This is an optimization exercise on Yosys and OpenROAD, whose aim is small area, not a production implementation.
Function was checked by simulation only, so behaviour that the tests miss may differ from the original.
Not every run is shown, and edits may drop behaviour that the tests do not exercise.

run_1/pinout.png
Pins as bars across the die edge, other pins in gray.
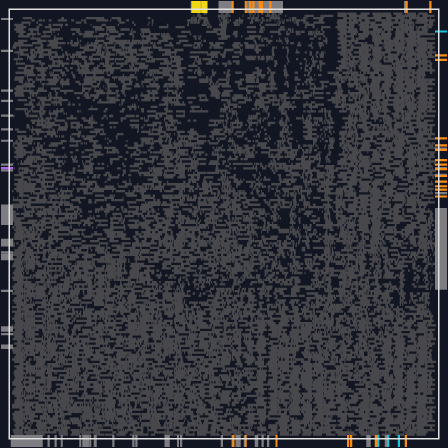
run_1/m2.png
(1 px per micron)
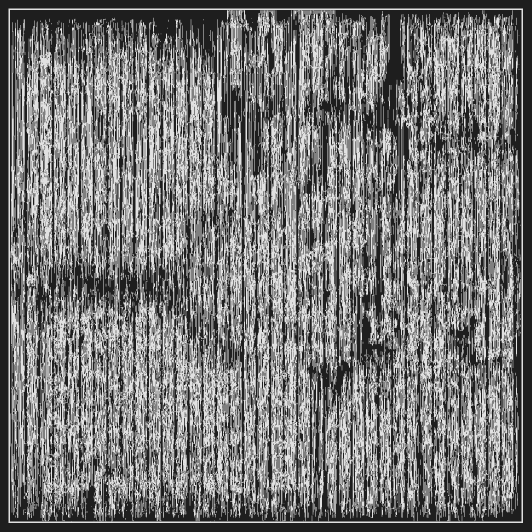
run_1/top_view.png
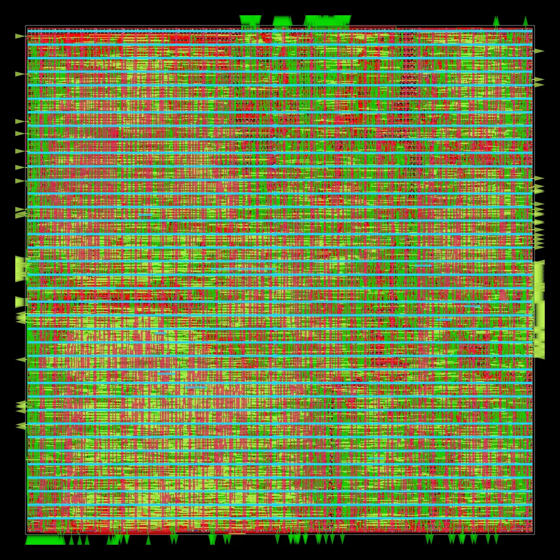
File: flow/run.sh
#!/bin/bash
# Layout flow: the standard flow (standard.sh) with these changes.
#  2. Clock tree synthesis adds no dummy loads, and uses clkbuf_8 buffers on
#     sink clusters of 14.
#  3. The buffers that placement puts on every input and output port are
#     buf_1 cells.
# Each tool's output goes to a log file of its own in this folder.
set -uo pipefail
R=orfs/results/sky130hd/v_top/base
YOSYS=$FLOW_HOME/../tools/install/yosys/bin/yosys
YABC=$FLOW_HOME/../tools/install/yosys/bin/yosys-abc
LIB=$FLOW_HOME/platforms/sky130hd/lib/sky130_fd_sc_hd__tt_025C_1v80.lib
export BUFFER_PORTS_ARGS="-buffer_cell sky130_fd_sc_hd__buf_1"
export CTS_ARGS="-sink_clustering_enable -repair_clock_nets -dont_use_dummy_load -buf_list sky130_fd_sc_hd__clkbuf_8 -sink_clustering_size 14 -sink_clustering_max_diameter 60"

bash standard.sh synth > synth.log 2>&1 || exit 1
cp $R/1_2_yosys.v standard_netlist.v

DU=""
for c in probe_p_8 probec_p_8 lpflow_bleeder_1 lpflow_clkbufkapwr_1 lpflow_clkbufkapwr_16 \
  lpflow_clkbufkapwr_2 lpflow_clkbufkapwr_4 lpflow_clkbufkapwr_8 lpflow_clkinvkapwr_1 \
  lpflow_clkinvkapwr_16 lpflow_clkinvkapwr_2 lpflow_clkinvkapwr_4 lpflow_clkinvkapwr_8 \
  lpflow_decapkapwr_12 lpflow_decapkapwr_3 lpflow_decapkapwr_4 lpflow_decapkapwr_6 \
  lpflow_decapkapwr_8 lpflow_inputiso0n_1 lpflow_inputiso0p_1 lpflow_inputiso1n_1 \
  lpflow_inputiso1p_1 lpflow_inputisolatch_1 lpflow_isobufsrc_1 lpflow_isobufsrc_16 \
  lpflow_isobufsrc_2 lpflow_isobufsrc_4 lpflow_isobufsrc_8 lpflow_isobufsrckapwr_16 \
  lpflow_lsbuf_lh_hl_isowell_tap_1 lpflow_lsbuf_lh_hl_isowell_tap_2 \
  lpflow_lsbuf_lh_hl_isowell_tap_4 lpflow_lsbuf_lh_isowell_4 lpflow_lsbuf_lh_isowell_tap_1 \
  lpflow_lsbuf_lh_isowell_tap_2 lpflow_lsbuf_lh_isowell_tap_4; do
  DU="$DU -dont_use sky130_fd_sc_hd__$c"
done

cat > remap.ys <<EOT
read_liberty -ignore_miss_func $LIB
read_verilog standard_netlist.v
hierarchy -top v_top
setattr -mod -set keep_hierarchy 1 sky130_fd_sc_hd__df* sky130_fd_sc_hd__edf* sky130_fd_sc_hd__sdf* sky130_fd_sc_hd__sedf* sky130_fd_sc_hd__dl*
flatten
blackbox sky130_fd_sc_hd__*
delete t:\$scopeinfo
opt -purge
abc -script flow/area.abc -liberty $LIB $DU
opt_clean -purge
setundef -zero
hilomap -singleton -hicell sky130_fd_sc_hd__conb_1 HI -locell sky130_fd_sc_hd__conb_1 LO
insbuf -buf sky130_fd_sc_hd__buf_4 A X
splitnets
opt_clean -purge
stat -liberty $LIB
write_verilog -noattr -noexpr -nohex -nodec remapped_netlist.v
EOT
$YOSYS -s remap.ys > remap.log 2>&1

ok=0
if [[ -s remapped_netlist.v ]]; then
  python3 flow/cutff.py standard_netlist.v gold_cut.v > cut.log 2>&1 &&
  python3 flow/cutff.py remapped_netlist.v gate_cut.v >> cut.log 2>&1 &&
  cat > equiv.ys <<EOT &&
read_liberty -ignore_miss_func $LIB
read_verilog gold_cut.v
rename v_top gold
read_verilog gate_cut.v
rename v_top gate
hierarchy -check
flatten gold gate
delete t:\$scopeinfo
opt_clean
miter -equiv -flatten gold gate miter
hierarchy -top miter
opt -fast
techmap
aigmap
write_aiger miter.aig
EOT
  $YOSYS -s equiv.ys > equiv.log 2>&1 &&
  $YABC -c "read_aiger miter.aig; strash; iprove" > iprove.log 2>&1 &&
  grep -q "UNSATISFIABLE" iprove.log && ok=1
fi
if [[ $ok == 1 ]]; then
  echo "remapped netlist proven equal; using it" > remap_result.log
  cp remapped_netlist.v $R/1_2_yosys.v
else
  echo "remapped netlist not proven equal; using the standard netlist" > remap_result.log
fi
rm -f gold_cut.v gate_cut.v miter.aig

bash standard.sh > standard.log 2>&1
File: flow/area.abc
&get -n
&st
&deepsyn -T 120
&dch -f
&nf -a -R 1000
&st
&syn2
&dch -f
&nf -a -R 1000
&put
topo
File: flow/cutff.py
#!/usr/bin/env python3
"""Cut the flip-flops out of a mapped netlist: each flip-flop's Q becomes a top
input and each of its input pins a top output, named after the instance, so two
netlists with the same flip-flops can be compared as combinational logic."""
import re, sys
src, dst = sys.argv[1], sys.argv[2]
t = open(src).read()
m = re.search(r'module\s+v_top\s*\((.*?)\);', t, re.S)
body_start = m.end()
end = t.index('endmodule', body_start)
body = t[body_start:end]
inst_re = re.compile(r'\n(\s*)(sky130_fd_sc_hd__\w+)\s+(\\\S+|\S+)\s*\((.*?)\);', re.S)
newports = []
decls = []
assigns = []
def ident(s):
    s = re.sub(r'[^A-Za-z0-9_]', '_', s)
    return s
out = []
pos = 0
for mm in inst_re.finditer(body):
    cell, name, pins = mm.group(2), mm.group(3), mm.group(4)
    if not re.match(r'sky130_fd_sc_hd__(df|edf|sdf|sedf|dl)', cell):
        continue
    out.append(body[pos:mm.start()])
    pos = mm.end()
    base = ident(name.lstrip('\\'))
    for p, n in re.findall(r'\.(\w+)\(([^()]*)\)', pins):
        n = n.strip()
        if not n:
            continue
        if p in ('Q', 'Q_N'):
            pn = 'q__' + base + '__' + p
            newports.append(pn); decls.append(f'  input {pn};')
            assigns.append(f'  assign {n} = {pn};')
        else:
            pn = 'd__' + base + '__' + p
            newports.append(pn); decls.append(f'  output {pn};')
            assigns.append(f'  assign {pn} = {n} ;')
out.append(body[pos:])
ports = m.group(1).strip()
res = t[:m.start()] + 'module v_top(' + ports + ', ' + ', '.join(newports) + ');\n' + \
      '\n'.join(decls) + '\n' + ''.join(out) + '\n'.join(assigns) + '\n' + t[end:]
open(dst, 'w').write(res)
File: standard.sh
#!/bin/bash
# synth_recipe.tcl (not shown) runs the flow's synth.tcl, then flattens the netlist and writes it again
# the make line also repeats each setting of config.mk as NAME=value (left out here)
make -C /OpenROAD-flow-scripts/flow DESIGN_CONFIG=/design/flow/config.mk WORK_HOME=/design/flow/orfs CLKGATE_MAP_FILE= SYNTH_SCRIPT=/design/flow/synth_recipe.tcl "${@:-finish}"
File: config.mk
export PLATFORM = sky130hd
export DESIGN_NAME = v_top
export DESIGN_NICKNAME = v_top
export VERILOG_FILES = /design/flow/design.v
export SDC_FILE = /design/flow/constraint.sdc
export NUM_CORES = 8
export LEC_CHECK = 0
export CAP_MARGIN = 20
export CORE_MARGIN = 2
export CORE_UTILIZATION = 55
export PLACE_DENSITY = 0.72
export SETUP_SLACK_MARGIN = 0.4
export SLEW_MARGIN = 20
File: constraint.sdc
create_clock -name core_clock -period 12.0 [get_ports {hclk}]
set_input_delay 2.4000 -clock core_clock [delete_from_list [all_inputs] [get_ports {hclk}]]
set_output_delay 2.4000 -clock core_clock [all_outputs]
set_load 0.01 [all_outputs]
File: design.v
package ahb_lite;
  parameter [1:0] AHB_IDLE   = 2'b00,
                  AHB_BUSY   = 2'b01,
                  AHB_NONSEQ = 2'b10,
                  AHB_SEQ    = 2'b11;
  parameter [2:0] AHB_B8    = 3'b000,
                  AHB_B16   = 3'b001,
                  AHB_B32   = 3'b010,
                  AHB_B64   = 3'b011,
                  AHB_B128  = 3'b100, 
                  AHB_B256  = 3'b101, 
                  AHB_B512  = 3'b110,
                  AHB_B1024 = 3'b111,
                  AHB_BYTE  = AHB_B8,
                  AHB_HWORD = AHB_B16,
                  AHB_WORD  = AHB_B32,
                  AHB_DWORD = AHB_B64;
  parameter [2:0] AHB_SINGLE = 3'b000,
                  AHB_INCR   = 3'b001,
                  AHB_WRAP4  = 3'b010,
                  AHB_INCR4  = 3'b011,
                  AHB_WRAP8  = 3'b100,
                  AHB_INCR8  = 3'b101,
                  AHB_WRAP16 = 3'b110,
                  AHB_INCR16 = 3'b111;
  parameter [3:0] AHB_OPCODE         = 4'b0000,
                  AHB_DATA           = 4'b0001,
                  AHB_USER           = 4'b0000,
                  AHB_PRIVILEGED     = 4'b0010,
                  AHB_NON_BUFFERABLE = 4'b0000,
                  AHB_BUFFERABLE     = 4'b0100,
                  AHB_NON_CACHEABLE  = 4'b0000,
                  AHB_CACHEABLE      = 4'b1000;
  parameter       AHB_OKAY  = 1'b0,
                  AHB_ERROR = 1'b1;
endpackage
module v_arbiter #(
  parameter CH = 8)
(
  input  logic [CH-1:0] r_i,
  input  logic [CH-1:0][1:0] p_i,
  output logic [$clog2(CH)-1:0] c_o,
  output logic ready);
  always_comb begin c_o = '0;
    for (int j=0; j<4; j++)
      for (int i=0; i<CH; i++) 
         if (r_i[CH-i-1] & p_i[CH-i-1]==j) 
            c_o = CH-i-1;
  end
  assign ready = |r_i;
endmodule
module v_rux #(
  parameter CHANNEL_NUM = 8,
  parameter REQUEST_WIDTH = 16)
(
  input  logic [CHANNEL_NUM-1:0][$clog2(REQUEST_WIDTH)-1:0] rmux_i,
  input  logic [CHANNEL_NUM-1:0][$clog2(REQUEST_WIDTH)-1:0] wmux_i,
  input  logic [REQUEST_WIDTH-1:0] rreq_i,
  input  logic [REQUEST_WIDTH-1:0] wreq_i,
  output logic [REQUEST_WIDTH-1:0] wack_o,
  output logic [CHANNEL_NUM-1:0] ch_rreq_o,
  output logic [CHANNEL_NUM-1:0] ch_wreq_o, 
  input  logic [CHANNEL_NUM-1:0] ch_wack_i); 
  genvar i, j;
  generate 
    for (i=0; i <CHANNEL_NUM; i++) begin: ireq_gen
      assign ch_rreq_o[i] = rreq_i[rmux_i[i]];
      assign ch_wreq_o[i] = wreq_i[wmux_i[i]];
    end 
    for (j=0; j<REQUEST_WIDTH; j++) begin: oack_gen
      logic [CHANNEL_NUM-1:0] hit;
      for (i=0; i <CHANNEL_NUM; i++) begin: ch_gen
        assign hit[i] = ch_wack_i[i] & (wmux_i[i] == j);
      end
      assign wack_o[j] = |hit;
    end 
  endgenerate
endmodule
module v_fifo (
  input  logic       clk,
  input  logic       areset,
  input  logic [7:0] data_i,
  input  logic       read_i,
  input  logic       write_i,
  input  logic       sel_i,
  output logic [7:0] data_o,
  output logic       valid_o);
  logic [7:0] memory [4];
  logic [1:0] read_ptr, write_ptr;
  logic last_write, wrapped;
  logic same, full, empty;
  assign same  = read_ptr == write_ptr;
  assign full  = same & last_write;
  assign empty = same & ~last_write;
  logic do_write, do_read;
  assign do_write = write_i & ~full;
  assign do_read  = read_i & ~empty;
  always @(posedge clk or negedge areset)
    if (~areset) begin
      read_ptr <= '0;
      write_ptr <= '0;
      last_write <= '0;
      wrapped <= '0;
    end
    else begin
      if (do_write) begin
        write_ptr <= {write_ptr[0], ~write_ptr[1]};
        last_write <= '1;
        if (write_ptr == 2'b10) wrapped <= '1;
      end
      if (do_read) begin
        read_ptr <= {read_ptr[0], ~read_ptr[1]};
        last_write <= '0;
      end
    end
  genvar i;
  generate for (i=0; i<4; i++) begin : mem
    always @(posedge clk)
      if (do_write & write_ptr == i) memory[i] <= data_i;
  end endgenerate
  assign valid_o = wrapped | ~empty;
  always_comb begin
    data_o = '0;
    for (int e=0; e<4; e++)
      if (sel_i & read_ptr == e) data_o = data_o | memory[e];
  end
endmodule
module v_channel (
  input  logic        clk,
  input  logic        areset,
  input  logic        ch_enable_i,
  input  logic        ch_rd_mode_i, 
  input  logic        ch_wr_mode_i,
  input  logic        ch_rd_incr_i,  
  input  logic        ch_wr_incr_i,
  input  logic  [1:0] ch_rd_size_i,  
  input  logic  [1:0] ch_wr_size_i, 
  input  logic  [2:0] ch_rd_bsize_i,  
  input  logic  [2:0] ch_wr_bsize_i,  
  input  logic        ch_rack_en_i,  
  input  logic        ch_wack_en_i,
  input  logic [31:0] ch_data_len_i, 
  input  logic [31:0] ch_rd_addr_i,   
  input  logic [31:0] ch_wr_addr_i,
  input  logic        sel_i,
  input  logic        i_last_i,
  input  logic        i_last_write_i,
  input  logic        i_next_i,
  input  logic        i_resp_i,
  input  logic [31:0] g_addr_next_i,
  input  logic [32:0] g_l_next_i,
  input  logic        g_l_last_i,
  input  logic  [8:0] g_d_next_i,
  input  logic        g_r_ge_wb_next_i,
  input  logic        g_w_done_i,
  input  logic        g_r_full_i,
  input  logic        g_wb_ge_rb_i,
  input  logic  [1:0] g_fr_next_i,
  input  logic  [1:0] g_fw_next_i,
  output logic        rush_read_o,
  output logic        rush_write_o,
  output logic [31:0] i_rd_addr_o,
  output logic [31:0] i_wr_addr_o, 
  output logic  [2:0] i_bsize_o,
  output logic  [1:0] i_size_o,
  output logic        i_incr_o,   
  output logic        i_mode_o,
  output logic  [8:0] d_count_o,
  output logic        r_ge_wb_o,
  output logic [32:0] l_count_o,
  input  logic        i_read_i,
  input  logic        i_write_i,
  input  logic  [3:0] g_rd_lanes_i,
  input  logic  [3:0] g_wr_lanes_i,
  input  logic [31:0] g_wr_data_i,
  output logic  [1:0] f_r_count_o,
  output logic  [1:0] f_w_count_o,
  output logic [31:0] f_data_o,
  output logic  [3:0] f_valid_o,
  output logic        ch_bus_error_o, 
  output logic        ch_interrupt_o,  
  input  logic        ch_rreq_i,
  input  logic        ch_wreq_i,
  output logic        rack_state_o,
  output logic        wack_state_o,
  output logic        loaded_o,
  output logic        ready);
  typedef enum logic [3:0] {
    IDLE,
    READ,
    WRITE,
    WAIT_ACK_READ,
    WAIT_LAST_READ,
    WAIT_ACK_WRITE,
    WAIT_LAST_WRITE,
    LAST,
    BUS_ERROR} fsm_state;
  fsm_state state;
  logic  [8:0] d_count;
  logic        r_ge_wb;
  logic [32:0] l_m;
  logic  [7:0] wb;
  logic        next, last, fresh, start;
  assign next = i_next_i & sel_i;
  assign last = i_last_i & sel_i;
  assign fresh = ~ch_interrupt_o & ~ch_bus_error_o;
  assign start = state == IDLE & ch_enable_i;
  assign wb = 8'd1 << ch_wr_bsize_i;
  assign d_count_o = d_count;
  assign r_ge_wb_o = r_ge_wb;
  assign l_count_o = l_m;
  assign loaded_o = state != IDLE | ~fresh;
  assign rush_read_o = state == READ;
  assign rush_write_o = state == WRITE;
  always @(posedge clk or negedge areset)
    if (~areset) begin
      state <= IDLE;
      ch_bus_error_o <= '0;
      ch_interrupt_o <= '0;
    end
    else case (state)
      IDLE: 
        if (ch_enable_i) state <= READ;
      READ: begin
        if (i_resp_i) state <= BUS_ERROR;
        else if (next) begin
          if (~g_wb_ge_rb_i | g_r_full_i) begin
            if (ch_rack_en_i & ~ch_rd_mode_i) 
              state <= WAIT_LAST_READ;
            else state <= WRITE;
          end
          else if (ch_rack_en_i & ~ch_rd_mode_i)
            state <= WAIT_LAST_READ;
        end   
      end    
      WAIT_LAST_READ: begin
        if (i_resp_i) state <= BUS_ERROR;
        if (last) state <= WAIT_ACK_READ;
      end
      WAIT_ACK_READ: begin
        if (next) state <= BUS_ERROR;
        if (~ch_rreq_i) begin
          if (ch_wr_bsize_i >= ch_rd_bsize_i && ~r_ge_wb)
            state <= READ;
          else
            state <= WRITE;
        end 
      end
      WRITE: begin
        if (i_resp_i) state <= BUS_ERROR;
        else if (next) begin
          if (g_l_last_i) 
            state <= LAST;
          else if (ch_wack_en_i & ~ch_wr_mode_i)
            state <= WAIT_LAST_WRITE;
          else if (g_w_done_i)
            state <= READ;
        end
      end
      WAIT_LAST_WRITE: begin
        if (i_resp_i) state <= BUS_ERROR;
        if (i_last_write_i) state <= WAIT_ACK_WRITE;
      end
      WAIT_ACK_WRITE: begin
        if (i_resp_i) state <= BUS_ERROR;
        if (~ch_wreq_i) begin       
          if (l_m == {1'b0, ch_data_len_i})
            state <= LAST;
          else if (w_ge_r)
            state <= READ;
          else
            state <= WRITE;
        end
      end
      LAST: begin
        if (i_resp_i) state <= BUS_ERROR;
        if (i_last_write_i) begin
          ch_interrupt_o <= '1;
          state <= IDLE;
        end
      end 
      BUS_ERROR: begin
        ch_bus_error_o <= '1;
        state <= IDLE;
      end  
      default: ;
    endcase
  logic rd_next, wr_next, wr_last, to_read_w, to_read_a, ack_w, to_write_r;
  logic w_ge_r;
  assign w_ge_r = d_count[8] | d_count == '0;
  assign rd_next   = state == READ & ~i_resp_i & next;
  assign wr_next   = state == WRITE & ~i_resp_i & next;
  assign wr_last   = wr_next & g_l_last_i;
  assign to_read_w = wr_next & ~g_l_last_i & ~(ch_wack_en_i & ~ch_wr_mode_i) & g_w_done_i;
  assign ack_w     = state == WAIT_ACK_WRITE & ~ch_wreq_i & l_m != {1'b0, ch_data_len_i};
  assign to_read_a = ack_w & w_ge_r;
  assign to_write_r = rd_next & (~g_wb_ge_rb_i | g_r_full_i);
  always @(posedge clk) begin
    if (start) begin
      i_rd_addr_o <= ch_rd_addr_i;
      i_wr_addr_o <= ch_wr_addr_i;
    end
    if (rd_next & ch_rd_incr_i) i_rd_addr_o <= g_addr_next_i;
    if (wr_next & ~g_l_last_i & ch_wr_incr_i) i_wr_addr_o <= g_addr_next_i;
    if (start) l_m <= '1;
    if (wr_next) l_m <= g_l_next_i;
    if (rd_next) begin
      d_count <= g_d_next_i;
      r_ge_wb <= g_r_ge_wb_next_i;
    end
    if (wr_next) d_count <= g_d_next_i;
    if (start | to_read_w | to_read_a) begin
      d_count <= '0;
      r_ge_wb <= '0;
    end
    if (start | to_read_w | to_read_a) begin
      i_incr_o <= ch_rd_incr_i;
      i_size_o <= ch_rd_size_i; 
      i_bsize_o <= ch_rd_bsize_i;
    end
    if (to_write_r) begin
      i_incr_o <= ch_wr_incr_i;
      i_size_o <= ch_wr_size_i;
      i_bsize_o <= ch_wr_bsize_i;
    end
    if (start | to_read_w | to_read_a | (wr_next & ~g_l_last_i & ch_wack_en_i & ~ch_wr_mode_i))
      i_mode_o <= '0;
    if (to_write_r | (ack_w & ~w_ge_r))
      i_mode_o <= '1;
  end
  assign rack_state_o = state == WAIT_LAST_READ;
  assign wack_state_o = state == WAIT_LAST_WRITE | state == LAST;
  assign ready = state == IDLE;
  logic [1:0] f_r_count, f_w_count;
  logic rd, wr;
  assign rd = i_read_i & sel_i;
  assign wr = i_write_i & sel_i;
  assign f_r_count_o = f_r_count;
  assign f_w_count_o = f_w_count;
  always @(posedge clk or negedge areset)
    if (~areset) begin
      f_r_count <= '0;
      f_w_count <= '0;
    end
    else begin
      if (rd) f_r_count <= g_fr_next_i;
      if (wr) f_w_count <= g_fw_next_i;
    end 
  genvar i;
  generate for (i=0; i<4; i++) begin : byte_fifos
    v_fifo byte_fifo (
      .clk(clk),
      .areset(areset),
      .data_i(g_wr_data_i[8*i+:8]),
      .read_i(rd & g_rd_lanes_i[i]),
      .write_i(wr & g_wr_lanes_i[i]),
      .sel_i(sel_i),
      .data_o(f_data_o[8*i+:8]),
      .valid_o(f_valid_o[i]));
  end endgenerate
endmodule
module v_engine #(
  parameter CHANNEL_NUM  = 8,
  parameter REQUEST_LINE = 16,
  parameter BUFFER_SIZE  = 4)
(
  input  logic clk,
  input  logic areset,
  input  logic cg_te,
  input  logic [CHANNEL_NUM-1:0]       ch_enable_i, 
  input  logic [CHANNEL_NUM-1:0] [1:0] ch_prior_i,
  input  logic [CHANNEL_NUM-1:0]       ch_rd_mode_i, 
  input  logic [CHANNEL_NUM-1:0]       ch_wr_mode_i,
  input  logic [CHANNEL_NUM-1:0]       ch_rd_incr_i,  
  input  logic [CHANNEL_NUM-1:0]       ch_wr_incr_i,
  input  logic [CHANNEL_NUM-1:0] [1:0] ch_rd_size_i,  
  input  logic [CHANNEL_NUM-1:0] [1:0] ch_wr_size_i, 
  input  logic [CHANNEL_NUM-1:0] [2:0] ch_rd_bsize_i,  
  input  logic [CHANNEL_NUM-1:0] [2:0] ch_wr_bsize_i, 
  input  logic [CHANNEL_NUM-1:0]
      [$clog2(REQUEST_LINE)-1:0]       ch_rreq_sel_i, 
  input  logic [CHANNEL_NUM-1:0]
      [$clog2(REQUEST_LINE)-1:0]       ch_wreq_sel_i,
  input  logic [CHANNEL_NUM-1:0]       ch_rack_en_i,  
  input  logic [CHANNEL_NUM-1:0]       ch_wack_en_i,
  input  logic [CHANNEL_NUM-1:0][31:0] ch_data_len_i, 
  input  logic [CHANNEL_NUM-1:0][31:0] ch_rd_addr_i,   
  input  logic [CHANNEL_NUM-1:0][31:0] ch_wr_addr_i,
  output logic [CHANNEL_NUM-1:0]       ch_ready_o,
  output logic [CHANNEL_NUM-1:0]       ch_bus_error_o, 
  output logic                         grq_o,
  output logic [CHANNEL_NUM-1:0]       irq_o,  
  input  logic [REQUEST_LINE-1:0]      rreq_i,
  input  logic [REQUEST_LINE-1:0]      wreq_i,
  output logic [REQUEST_LINE-1:0]      rack_o,
  output logic [REQUEST_LINE-1:0]      wack_o,   
  input  logic                         i_next_i,
  input  logic                         i_last_i,
  input  logic                         i_last_write_i,
  input  logic                         i_resp_i,  
  output logic                         i_valid_o,  
  output logic                  [31:0] i_rd_addr_o,
  output logic                  [31:0] i_wr_addr_o, 
  output logic [$clog2(4*BUFFER_SIZE):0] i_lenght_o,
  output logic                   [1:0] i_size_o,
  output logic                         i_incr_o,
  output logic                         i_mode_o,
  input  logic                         i_ready_i,
  input  logic                         i_hready_i,
  output logic                  [31:0] i_rd_data_o, 
  input  logic                  [31:0] i_wr_data_i,
  input  logic                   [1:0] i_buf_size_i,
  input  logic                   [1:0] i_buf_offset_i,
  input  logic                         i_read_i,
  input  logic                         i_write_i,
  output logic                         race,
  output logic                         ready);
  localparam CW = $clog2(CHANNEL_NUM);
  logic [CHANNEL_NUM-1:0]      rreq;
  logic [CHANNEL_NUM-1:0]      wreq;
  logic [CHANNEL_NUM-1:0]      rack_state;
  logic [CHANNEL_NUM-1:0]      wack_state;
  logic [CHANNEL_NUM-1:0][31:0] i_rd_addr;
  logic [CHANNEL_NUM-1:0][31:0] i_wr_addr; 
  logic [CHANNEL_NUM-1:0][2:0]  i_bsize;
  logic [CHANNEL_NUM-1:0]       loaded;
  logic [CHANNEL_NUM-1:0] [1:0] i_size;
  logic [CHANNEL_NUM-1:0]       i_incr;
  logic [CHANNEL_NUM-1:0]       i_mode;
  logic [CHANNEL_NUM-1:0] [8:0] d_count;
  logic [CHANNEL_NUM-1:0]       r_ge_wb;
  logic [CHANNEL_NUM-1:0][32:0] l_count;
  logic [CHANNEL_NUM-1:0] [1:0] f_r_count;
  logic [CHANNEL_NUM-1:0] [1:0] f_w_count;
  logic [CHANNEL_NUM-1:0][31:0] f_data;
  logic [CHANNEL_NUM-1:0] [3:0] f_valid;
  logic [CHANNEL_NUM-1:0]       rush_read;
  logic [CHANNEL_NUM-1:0]       rush_write;
  logic [CHANNEL_NUM-1:0]       read_request;
  logic [CHANNEL_NUM-1:0]       write_request;
  logic [CW-1:0] read_channel;
  logic [CW-1:0] write_channel;
  logic [CW-1:0] channel_select;
  logic [CW-1:0] channel_select_next;
  logic [CW-1:0] channel_select_last;
  logic [CW-1:0] channel_select_last_write;
  logic [CHANNEL_NUM-1:0] sel;
  logic race_i;
  logic channel_init;
  logic read_ready_from_arbiter;
  logic write_ready_from_arbiter; 
  typedef enum logic [1:0] {
    IDLE,
    WAIT_REQUEST,
    HANDLING_REQUEST} fsm_state;
  fsm_state state;
  assign channel_select = 
    write_ready_from_arbiter ? 
    write_channel : read_channel;
  logic [CHANNEL_NUM-1:0] cs_oh;
  always_comb
    for (int i=0; i<CHANNEL_NUM; i++) cs_oh[i] = channel_select == i;
  always @(posedge clk) if (|ch_enable_i) begin
    if (channel_init | race & (i_last_i | i_valid_o)) sel <= cs_oh;
  end
  always @(posedge clk) if (|ch_enable_i) begin
    if (channel_init) channel_select_next <= channel_select;
    if (channel_init) channel_select_last <= channel_select;
    if (channel_init) channel_select_last_write <= channel_select;
    if (race)
      if (i_last_i | i_valid_o) channel_select_next <= channel_select;
    if (i_next_i) channel_select_last <= channel_select_next;
    if (i_last_write_i) channel_select_last_write <= channel_select_next;
  end
  assign race = race_i & (state != IDLE); 
  assign race_i = write_ready_from_arbiter | read_ready_from_arbiter;
  always @(posedge clk or negedge areset)
    if (~areset) begin
      state <= IDLE;
      channel_init <= '0;
      i_valid_o <= '0;
      grq_o <= '0;
    end 
    else case (state)
      IDLE: begin
        grq_o <= '0;
        if (|ch_enable_i) begin
          state <=  WAIT_REQUEST;
          channel_init <= '1;
        end
      end
      WAIT_REQUEST: begin
        channel_init <= '0;
        if (|ch_enable_i) begin
          if (race_i & i_ready_i) begin
            channel_init <= '0;
            i_valid_o <= '1;
            state <= HANDLING_REQUEST;
          end
        end else begin
          grq_o <= '1;
          state <= IDLE;
        end 
      end
      HANDLING_REQUEST: begin
        i_valid_o <= '0;
        if (|ch_enable_i) begin 
          if (i_hready_i) begin  
            if (i_resp_i) state <= IDLE;
            else if (~race_i)
              state <=  WAIT_REQUEST;
          end  
        end 
        else if (i_ready_i) begin
          grq_o <= '1;
          state <= IDLE;
        end 
      end
      default: ;
    endcase
  logic [31:0] g_addr, g_len;
  logic [32:0] g_l;
  logic  [8:0] g_d;
  logic        g_read, g_rge;
  logic  [2:0] g_rbs, g_wbs;
  logic  [1:0] g_fr, g_fw;
  logic [31:0] g_fdata;
  logic  [3:0] g_fvalid;
  always_comb begin
    g_addr = '0; g_len = '0; g_l = '0; g_d = '0; g_read = '0; g_rge = '0;
    g_rbs = '0; g_wbs = '0; g_fr = '0; g_fw = '0; g_fdata = '0; g_fvalid = '0;
    for (int i=0; i<CHANNEL_NUM; i++) g_fdata = g_fdata | f_data[i];
    for (int i=0; i<CHANNEL_NUM; i++) if (sel[i]) begin
      g_addr    = g_addr    | (rush_read[i] ? i_rd_addr[i] : i_wr_addr[i]);
      g_read    = g_read    | rush_read[i];
      g_len     = g_len     | ch_data_len_i[i];
      g_l       = g_l       | l_count[i];
      g_d       = g_d       | d_count[i];
      g_rge     = g_rge     | r_ge_wb[i];
      g_rbs     = g_rbs     | ch_rd_bsize_i[i];
      g_wbs     = g_wbs     | ch_wr_bsize_i[i];
      g_fr      = g_fr      | f_r_count[i];
      g_fw      = g_fw      | f_w_count[i];
      g_fvalid  = g_fvalid  | f_valid[i];
    end
  end
  logic  [7:0] g_rb, g_wb;
  logic [31:0] g_addr_next;
  logic [32:0] g_l_next;
  logic        g_l_last;
  logic  [8:0] g_d_next, g_r_next;
  logic        g_w_done, g_r_full, g_wb_ge_rb, g_rge_next;
  assign g_rb = 8'd1 << g_rbs;
  assign g_wb = 8'd1 << g_wbs;
  assign g_addr_next = g_addr + 32'(g_read ? g_rb : g_wb);
  assign g_l_next = g_l + 33'(g_wb);
  assign g_l_last = g_l_next == {1'b0, g_len};
  assign g_r_next = g_d + {1'b0, g_rb};
  assign g_d_next = g_read ? g_r_next : g_d - {1'b0, g_wb};
  assign g_rge_next = g_r_next >= {1'b0, g_wb};
  assign g_wb_ge_rb = g_wbs >= g_rbs;
  assign g_r_full = g_d >= {1'b0, g_wb} - {1'b0, g_rb};
  assign g_w_done = g_d[8] | (g_rge ? g_d[7:0] <= g_wb : g_d[7:0] == '0);
  logic [3:0] lane_mask;
  logic [1:0] lane_step;
  logic [1:0] w_rot, r_rot;
  logic [3:0] g_rd_lanes, g_wr_lanes;
  logic [3:0][7:0] g_wr_data, wr_bytes;
  logic [1:0] g_fr_next, g_fw_next;
  always_comb
    case (i_buf_size_i)
      2'd0:    begin lane_mask = 4'b0001; lane_step = 2'd1; end
      2'd1:    begin lane_mask = 4'b0011; lane_step = 2'd2; end
      2'd2:    begin lane_mask = 4'b1111; lane_step = 2'd0; end
      default: begin lane_mask = 4'b0000; lane_step = 2'd0; end
    endcase
  assign wr_bytes = i_wr_data_i;
  assign w_rot = 2'(i_buf_offset_i - g_fw);
  assign r_rot = 2'(g_fr - i_buf_offset_i);
  assign g_fr_next = 2'(g_fr + lane_step);
  assign g_fw_next = 2'(g_fw + lane_step);
  always_comb
    for (int j=0; j<4; j++) begin
      g_wr_lanes[j] = lane_mask[2'(j - g_fw)];
      g_rd_lanes[j] = lane_mask[2'(j - g_fr)];
      g_wr_data[j] = wr_bytes[2'(j + w_rot)];
    end
  logic [3:0] hw_mask;
  always_comb
    case (i_buf_size_i)
      2'd0:    hw_mask = 4'b0001 << i_buf_offset_i;
      2'd1:    hw_mask = i_buf_offset_i[1] ? 4'b1100 : 4'b0011;
      2'd2:    hw_mask = 4'b1111;
      default: hw_mask = 4'b0000;
    endcase
  logic [31:0] d_data;
  logic [CW-1:0] d_owner;
  logic d_valid;
  always @(posedge clk or negedge areset)
    if (~areset) begin
      d_valid <= '0;
    end
    else if (i_read_i) begin
      d_valid <= ch_enable_i[channel_select_next];
    end
    else if (~ch_enable_i[d_owner]) begin
      d_valid <= '0;
    end
  always @(posedge clk)
    if (i_read_i) begin
      d_owner <= channel_select_next;
      for (int j=0; j<4; j++)
        d_data[8*j+:8] <= (lane_mask[2'(j - i_buf_offset_i)] & hw_mask[j] & g_fvalid[2'(j + r_rot)]) ?
                          g_fdata[8*(2'(j + r_rot))+:8] : 8'd0;
    end
  assign i_rd_data_o = (d_valid & ch_enable_i[d_owner] & d_owner == channel_select_last) ?
                       d_data : '0;
  genvar i;
  generate for (i=0; i<CHANNEL_NUM; i++) begin : channels
    v_channel v_channel (
      .clk(clk),
      .areset(areset & ch_enable_i[i]),
      .ch_enable_i(ch_enable_i[i]),
      .ch_rd_mode_i(ch_rd_mode_i[i]), 
      .ch_wr_mode_i(ch_wr_mode_i[i]),
      .ch_rd_incr_i(ch_rd_incr_i[i]),  
      .ch_wr_incr_i(ch_wr_incr_i[i]),
      .ch_rd_size_i(ch_rd_size_i[i]),  
      .ch_wr_size_i(ch_wr_size_i[i]),  
      .ch_rd_bsize_i(ch_rd_bsize_i[i]),  
      .ch_wr_bsize_i(ch_wr_bsize_i[i]), 
      .ch_rack_en_i(ch_rack_en_i[i]),  
      .ch_wack_en_i(ch_wack_en_i[i]),
      .ch_data_len_i(ch_data_len_i[i]), 
      .ch_rd_addr_i(ch_rd_addr_i[i]),   
      .ch_wr_addr_i(ch_wr_addr_i[i]),
      .sel_i(sel[i]),
      .i_last_i(i_last_i),
      .i_last_write_i(i_last_write_i),
      .i_next_i(i_next_i),
      .i_resp_i(i_resp_i & i==channel_select_last),
      .g_addr_next_i(g_addr_next),
      .g_l_next_i(g_l_next),
      .g_l_last_i(g_l_last),
      .g_d_next_i(g_d_next),
      .g_r_ge_wb_next_i(g_rge_next),
      .g_w_done_i(g_w_done),
      .g_r_full_i(g_r_full),
      .g_wb_ge_rb_i(g_wb_ge_rb),
      .g_fr_next_i(g_fr_next),
      .g_fw_next_i(g_fw_next),
      .rush_read_o(rush_read[i]),
      .rush_write_o(rush_write[i]),
      .i_rd_addr_o(i_rd_addr[i]),
      .i_wr_addr_o(i_wr_addr[i]), 
      .i_bsize_o(i_bsize[i]),
      .i_size_o(i_size[i]),
      .i_incr_o(i_incr[i]),
      .i_mode_o(i_mode[i]),
      .d_count_o(d_count[i]),
      .r_ge_wb_o(r_ge_wb[i]),
      .l_count_o(l_count[i]),
      .i_read_i(i_read_i),
      .i_write_i(i_write_i),
      .g_rd_lanes_i(g_rd_lanes),
      .g_wr_lanes_i(g_wr_lanes),
      .g_wr_data_i(g_wr_data),
      .f_r_count_o(f_r_count[i]),
      .f_w_count_o(f_w_count[i]),
      .f_data_o(f_data[i]),
      .f_valid_o(f_valid[i]),
      .ch_bus_error_o(ch_bus_error_o[i]),
      .ch_interrupt_o(irq_o[i]),
      .ch_rreq_i(rreq[i]),
      .ch_wreq_i(wreq[i]),
      .rack_state_o(rack_state[i]),
      .wack_state_o(wack_state[i]),
      .loaded_o(loaded[i]),
      .ready(ch_ready_o[i]));
  end endgenerate
  logic cs_loaded;
  assign cs_loaded = loaded[channel_select];
  assign i_rd_addr_o = ~cs_loaded ? '0 :
                       i_mode[channel_select] ? i_wr_addr[channel_select] : i_rd_addr[channel_select];
  assign i_wr_addr_o = i_rd_addr_o;
  assign i_lenght_o = cs_loaded ? 5'(8'd1 << i_bsize[channel_select]) : '0;
  assign i_size_o = cs_loaded ? i_size[channel_select] : '0;
  assign i_incr_o = cs_loaded & i_incr[channel_select];
  assign i_mode_o = cs_loaded & i_mode[channel_select];
  v_arbiter #(CHANNEL_NUM)
  read_arbiter (
    .r_i(read_request & ch_enable_i),
    .p_i(ch_prior_i), 
    .c_o(read_channel),
    .ready(read_ready_from_arbiter));
  v_arbiter #(CHANNEL_NUM)
  write_arbiter (
    .r_i(write_request & ch_enable_i),
    .p_i(ch_prior_i),
    .c_o(write_channel),
    .ready(write_ready_from_arbiter));
  v_rux #(CHANNEL_NUM, REQUEST_LINE)
  v_rux (
    .rmux_i(ch_rreq_sel_i),
    .wmux_i(ch_wreq_sel_i),
    .rreq_i(rreq_i),
    .wreq_i(wreq_i),
    .wack_o(wack_o),
    .ch_rreq_o(rreq),
    .ch_wreq_o(wreq), 
    .ch_wack_i(wack_state & {CHANNEL_NUM{i_last_write_i}})); 
  logic [$clog2(REQUEST_LINE)-1:0] g_rsel;
  always_comb begin
    g_rsel = '0;
    for (int i=0; i<CHANNEL_NUM; i++) if (sel[i]) g_rsel = g_rsel | ch_rreq_sel_i[i];
  end
  always_comb begin
    rack_o = '0;
    if (i_last_i & |(rack_state & sel)) rack_o[g_rsel] = 1'b1;
  end
  logic [CHANNEL_NUM-1:0] req_mask;
  always_comb begin
    read_request = '0;
    write_request = '0; 
    req_mask = '0;
    for (int i=0; i<CHANNEL_NUM; i++) begin
      req_mask[i] = i_last_i & sel[i];  
      read_request[i] = rreq[i] & rush_read[i] & ~req_mask[i]; 
      write_request[i] = wreq[i] & rush_write[i] & ~req_mask[i]; 
      if (ch_rd_mode_i[i]) read_request[i] = rush_read[i] & ~req_mask[i];
      if (ch_wr_mode_i[i]) write_request[i] = rush_write[i] & ~req_mask[i];
  end end
  assign ready = state == IDLE;
endmodule
module v_control #(
  parameter CHANNEL_NUM   = 8,
  parameter REQUEST_LINE  = 4,
  parameter AHB_ADDR_SIZE = 32,
  parameter AHB_DATA_SIZE = 32)
(
  input  logic clk,
  input  logic areset,
  input  logic     [AHB_ADDR_SIZE-1:0] c_ad_i,
  input  logic                         c_we_i,
  input  logic                         c_cs_i,
  input  logic     [AHB_DATA_SIZE-1:0] c_wd_i,
  output logic     [AHB_DATA_SIZE-1:0] c_rd_o,
  output logic [CHANNEL_NUM-1:0]       ch_enable_o, 
  output logic [CHANNEL_NUM-1:0] [1:0] ch_prior_o,
  output logic [CHANNEL_NUM-1:0]       ch_rd_mode_o, 
  output logic [CHANNEL_NUM-1:0]       ch_wr_mode_o,
  output logic [CHANNEL_NUM-1:0]       ch_rd_incr_o,  
  output logic [CHANNEL_NUM-1:0]       ch_wr_incr_o,
  output logic [CHANNEL_NUM-1:0] [1:0] ch_rd_size_o,  
  output logic [CHANNEL_NUM-1:0] [1:0] ch_wr_size_o, 
  output logic [CHANNEL_NUM-1:0] [2:0] ch_rd_bsize_o,  
  output logic [CHANNEL_NUM-1:0] [2:0] ch_wr_bsize_o, 
  output logic [CHANNEL_NUM-1:0]
      [$clog2(REQUEST_LINE)-1:0]       ch_rreq_sel_o, 
  output logic [CHANNEL_NUM-1:0]
      [$clog2(REQUEST_LINE)-1:0]       ch_wreq_sel_o,
  output logic [CHANNEL_NUM-1:0]       ch_rack_en_o,  
  output logic [CHANNEL_NUM-1:0]       ch_wack_en_o,
  output logic [CHANNEL_NUM-1:0][31:0] ch_data_len_o, 
  output logic [CHANNEL_NUM-1:0][31:0] ch_rd_addr_o,   
  output logic [CHANNEL_NUM-1:0][31:0] ch_wr_addr_o,
  input  logic [CHANNEL_NUM-1:0]       ch_ready_i,
  output logic                         erq_o,
  output logic                         grq_o,
  output logic [CHANNEL_NUM-1:0]       irq_o,
  input  logic [CHANNEL_NUM-1:0]       ch_bus_errors_i,
  input  logic [CHANNEL_NUM-1:0]       ch_interrupt_i,  
  input  logic                         ch_g_interrupt_i);
  logic      grq_en, irq_en, erq_en;
  logic [CHANNEL_NUM-1:0] bus_error;
  logic [CHANNEL_NUM-1:0] ch_irq_ena;
  always @(posedge clk or negedge areset)
    if (~areset) begin
      erq_o         <= '0;
      grq_o         <= '0;
      irq_o         <= '0; 
      erq_en        <= '1;
      grq_en        <= '1;
      irq_en        <= '0; 
      bus_error     <= '0;
      ch_enable_o   <= '0;
    end
    else begin    
        for (int i=0; i <CHANNEL_NUM; i++) begin 
          if (ch_bus_errors_i[i]) begin
            bus_error[i] <= '1;
            if (erq_en) erq_o <= '1;
          end
          if (ch_interrupt_i[i]| 
              ch_bus_errors_i[i]) ch_enable_o[i] <= '0;
          if (ch_interrupt_i[i]&ch_irq_ena[i]) irq_o[i] <= '1;
          if (c_cs_i & c_we_i) begin
            for (int i=0; i <CHANNEL_NUM; i++) begin
              if (c_ad_i == 16*i+12) begin
                if (c_wd_i[0])
                  if (ch_ready_i[i]) begin
                    ch_enable_o[i] <= '1;
                    {bus_error[i]} <= '0;
                  end 
                  else ch_enable_o[i] <= '0; 
                else ch_enable_o[i] <= '0;
              end  
              if (c_ad_i == 16*CHANNEL_NUM+0)
                if (c_wd_i[i] == '1) irq_o[i] <= '0;      
            end
          end
        end
        if (ch_g_interrupt_i & grq_en) grq_o <= '1;  
        if (c_cs_i & c_we_i) begin
          if (c_ad_i == 16*CHANNEL_NUM) begin  
            if (c_wd_i[CHANNEL_NUM+0] == '1 & 
                c_wd_i[CHANNEL_NUM+1] == '1) {grq_o,erq_o} <= '0;            
            if (c_wd_i[CHANNEL_NUM+0] == '1) grq_o  <= '0;            
            if (c_wd_i[CHANNEL_NUM+1] == '1) erq_o  <= '0;
            if (c_wd_i[CHANNEL_NUM+2] == '0) grq_en <= '0;
            if (c_wd_i[CHANNEL_NUM+2] == '1) grq_en <= '1; 
            if (c_wd_i[CHANNEL_NUM+3] == '0) erq_en <= '0;
            if (c_wd_i[CHANNEL_NUM+3] == '1) erq_en <= '1; 
            if (c_wd_i[CHANNEL_NUM+2] == '0&
                   c_wd_i[CHANNEL_NUM+3] == '0) {grq_en,erq_en} <= '0;
            if (c_wd_i[CHANNEL_NUM+2] == '1&
                   c_wd_i[CHANNEL_NUM+3] == '1) {grq_en,erq_en} <= '1;
          end     
        end         
      end
  always @(posedge clk)
    if (c_cs_i & c_we_i)
      for (int i=0; i <CHANNEL_NUM; i++)
        if (c_ad_i == 16*i+12)
          {ch_irq_ena[i],
           ch_wack_en_o[i], 
           ch_rack_en_o[i],
           ch_wreq_sel_o[i],
           ch_rreq_sel_o[i], 
           ch_wr_bsize_o[i], 
           ch_rd_bsize_o[i], 
           ch_wr_size_o[i], 
           ch_rd_size_o[i], 
           ch_wr_incr_o[i],  
           ch_rd_incr_o[i],  
           ch_wr_mode_o[i],  
           ch_rd_mode_o[i], 
           ch_prior_o[i]}   
           <= c_wd_i[AHB_DATA_SIZE-1:1];  
  always @(posedge clk)
    if (areset & c_cs_i & c_we_i)
      for (int i=0; i <CHANNEL_NUM; i++) begin
        if (c_ad_i == 16*i+0) 
          {ch_wr_addr_o[i]} <= c_wd_i;
        if (c_ad_i == 16*i+4) 
          {ch_rd_addr_o[i]} <= c_wd_i;
        if (c_ad_i == 16*i+8) 
          {ch_data_len_o[i]} <= c_wd_i;
      end
  always_comb begin c_rd_o = '0;
    if (c_cs_i & ~c_we_i) if (c_ad_i == 16*CHANNEL_NUM)    
      c_rd_o =  {{(AHB_DATA_SIZE-3*CHANNEL_NUM){1'b0}},bus_error,irq_o,ch_ready_i}; end
endmodule
import ahb_lite::*;
module v_ahb_slave #(
  parameter AHB_SLAVE_VOL = 64,
  parameter AHB_ADDR_SIZE = 32,
  parameter AHB_DATA_SIZE = 32)
(
  input  logic                     hclk,
  input  logic                     hresetn,
  input  logic                     s_hsel_i,
  input  logic [AHB_ADDR_SIZE-1:0] s_haddr_i,
  input  logic [AHB_DATA_SIZE-1:0] s_hwdata_i,
  output logic [AHB_DATA_SIZE-1:0] s_hrdata_o,
  input  logic                     s_hwrite_i,
  input  logic               [2:0] s_hsize_i,
  input  logic               [2:0] s_hburst_i,
  input  logic               [3:0] s_hprot_i,
  input  logic               [1:0] s_htrans_i,
  input  logic                     s_hmastlock_i ,
  output logic                     s_hreadyout_o, 
  input  logic                     s_hready_i, 
  output logic                     s_hresp_o,
  output logic [AHB_ADDR_SIZE-1:0] c_ad_o,
  output logic                     c_we_o,
  output logic                     c_cs_o,
  output logic [AHB_DATA_SIZE-1:0] c_wd_o,
  input  logic [AHB_DATA_SIZE-1:0] c_rd_i,
  input  logic                     flow_ready_i);
  localparam LAW = $clog2(AHB_SLAVE_VOL);
  logic we;
  logic [AHB_DATA_SIZE-1:0] data;
  logic [LAW-1:0] waddr;
  assign data = s_hwdata_i[AHB_DATA_SIZE-1:0];
  always @(posedge hclk)
    if (s_hready_i & s_hsel_i & (s_htrans_i != AHB_BUSY) & (s_htrans_i != AHB_IDLE)) begin
      we <= s_hwrite_i;
      waddr <= s_haddr_i[LAW-1:0];
    end
  assign c_ad_o = waddr;
  assign c_we_o = we;
  assign c_wd_o = data;
  assign s_hrdata_o = {c_rd_i};
  typedef enum logic [0:0] {IDLE, ERROR} fsm_state;
  fsm_state state;
  always @(posedge hclk or negedge hresetn) 
    if (~hresetn) begin 
      state <= IDLE;
      s_hreadyout_o <= '1;
      s_hresp_o <= AHB_OKAY;
      c_cs_o <= '0;
    end
    else case (state)
      IDLE: begin
        s_hresp_o <= AHB_OKAY;
        s_hreadyout_o <= '1;
        c_cs_o <= '0;
        if (s_hsel_i & s_htrans_i[1] & s_hready_i) begin
          c_cs_o <= '1;
          if (s_hsize_i!=AHB_WORD) begin
            c_cs_o <= '0;
            state <= ERROR;
            s_hresp_o <= AHB_ERROR;
            s_hreadyout_o <= '0;
          end
        end          
      end
      ERROR: begin
        c_cs_o <= '0;
        s_hreadyout_o <= '1;
        state <= IDLE;
      end
    endcase
endmodule
import ahb_lite::*;
module v_ahb_master #(
  parameter AHB_ADDR_SIZE  = 32,
  parameter AHB_DATA_SIZE  = 32,
  parameter BUFFER_SIZE = 4) 
(
  input  logic                     hclk,
  input  logic                     hresetn,
  output logic                     m_hsel_o,
  output logic [AHB_ADDR_SIZE-1:0] m_haddr_o,
  output logic [AHB_DATA_SIZE-1:0] m_hwdata_o,
  input  logic [AHB_DATA_SIZE-1:0] m_hrdata_i,
  output logic                     m_hwrite_o,
  output logic               [2:0] m_hsize_o,
  output logic               [2:0] m_hburst_o,
  output logic               [3:0] m_hprot_o,
  output logic               [1:0] m_htrans_o,
  output logic                     m_hmastlock_o ,
  input  logic                     m_hready_i, 
  input  logic                     m_hresp_i,
  output logic                     i_last_o,
  output logic                     i_last_write_o,
  output logic                     i_next_o,
  input  logic                     i_valid_i,   
  input  logic              [31:0] i_rd_addr_i,
  input  logic              [31:0] i_wr_addr_i, 
  input  logic [$clog2(4*BUFFER_SIZE):0] i_lenght_i,
  input  logic               [1:0] i_size_i,
  input  logic                     i_incr_i,
  input  logic                     i_mode_i,
  input  logic              [31:0] i_rd_data_i, 
  output logic              [31:0] i_wr_data_o,
  output logic               [1:0] i_buf_size_o,
  output logic               [1:0] i_buf_offset_o,
  output logic                     i_read_o,
  output logic                     i_write_o,
  input  logic                     channel_enable, 
  input  logic                     race,
  output logic                     ready);
  assign m_hprot_o = '0;
  assign m_hburst_o = '0;
  assign m_hmastlock_o = '0;
  logic write_last_f, i_last_write;
  assign i_last_write_o = write_last_f | i_last_write; 
  typedef enum {
    IDLE,
    READ_INIT,
    READ_NEXT,
    WRITE_INIT,
    WRITE_NEXT, 
    WAIT_LAST} fsm_state;
  fsm_state state;
  logic       t_incr_s;
  logic [$clog2(4*BUFFER_SIZE):0] t_count;
  logic [$clog2(4*BUFFER_SIZE):0] t_lenght_s;
  logic m_hsel_a;
  always_comb begin
    i_next_o = '0;
    if (m_hready_i) begin
      if (state == READ_INIT) i_next_o = '1;
      if (state == WRITE_INIT) i_next_o = '1;
    end
  end
  always @(posedge hclk or negedge hresetn)
    if (~hresetn) begin
      state <= IDLE;
      m_haddr_o <= '0;
      m_hsel_a <= '0;
      m_htrans_o <= AHB_IDLE;
      m_hsize_o <= '0;
      m_hwrite_o <= '0;
      t_count <= '0;
      t_incr_s <= '0;
      t_lenght_s <= '0; 
      write_last_f <= '0;
    end
    else case (state)
      IDLE: begin
        if (m_hresp_i) begin
          state <= IDLE;
          m_haddr_o <= '0;
          m_hsel_a <= '0;
          m_htrans_o <= AHB_IDLE;
          m_hsize_o <= '0;
          m_hwrite_o <= '0;
          write_last_f <= '0;
        end 
        else begin
          if (i_valid_i & channel_enable) begin 
            if (i_mode_i) begin
              state <= WRITE_INIT;
              m_htrans_o <= AHB_NONSEQ;
              m_hsel_a <= '1;
              m_hwrite_o <= '1;
              m_haddr_o <= i_wr_addr_i;
              m_hsize_o <= i_size_i; 
              t_count <= '0;
              t_incr_s <= i_incr_i;
              t_lenght_s <= i_lenght_i; 
            end
            else begin
              state <= READ_INIT;  
              m_htrans_o <= AHB_NONSEQ;
              m_hsel_a <= '1;
              m_haddr_o <= i_rd_addr_i;
              m_hsize_o <= i_size_i; 
              t_count <= '0;
              t_incr_s <= i_incr_i;
              t_lenght_s <= i_lenght_i; 
            end  
          end
        end
      end
      READ_INIT: begin
        write_last_f <= '0;
        if (m_hresp_i) begin
          state <= IDLE;
          m_haddr_o <= '0;
          m_hsel_a <= '0;
          m_htrans_o <= AHB_IDLE;
          m_hsize_o <= '0;
          m_hwrite_o <= '0;
        end 
        else if (m_hready_i) begin
          state <= READ_NEXT;
          if (t_lenght_s>2**m_hsize_o)
            m_haddr_o <= t_incr_s? m_haddr_o+2**m_hsize_o: m_haddr_o;
          if (t_lenght_s == 2**m_hsize_o) m_hsel_a <= '0;
        end
      end 
      READ_NEXT: begin
        if (m_hresp_i) begin
          state <= IDLE;
          m_haddr_o <= '0;
          m_hsel_a <= '0;
          m_htrans_o <= AHB_IDLE;
          m_hsize_o <= '0;
          m_hwrite_o <= '0;
        end 
        else if (m_hready_i) begin
          if (t_count < t_lenght_s-2**m_hsize_o) begin    
            t_count <= t_count+2**m_hsize_o; 
            if (t_count < t_lenght_s-2*2**m_hsize_o) begin   
              m_haddr_o <= t_incr_s ? t_count < t_lenght_s-2*2**m_hsize_o ? 
              m_haddr_o+2**m_hsize_o: m_haddr_o : m_haddr_o;
            end 
            else begin
              m_hsel_a<='0;
              m_htrans_o<=AHB_IDLE; 
            end
          end
          else begin
            m_hsel_a<='0;
            m_htrans_o<=AHB_IDLE;  
            if (race) begin
              if (i_mode_i) begin
                state <= WRITE_INIT;
                m_htrans_o <= AHB_NONSEQ;
                m_hsel_a <= '1;
                m_hwrite_o <= '1;
                m_haddr_o <= i_wr_addr_i;
                m_hsize_o <= i_size_i; 
                t_count <= '0;
                t_incr_s <= i_incr_i;
                t_lenght_s <= i_lenght_i; 
              end
              else begin
                state <= READ_INIT;
                m_htrans_o <= AHB_NONSEQ;
                m_hsel_a <= '1;
                m_haddr_o <= i_rd_addr_i;
                m_hsize_o <= i_size_i; 
                t_count <= '0;
                t_incr_s <= i_incr_i;
                t_lenght_s <= i_lenght_i; 
              end
            end else state <= IDLE;
          end        
        end
      end
      WRITE_INIT: begin
        write_last_f <= '0;
        if (m_hresp_i) begin
          state <= IDLE;
          m_haddr_o <= '0;
          m_hsel_a <= '0;
          m_htrans_o <= AHB_IDLE;
          m_hsize_o <= '0;
          m_hwrite_o <= '0;
        end 
        else 
          if (m_hready_i) begin
            state <= WRITE_NEXT;
            if (t_lenght_s>2**m_hsize_o) begin
              m_haddr_o <= t_incr_s? 
              m_haddr_o+2**m_hsize_o: m_haddr_o;
              t_count <= t_count+2**m_hsize_o;
            end 
            if (t_lenght_s == 2**m_hsize_o) begin
              m_hsel_a <= '0;
              m_hwrite_o <= '0;
            end  
          end
      end
      WRITE_NEXT: begin
        if (m_hresp_i) begin
          state <= IDLE;
          m_haddr_o <= '0;
          m_hsel_a <= '0;
          m_htrans_o <= AHB_IDLE;
          m_hsize_o <= '0;
          m_hwrite_o <= '0;
        end 
        else if (m_hready_i) begin
          if (t_count < t_lenght_s-2**m_hsize_o) begin    
            t_count <= t_count+2**m_hsize_o; 
            m_haddr_o <= t_incr_s ? 
            m_haddr_o+2**m_hsize_o : m_haddr_o;
          end
          else begin
            m_hsel_a<='0;
            m_hwrite_o<='0;
            m_htrans_o<=AHB_IDLE;  
            if (race) begin
              if (i_mode_i) begin
                write_last_f <= '1;
                state <= WRITE_INIT;
                m_htrans_o <= AHB_NONSEQ;
                m_hsel_a <= '1;
                m_hwrite_o <= '1;
                m_haddr_o <= i_wr_addr_i;
                m_hsize_o <= i_size_i; 
                t_count <= '0;
                t_incr_s <= i_incr_i;
                t_lenght_s <= i_lenght_i; 
              end
              else begin
                write_last_f <= '1;
                state <= READ_INIT;  
                m_htrans_o <= AHB_NONSEQ;
                m_hsel_a <= '1;
                m_haddr_o <= i_rd_addr_i;
                m_hsize_o <= i_size_i; 
                t_count <= '0;
                t_incr_s <= i_incr_i;
                t_lenght_s <= i_lenght_i; 
              end
            end
            else state <= WAIT_LAST;
          end
        end
      end
      WAIT_LAST: begin
        if (m_hready_i) state <= IDLE;
      end
    endcase
  assign m_hsel_o = channel_enable ? m_hsel_a : '0;
  logic [1:0] i_buf_offset_s;
  always @(posedge hclk)
    if (m_hsel_a & m_hready_i)
      i_buf_offset_s <= m_haddr_o;
  assign i_buf_size_o = m_hsize_o;
  assign i_buf_offset_o = i_write_o ? i_buf_offset_s : m_haddr_o;
  always_comb begin
    i_wr_data_o = '0;
    i_write_o = '0;
    i_read_o = '0;
    i_last_o = '0;
    i_last_write = '0;
    m_hwdata_o = '0;
    if (state == READ_NEXT & m_hready_i) begin
      i_write_o = '1;
      if (t_count == t_lenght_s-2**m_hsize_o) 
        i_last_o = '1;
      case (m_hsize_o) 
        0: case (i_buf_offset_s[1:0])
             0: i_wr_data_o[7:0] = m_hrdata_i[7:0]; 
             1: i_wr_data_o[15:8] = m_hrdata_i[15:8];
             2: i_wr_data_o[23:16] = m_hrdata_i[23:16];
             3: i_wr_data_o[31:24] = m_hrdata_i[31:24];
           endcase
        1: case (i_buf_offset_s[1])
             0: i_wr_data_o[15:0] = m_hrdata_i[15:0]; 
             1: i_wr_data_o[31:16] = m_hrdata_i[31:16];
           endcase
        2: i_wr_data_o = m_hrdata_i;
      endcase
    end
    if ((state == WRITE_NEXT | state == WRITE_INIT) 
        & m_hready_i & m_hsel_a) i_read_o = '1;
    if (state == WRITE_NEXT & m_hready_i) begin
      if (t_count == t_lenght_s-2**m_hsize_o) 
        i_last_o = '1;
    end
    if (state == WAIT_LAST & m_hready_i) begin
      if (t_count == t_lenght_s-2**m_hsize_o) 
        i_last_write = '1;
    end
    m_hwdata_o = i_rd_data_i;
  end
  assign ready = state == IDLE;
endmodule
module v_top #(
  parameter CHANNEL_NUM    = 8,
  parameter REQUEST_LINE   = 16,
  parameter CHANNEL_DEPTH  = 4,
  parameter AHB_ADDR_SIZE  = 32,
  parameter AHB_DATA_SIZE  = 32) 
(
  input  logic                     hclk,
  input  logic                     hresetn,
  input  logic                     cg_te,
  output logic                     m_hsel_o,
  output logic [AHB_ADDR_SIZE-1:0] m_haddr_o,
  output logic [AHB_DATA_SIZE-1:0] m_hwdata_o,
  input  logic [AHB_DATA_SIZE-1:0] m_hrdata_i,
  output logic                     m_hwrite_o,
  output logic               [2:0] m_hsize_o,
  output logic               [2:0] m_hburst_o,
  output logic               [3:0] m_hprot_o,
  output logic               [1:0] m_htrans_o,
  output logic                     m_hmastlock_o,
  input  logic                     m_hready_i, 
  input  logic                     m_hresp_i,
  input  logic                     s_hsel_i,
  input  logic [AHB_ADDR_SIZE-1:0] s_haddr_i,
  input  logic [AHB_DATA_SIZE-1:0] s_hwdata_i,
  output logic [AHB_DATA_SIZE-1:0] s_hrdata_o,
  input  logic                     s_hwrite_i,
  input  logic               [2:0] s_hsize_i,
  input  logic               [2:0] s_hburst_i,
  input  logic               [3:0] s_hprot_i,
  input  logic               [1:0] s_htrans_i,
  input  logic                     s_hmastlock_i ,
  output logic                     s_hreadyout_o, 
  input  logic                     s_hready_i, 
  output logic                     s_hresp_o,
  output logic                     grq_o,
  output logic                     erq_o, 
  output logic   [CHANNEL_NUM-1:0] irq_o,  
  input  logic  [REQUEST_LINE-1:0] rreq_i,
  input  logic  [REQUEST_LINE-1:0] wreq_i,
  output logic  [REQUEST_LINE-1:0] rack_o,
  output logic  [REQUEST_LINE-1:0] wack_o,
  output logic                     ready);
  logic                         channel_race;
  logic [CHANNEL_NUM-1:0]       ch_enable; 
  logic [CHANNEL_NUM-1:0] [1:0] ch_prior;
  logic [CHANNEL_NUM-1:0]       ch_rd_mode; 
  logic [CHANNEL_NUM-1:0]       ch_wr_mode;
  logic [CHANNEL_NUM-1:0]       ch_rd_incr;  
  logic [CHANNEL_NUM-1:0]       ch_wr_incr;
  logic [CHANNEL_NUM-1:0] [1:0] ch_rd_size;  
  logic [CHANNEL_NUM-1:0] [1:0] ch_wr_size; 
  logic [CHANNEL_NUM-1:0] [2:0] ch_rd_bsize;  
  logic [CHANNEL_NUM-1:0] [2:0] ch_wr_bsize;  
  logic [CHANNEL_NUM-1:0]
  [$clog2(REQUEST_LINE)-1:0]    ch_rreq_sel;
  logic [CHANNEL_NUM-1:0]
  [$clog2(REQUEST_LINE)-1:0]    ch_wreq_sel;
  logic [CHANNEL_NUM-1:0]       ch_rack_en;  
  logic [CHANNEL_NUM-1:0]       ch_wack_en;
  logic [CHANNEL_NUM-1:0][31:0] ch_data_len; 
  logic [CHANNEL_NUM-1:0][31:0] ch_rd_addr;   
  logic [CHANNEL_NUM-1:0][31:0] ch_wr_addr;
  logic [CHANNEL_NUM-1:0]       ch_ready;
  logic [CHANNEL_NUM-1:0]       ch_bus_error;
  logic [CHANNEL_NUM-1:0]       ch_irq;
  logic                         ch_grq;
  logic                         i_next;
  logic                         i_last;
  logic                         i_last_write;
  logic                         i_valid;  
  logic                  [31:0] i_rd_addr;
  logic                  [31:0] i_wr_addr; 
  logic [$clog2(4*CHANNEL_DEPTH):0] i_lenght;
  logic                   [1:0] i_size;
  logic                         i_incr;  
  logic                         i_mode;
  logic                  [31:0] i_wr_data; 
  logic                  [31:0] i_rd_data;
  logic                   [1:0] i_buf_size;
  logic                   [1:0] i_buf_offset;
  logic                         i_read;
  logic                         i_write;
  logic                   [8:0] c_ad;
  logic                         c_we, 
                                c_cs;
  logic     [AHB_DATA_SIZE-1:0] c_wd, 
                                c_rd;
  logic ready_from_master, ready_from_engine;
  v_ahb_slave #(16*(CHANNEL_NUM+1),9,AHB_DATA_SIZE)
  v_ahb_slave (
    .hclk(hclk),
    .hresetn(hresetn),
    .s_hsel_i(s_hsel_i),
    .s_haddr_i(s_haddr_i),
    .s_hwdata_i(s_hwdata_i),
    .s_hrdata_o(s_hrdata_o),
    .s_hwrite_i(s_hwrite_i),
    .s_hsize_i(s_hsize_i),
    .s_hburst_i(s_hburst_i),
    .s_hprot_i(s_hprot_i),
    .s_htrans_i(s_htrans_i),
    .s_hmastlock_i(s_hmastlock_i),
    .s_hreadyout_o(s_hreadyout_o), 
    .s_hready_i(s_hready_i), 
    .s_hresp_o(s_hresp_o),
    .c_ad_o(c_ad),
    .c_we_o(c_we),
    .c_cs_o(c_cs),
    .c_wd_o(c_wd),
    .c_rd_i(c_rd),
    .flow_ready_i());
  v_control #(
    CHANNEL_NUM,
    REQUEST_LINE,
    AHB_ADDR_SIZE,
    AHB_DATA_SIZE)
  v_control(
    .clk(hclk),
    .areset(hresetn),
    .c_ad_i(c_ad),
    .c_we_i(c_we),
    .c_cs_i(c_cs),
    .c_wd_i(c_wd),
    .c_rd_o(c_rd),
    .ch_enable_o(ch_enable), 
    .ch_prior_o(ch_prior),
    .ch_rd_mode_o(ch_rd_mode), 
    .ch_wr_mode_o(ch_wr_mode),
    .ch_rd_incr_o(ch_rd_incr),  
    .ch_wr_incr_o(ch_wr_incr),
    .ch_rd_size_o(ch_rd_size),  
    .ch_wr_size_o(ch_wr_size), 
    .ch_rd_bsize_o(ch_rd_bsize),  
    .ch_wr_bsize_o(ch_wr_bsize),
    .ch_rreq_sel_o(ch_rreq_sel),
    .ch_wreq_sel_o(ch_wreq_sel),
    .ch_rack_en_o(ch_rack_en),  
    .ch_wack_en_o(ch_wack_en),
    .ch_data_len_o(ch_data_len), 
    .ch_rd_addr_o(ch_rd_addr),   
    .ch_wr_addr_o(ch_wr_addr),
    .ch_ready_i(ch_ready),
    .erq_o(erq_o),
    .grq_o(grq_o),
    .irq_o(irq_o),
    .ch_bus_errors_i(ch_bus_error),
    .ch_interrupt_i(ch_irq),
    .ch_g_interrupt_i(ch_grq));
  v_engine #(
    CHANNEL_NUM,
    REQUEST_LINE,
    CHANNEL_DEPTH)
  v_engine (
    .clk(hclk),
    .areset(hresetn),
    .cg_te(cg_te),
    .ch_enable_i(ch_enable), 
    .ch_prior_i(ch_prior),
    .ch_rd_mode_i(ch_rd_mode), 
    .ch_wr_mode_i(ch_wr_mode),
    .ch_rd_incr_i(ch_rd_incr),  
    .ch_wr_incr_i(ch_wr_incr),
    .ch_rd_size_i(ch_rd_size),  
    .ch_wr_size_i(ch_wr_size), 
    .ch_rd_bsize_i(ch_rd_bsize),  
    .ch_wr_bsize_i(ch_wr_bsize),  
    .ch_rreq_sel_i(ch_rreq_sel),
    .ch_wreq_sel_i(ch_wreq_sel),
    .ch_rack_en_i(ch_rack_en),  
    .ch_wack_en_i(ch_wack_en),
    .ch_data_len_i(ch_data_len), 
    .ch_rd_addr_i(ch_rd_addr),   
    .ch_wr_addr_i(ch_wr_addr),
    .ch_ready_o(ch_ready),
    .ch_bus_error_o(ch_bus_error),      
    .grq_o(ch_grq),
    .irq_o(ch_irq),  
    .rreq_i(rreq_i),
    .wreq_i(wreq_i),
    .rack_o(rack_o),
    .wack_o(wack_o),
    .i_next_i(i_next),
    .i_last_i(i_last),
    .i_last_write_i(i_last_write),
    .i_valid_o(i_valid),  
    .i_rd_addr_o(i_rd_addr),
    .i_wr_addr_o(i_wr_addr), 
    .i_lenght_o(i_lenght),
    .i_size_o(i_size),
    .i_incr_o(i_incr),
    .i_mode_o(i_mode),
    .i_hready_i(m_hready_i),
    .i_ready_i(ready_from_master),
    .i_rd_data_o(i_rd_data), 
    .i_wr_data_i(i_wr_data),
    .i_buf_size_i(i_buf_size),
    .i_buf_offset_i(i_buf_offset),
    .i_read_i(i_read),
    .i_write_i(i_write),
    .i_resp_i(m_hresp_i),
    .race(channel_race), 
    .ready(ready_from_engine));
  v_ahb_master #(
    AHB_ADDR_SIZE,
    AHB_DATA_SIZE,
    CHANNEL_DEPTH) 
  v_ahb_master (
    .hclk(hclk),
    .hresetn(hresetn),
    .m_hsel_o(m_hsel_o),
    .m_haddr_o(m_haddr_o),
    .m_hwdata_o(m_hwdata_o),
    .m_hrdata_i(m_hrdata_i),
    .m_hwrite_o(m_hwrite_o),
    .m_hsize_o(m_hsize_o),
    .m_hburst_o(m_hburst_o),
    .m_hprot_o(m_hprot_o),
    .m_htrans_o(m_htrans_o),
    .m_hmastlock_o(m_hmastlock_o),
    .m_hready_i(m_hready_i), 
    .m_hresp_i(m_hresp_i),
    .i_next_o(i_next),
    .i_last_o(i_last),
    .i_last_write_o(i_last_write),
    .i_valid_i(i_valid),  
    .i_rd_addr_i(i_rd_addr),
    .i_wr_addr_i(i_wr_addr), 
    .i_lenght_i(i_lenght),
    .i_size_i(i_size),
    .i_incr_i(i_incr),
    .i_mode_i(i_mode),
    .i_rd_data_i(i_rd_data), 
    .i_wr_data_o(i_wr_data),
    .i_buf_size_o(i_buf_size),
    .i_buf_offset_o(i_buf_offset),
    .i_read_o(i_read),
    .i_write_o(i_write),
    .channel_enable(|ch_enable), 
    .race(channel_race),
    .ready(ready_from_master));
  assign ready = &ch_ready &ready_from_master &ready_from_engine;
endmodule
==> impl_metrics.csv, run 1 <==
group,metric,value,unit
global_routing,grt_max_degree,95,
drt,wl_met3,91280,microns
sta,fin_crit,11.26,ns
finish,multiInputGateArea,0.04330,sq mm
critical_path,rrSetupSlack,0.74,ns
global_routing,grt_pass1_wl,822900,microns
logic_synthesis,ys.warnings.count,10,
drt,met1_length,201700,microns
global_routing,antenna_found_initial,33,
finish,largest_register,"v_engine.channels.v_channel.byte_fifos.byte_fifo.memory",
clock_network,cts_resized,0,
clock_network,clock-sinks,3342,
finish,fillers,19880,
finish,multi_input_area_share,27.78,%
clock_network,htreeDepth,5,
finish,largest_reg_flops,1024,
critical_path,critPathKind,"reg2reg",
placement,postPlaceCellArea,0.1514,sq mm
logic_synthesis,synth_area,0.1417,sq mm
critical_path,path_depth,37,
critical_path,cpMostUsedCell,"nand2b_1",
critical_path,cp_max_fo,17,
drt,highest_layer,"met5",
drt,dr.pass1.iters,22,
finish,reg_top3,"v_engine.channels.v_channel.byte_fifos.byte_fifo.memory x1024, v_engine.channels.v_channel.l_m x264",
sta,period_share,93.87,%
floorplan,core_area,0.2565,sq mm
critical_path,cp_slowest_cell,"dfrtp_1",
hold_path,min_path_type,"reg2async",
run_status,status,"no timing/DRC/antenna violations",
placement,globalplace.congestion,1.035,
placement,dp_cells,14990,
global_routing,grt_pass1_vias,105800,
global_routing,grt_use_total,45.06,%
finish,post-route-util,60.78,%
sta,drv_slew,0,
drt,routed_via_density,7.396,
placement,dpl_worst_slack,0.7312,ns
finish,regArea,0.09767,sq mm
critical_path,cp-start-kind,"flip-flop",
critical_path,cp.required,12.84,ns
clock_network,cts_max_path_buffers,4,
sta,holdWs,0.4771,ns
drt,wl_met2,260600,microns
critical_path,timing.rr.end,"v_engine.channels[2].v_channel.i_rd_addr_o[31]",
finish,bufAreaShareNonClock,3.130,%
sta,fmax,0.08878,GHz
drt,vias,113300,
clock_network,cts_setup_buffers,0,
global_routing,grt_overflow,0,
clock_network,numCtsBuffers,308,
## Picture notes: pinout.png
port	color	pins	direction	edge
erq_o	purple	1	output	left
rreq_i	yellow	16	input	top
m_hprot_o	cyan	4	output	3 bottom, 1 right
s_hrdata_o	orange	32	output	13 right, 12 top, 7 bottom

## Picture notes: m2.png
nets with wire on the layer	10205
wire length on this layer	261 mm
longest straight run	192 microns
main direction	vertical

## Picture notes: top_view.png
I/O pin count: 305
site row count: 186
die width: 511.6 microns
die area: 0.2617 sq mm
final wirelength: 605600 microns

==> run 2, diff against run 1 <==
==> flow/area.abc (replaced) <==
&get -n
&st
&deepsyn -T 400
&dch -f
&nf -a -R 1000
&st
&syn2
&dch -f
&nf -a -R 1000
&put
topo
--- a/config.mk
+++ b/config.mk
@@ -8,6 +8,5 @@
 export CAP_MARGIN = 20
 export CORE_MARGIN = 2
 export CORE_UTILIZATION = 55
-export PLACE_DENSITY = 0.72
 export SETUP_SLACK_MARGIN = 0.4
 export SLEW_MARGIN = 20
==> run 2 against run 1 <==
Effect of this change: routed wire length rose by 0.85%; critical path depth rose by 4; count of clock-buffer cells in the layout did not move; non-clock buffer count rose by 58; setup slack got worse by 0.0094 ns; flip-flop and latch count did not move; hold slack got worse by 0.041 ns; critical endpoint is now v_engine.channels[5].v_channel.i_wr_addr_o[30]; largest cell class unchanged.
==> impl_metrics.csv, run 2 <==
group,metric,value,unit
clock_network,clk_latency,1.20,ns
critical_path,critPathKind,"reg2reg",
finish,largest_reg_flops,1024,
critical_path,rrSetupSlack,0.73,ns
clock_network,cts_max_path_buffers,4,
clock_network,cts_tree,"done",
placement,dpl_worst_slack,0.2718,ns
sta,period_share,93.95,%
clock_network,hold_buffers,0,
critical_path,cp.required,12.84,ns
clock_network,numCtsBuffers,308,
global_routing,grt_pass1_vias,105900,
finish,n_all_buffers,772,
logic_synthesis,ys.warnings.count,10,
floorplan,tap_cells,3384,
clock_network,cts_setup_buffers,0,
finish,layout.cells.non_filler,15260,
placement,dp_hpwl,405200,microns
global_routing,grt_overflow,0,
finish,multiInputGateArea,0.04312,sq mm
drt,wl_met2,256000,microns
drt,vias,113400,
sta,hold_viol,0,
drt,wl_per_cell,40.02,microns
finish,regArea,0.09767,sq mm
global_routing,grt_pass1_wl,830200,microns
floorplan,rows,186,
clock_network,clockRootBuffer,"clkbuf_8",
finish,reg_top3,"v_engine.channels.v_channel.byte_fifos.byte_fifo.memory x1024, v_engine.channels.v_channel.l_m x264",
critical_path,path_depth,41,
finish,nClkBuffers,308,
global_routing,grt_use_total,45.65,%
drt,routed_via_density,7.430,
finish,fillers,19820,
critical_path,cp_max_fo,17,
finish,mostFrequentLayoutCell,"edfxtp_1",
finish,nMultiInputCombCells,7052,
global_routing,grt_max_degree,66,
finish,seq_cells,3342,
critical_path,cp-start-kind,"flip-flop",
sta,max_slew_margin,7.459,%
placement,globalplace.congestion,1.051,
finish,num_antenna_cells,22,
sta,worst_pin_slew,1.388,ns
clock_network,htreeDepth,5,
run_status,status,"no timing/DRC/antenna violations",
placement,postPlaceCellArea,0.1517,sq mm
sta,fin_crit,11.27,ns
hold_path,hold_path_end,"v_engine.channels[2].v_channel.i_rd_addr_o[15]",
global_routing,met3_usage,16.16,%
finish,inverters,380,
clock_network,clock-sinks,3342,
drt,met1_length,204900,microns
finish,bufAreaShareNonClock,3.508,%
drt,drt-total-wl,610700,microns
finish,multi_input_area_share,27.60,%
critical_path,critical_path_buf_inv_count,9,
clock_network,cts_resized,0,
sta,fmax,0.08870,GHz
finish,largest_register,"v_engine.channels.v_channel.byte_fifos.byte_fifo.memory",
drt,dr.pass1.iters,14,
logic_synthesis,syn_avg_cell_area,13.08,sq um
global_routing,met2_usage,66.22,%
critical_path,crit_family,"simple AND/OR/NAND/NOR gates",
floorplan,die_area,0.2613,sq mm
placement,dp_cells,14920,
sta,fin_skew,0.1849,ns
sta,drv_slew,0,
critical_path,critical_path.endpoint,"v_engine.channels[5].v_channel.i_wr_addr_o[30]",
finish,seq-cell-share,62.52,%
floorplan,boundaryPins,305,
sta,holdWs,0.4357,ns
finish,post-route-util,60.97,%
floorplan,core_area,0.2562,sq mm
drt,highest_layer,"met5",
hold_path,holdCritStartpoint,"v_control.ch_rd_addr_o[79]",
hold_path,min_path_type,"reg2reg",
drt,wl_met3,99560,microns
critical_path,cp_slowest_cell,"nor3_1",
sta,setup_ws,0.7264,ns
logic_synthesis,synth_area,0.1415,sq mm
global_routing,antenna_found_initial,30,
critical_path,timing.rr.end,"v_engine.channels[5].v_channel.i_wr_addr_o[30]",
finish,nets,12010,
finish,fin_area,0.1562,sq mm
sta,rsz0062_at_grt,"false",
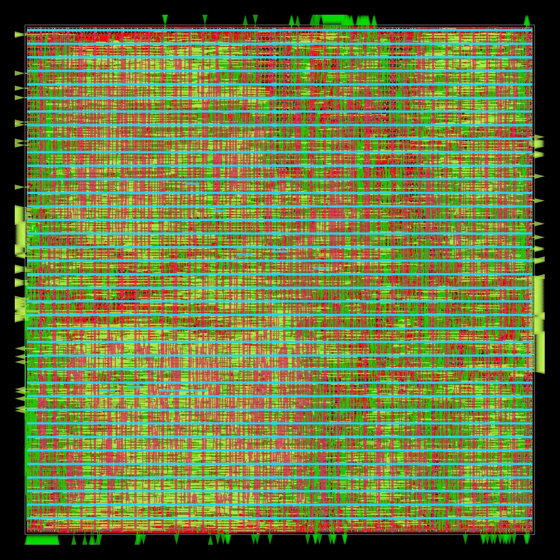
run_2/top_view.png
die height: 511.2 microns
die width: 511.2 microns

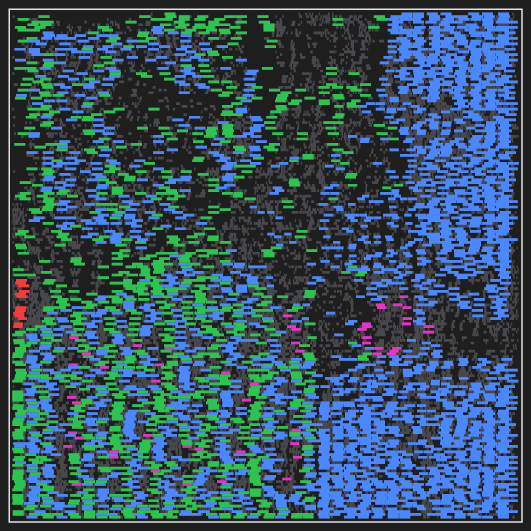
run_2/blocks.png
(1 px per micron) Other cells in gray.
scope	color	placed flops
v_control	green	1012
v_ahb_master	magenta	54
v_engine	blue	2263
v_ahb_slave	red	13

==> run 3, diff against run 2 <==
==> flow/area.abc (replaced) <==
&get -n
&st
&deepsyn -T 120
&dch -f
&nf -a -R 1000
&st
&syn2
&dch -f
&nf -a -R 1000
&put
topo
==> run 3 against run 2 <==
Effect of this change: synthesized area up 0.16%; count of clock-buffer cells in the layout down 2; setup slack lost 0.080 ns; register-to-register slack lost 0.08 ns; first-iteration DRC count shrank 1.5%; synthesized cell count grew 1.1%; global-route usage is 0.76 points lower; routed wire length shrank 1.5%.
==> impl_metrics.csv, run 3 <==
group,metric,value,unit
sta,rsz0062_at_grt,"false",
drt,wl_per_cell,39.33,microns
clock_network,clk_latency,1.19,ns
floorplan,die_w,511.6,microns
finish,nets,12050,
sta,setup_ws,0.6468,ns
global_routing,antenna_found_initial,36,
hold_path,min_path_type,"reg2reg",
clock_network,numCtsBuffers,306,
floorplan,die_area,0.2617,sq mm
drt,dr.pass1.iters,13,
global_routing,grt_use_total,44.89,%
critical_path,path_depth,38,
drt,routed_via_density,7.391,
floorplan,core_area,0.2565,sq mm
global_routing,met2_usage,64.97,%
hold_path,holdCritStartpoint,"v_control.ch_rd_addr_o[209]",
clock_network,clockRootBuffer,"clkbuf_8",
global_routing,grt_pass1_vias,105000,
critical_path,cp.required,13.03,ns
finish,seq_cells,3342,
drt,highest_layer,"met5",
critical_path,cp_slowest_cell,"edfxtp_1",
sta,worst_pin_slew,1.318,ns
sta,fmax,0.08808,GHz
critical_path,critPathKind,"reg2reg",
placement,dp_hpwl,396000,microns
logic_synthesis,synth_area,0.1417,sq mm
drt,wl_met3,98650,microns
finish,seq-cell-share,62.78,%
critical_path,r2r_cells,38,
floorplan,die_h,511.6,microns
placement,postPlaceCellArea,0.1511,sq mm
drt,wl_met2,252900,microns
sta,fin_crit,11.35,ns
sta,timing.setup.tns,0,ns
drt,vias,113100,
placement,dp_cells,14970,
clock_network,clock-sinks,3342,
clock_network,cts_tree,"done",
finish,multiInputGateArea,0.04337,sq mm
clock_network,cts_max_path_buffers,4,
clock_network,htreeDepth,5,
floorplan,tap_cells,3384,
global_routing,grt_max_degree,68,
finish,reg_top3,"v_engine.channels.v_channel.byte_fifos.byte_fifo.memory x1024, v_engine.channels.v_channel.l_m x264",
hold_path,hold_path_end,"v_engine.channels[6].v_channel.i_rd_addr_o[17]",
sta,hold_viol,0,
finish,drive_above_1_share,8.567,%
placement,dpl_worst_slack,0.7996,ns
sta,drv_slew,0,
clock_network,hold_buffers,0,
finish,inverters,400,
finish,largest_register,"v_engine.channels.v_channel.byte_fifos.byte_fifo.memory",
sta,max_slew_margin,12.12,%
logic_synthesis,ys.warnings.count,10,
finish,nClkBuffers,306,
sta,holdWs,0.4691,ns
sta,period_share,94.61,%
run_status,status,"no timing/DRC/antenna violations",
critical_path,timing.rr.end,"v_engine.channels[7].v_channel.d_count[3]",
critical_path,rrSetupSlack,0.65,ns
critical_path,cp_max_fo,15,
logic_synthesis,syn_avg_cell_area,12.95,sq um
floorplan,rows,186,
clock_network,clkTransAtPathRegs,0.09,ns
sta,fin_skew,0.1677,ns
critical_path,critical_path_buf_inv_count,6,
floorplan,boundaryPins,305,
finish,mostFrequentLayoutCell,"edfxtp_1",
global_routing,grt_overflow,0,
finish,final_cell_mix,"2892 x edfxtp_1, 1422 x nand2_1, 829 x nor2_1, 741 x o21ai_0, 505 x a222oi_1",
critical_path,critical_path.endpoint,"v_engine.channels[7].v_channel.d_count[3]",
finish,nMultiInputCombCells,7156,
finish,regArea,0.09767,sq mm
finish,post-route-util,60.66,%
finish,num_antenna_cells,20,
drt,met1_length,202000,microns
placement,globalplace.congestion,1.067,
clock_network,cts_resized,0,
finish,n_all_buffers,691,
global_routing,met3_usage,15.37,%
finish,fin_area,0.1556,sq mm
global_routing,grt_pass1_wl,819500,microns
finish,multi_input_area_share,27.88,%
finish,fillers,20050,
critical_path,crit_family,"simple AND/OR/NAND/NOR gates",
finish,largest_reg_flops,1024,
clock_network,cts_setup_buffers,0,
critical_path,cp-start-kind,"flip-flop",
finish,bufAreaShareNonClock,2.909,%
critical_path,worst_setup_path_end_kind,"flip-flop",
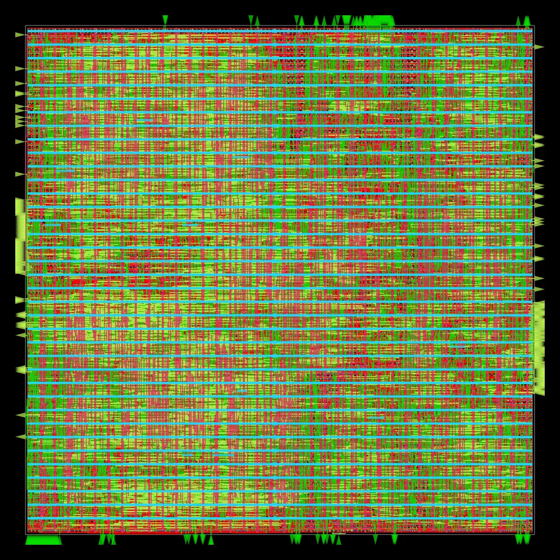
run_3/top_view.png
post-route insts no fill: 15300
final wirelength: 601700 microns

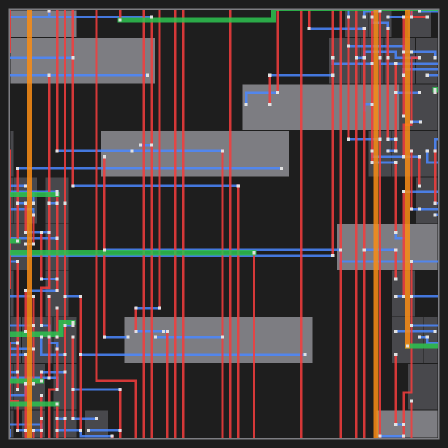
run_3/closeup.png
Region (371, 371) to (396, 396) microns. Cells in gray, sequential cells in the stronger gray; small squares are vias.
layer	color
M1	blue
M3	green
M2	red
M4	orange
sequential cells in the window	5
netlist names of flops here include	v_control.ch_prior_o (3)
cells with their middle in the window	31
most frequent	nand2_1 (9), nor2_1 (6)

==> run 4, diff against run 3 <==
--- a/flow/run.sh
+++ b/flow/run.sh
@@ -11,7 +11,7 @@
 YABC=$FLOW_HOME/../tools/install/yosys/bin/yosys-abc
 LIB=$FLOW_HOME/platforms/sky130hd/lib/sky130_fd_sc_hd__tt_025C_1v80.lib
 export BUFFER_PORTS_ARGS="-buffer_cell sky130_fd_sc_hd__buf_1"
-export CTS_ARGS="-sink_clustering_enable -repair_clock_nets -dont_use_dummy_load -buf_list sky130_fd_sc_hd__clkbuf_8 -sink_clustering_size 14 -sink_clustering_max_diameter 60"
+export CTS_ARGS="-sink_clustering_enable -repair_clock_nets -dont_use_dummy_load -buf_list sky130_fd_sc_hd__clkbuf_8 -sink_clustering_buffer sky130_fd_sc_hd__clkbuf_4 -sink_clustering_size 7 -sink_clustering_max_diameter 40"
 
 bash standard.sh synth > synth.log 2>&1 || exit 1
 cp $R/1_2_yosys.v standard_netlist.v
==> run 4 against run 3 <==
Effect of this change: now fails the layout checks on antenna rules; count of clock-buffer cells in the layout rose by 286; register-to-register slack got worse by 0.08 ns; hold slack got worse by 0.00092 ns; highest routed layer unchanged; critical path type unchanged; utilization rose by 0.31 points; first-iteration DRC count fell by 3.1%; sequential share of layout area fell by 0.32 points.
==> impl_metrics.csv, run 4 <==
group,metric,value,unit
clock_network,numCtsBuffers,592,
floorplan,boundaryPins,305,
critical_path,timing.rr.end,"v_engine.channels[0].v_channel.i_rd_addr_o[31]",
finish,bufAreaShareNonClock,2.949,%
clock_network,hold_buffers,0,
drt,vias,114700,
finish,drive_above_1_share,10.77,%
sta,period_share,95.30,%
clock_network,clockRootBuffer,"clkbuf_8",
critical_path,path_depth,38,
drt,wl_met3,98900,microns
drt,highest_layer,"met5",
critical_path,rrSetupSlack,0.56,ns
sta,hold_viol,0,
finish,inverters,400,
floorplan,die_area,0.2617,sq mm
placement,dp_hpwl,396000,microns
sta,setup_ws,0.5640,ns
finish,layout.cells.non_filler,15600,
sta,fin_skew,0.1581,ns
finish,nets,12340,
sta,worst_pin_slew,1.335,ns
global_routing,met3_usage,16.13,%
clock_network,cts_setup_buffers,0,
finish,seq_cells,3342,
finish,largest_reg_flops,1024,
finish,post-route-util,60.97,%
clock_network,cts_max_path_buffers,4,
critical_path,critical_path.endpoint,"v_engine.channels[0].v_channel.i_rd_addr_o[31]",
sta,fmax,0.08744,GHz
finish,regArea,0.09767,sq mm
drt,ant_nets,1,
run_status,status,"finished with violations",
finish,n_all_buffers,699,
drt,drt-total-wl,605100,microns
clock_network,clkTransAtPathRegs,0.09,ns
critical_path,cp_max_fo,38,
critical_path,cpMostUsedCell,"nand3_1",
finish,seq-cell-share,62.46,%
global_routing,grt_max_degree,68,
critical_path,critical_path_buf_inv_count,4,
critical_path,cp_slowest_cell,"edfxtp_1",
drt,dr.pass1.iters,14,
finish,fin_area,0.1564,sq mm
run_status,so.violations,"antenna rules",
finish,nClkBuffers,592,
critical_path,crit_family,"simple AND/OR/NAND/NOR gates",
floorplan,die_h,511.6,microns
logic_synthesis,syn_avg_cell_area,12.95,sq um
hold_path,holdCritStartpoint,"v_ahb_slave.state",
finish,fillers,20120,
sta,fin_crit,11.44,ns
critical_path,r2r_cells,38,
sta,drv_slew,0,
drt,wl_per_cell,38.78,microns
critical_path,cp-start-kind,"flip-flop",
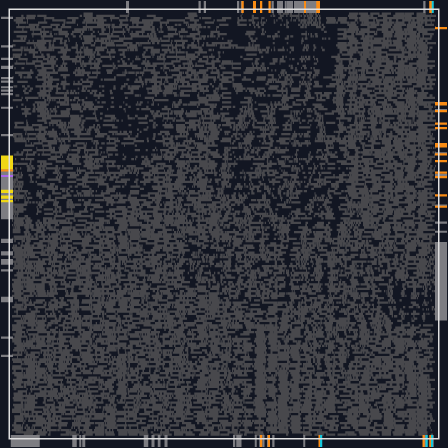
run_4/pinout.png
Pins as bars across the die edge, other pins in gray.
port	color	pins	direction	edge
s_hrdata_o	orange	32	output	14 right, 11 top, 6 bottom, 1 left
rreq_i	yellow	16	input	left
erq_o	purple	1	output	left
m_hprot_o	cyan	4	output	3 bottom, 1 top

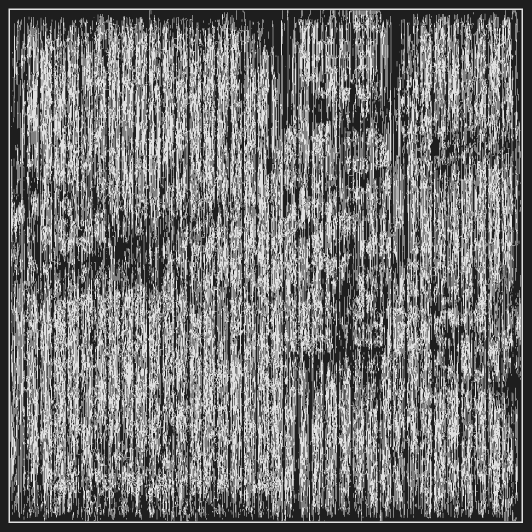
run_4/m2.png
(1 px per micron)
share of all routed wire	42%
main direction	vertical
wire length on this layer	254 mm

## separate check: timing with driven ports
The flow's constraints put no driver on any port. The routed layouts listed below were extracted and timed again, unchanged, in two steps.
Step 1 sets driving cells, clkbuf_16 on the clock port and buf_2 on the other inputs (assumed; they add their load-dependent delay and slew).
Step 2 also shifts input and output timing later by t, the mid clock arrival at the registers, as if the neighbouring blocks saw the same clock.
Three values: no drivers, after step 1, after step 2; two values: the first two.
run	t (ns)	setup slack, ns	slew at the worst register clock pin (ns)
run 1	1.226	0.736 / 0.736 / 0.434	0.11 / 0.11
run 2	1.215	0.726 / 0.726 / -0.367	0.11 / 0.11
run 3	1.207	0.647 / 0.647 / 0.507	0.11 / 0.11
run 4	1.146	0.564 / 0.564 / 0.310	0.10 / 0.10
With both steps, setup timing fails in run 2, where it was met with ideal ports. For run 2, which loses most, drivers alone change the setup slack by 0.000 ns; drivers and shift together by -1.093 ns.
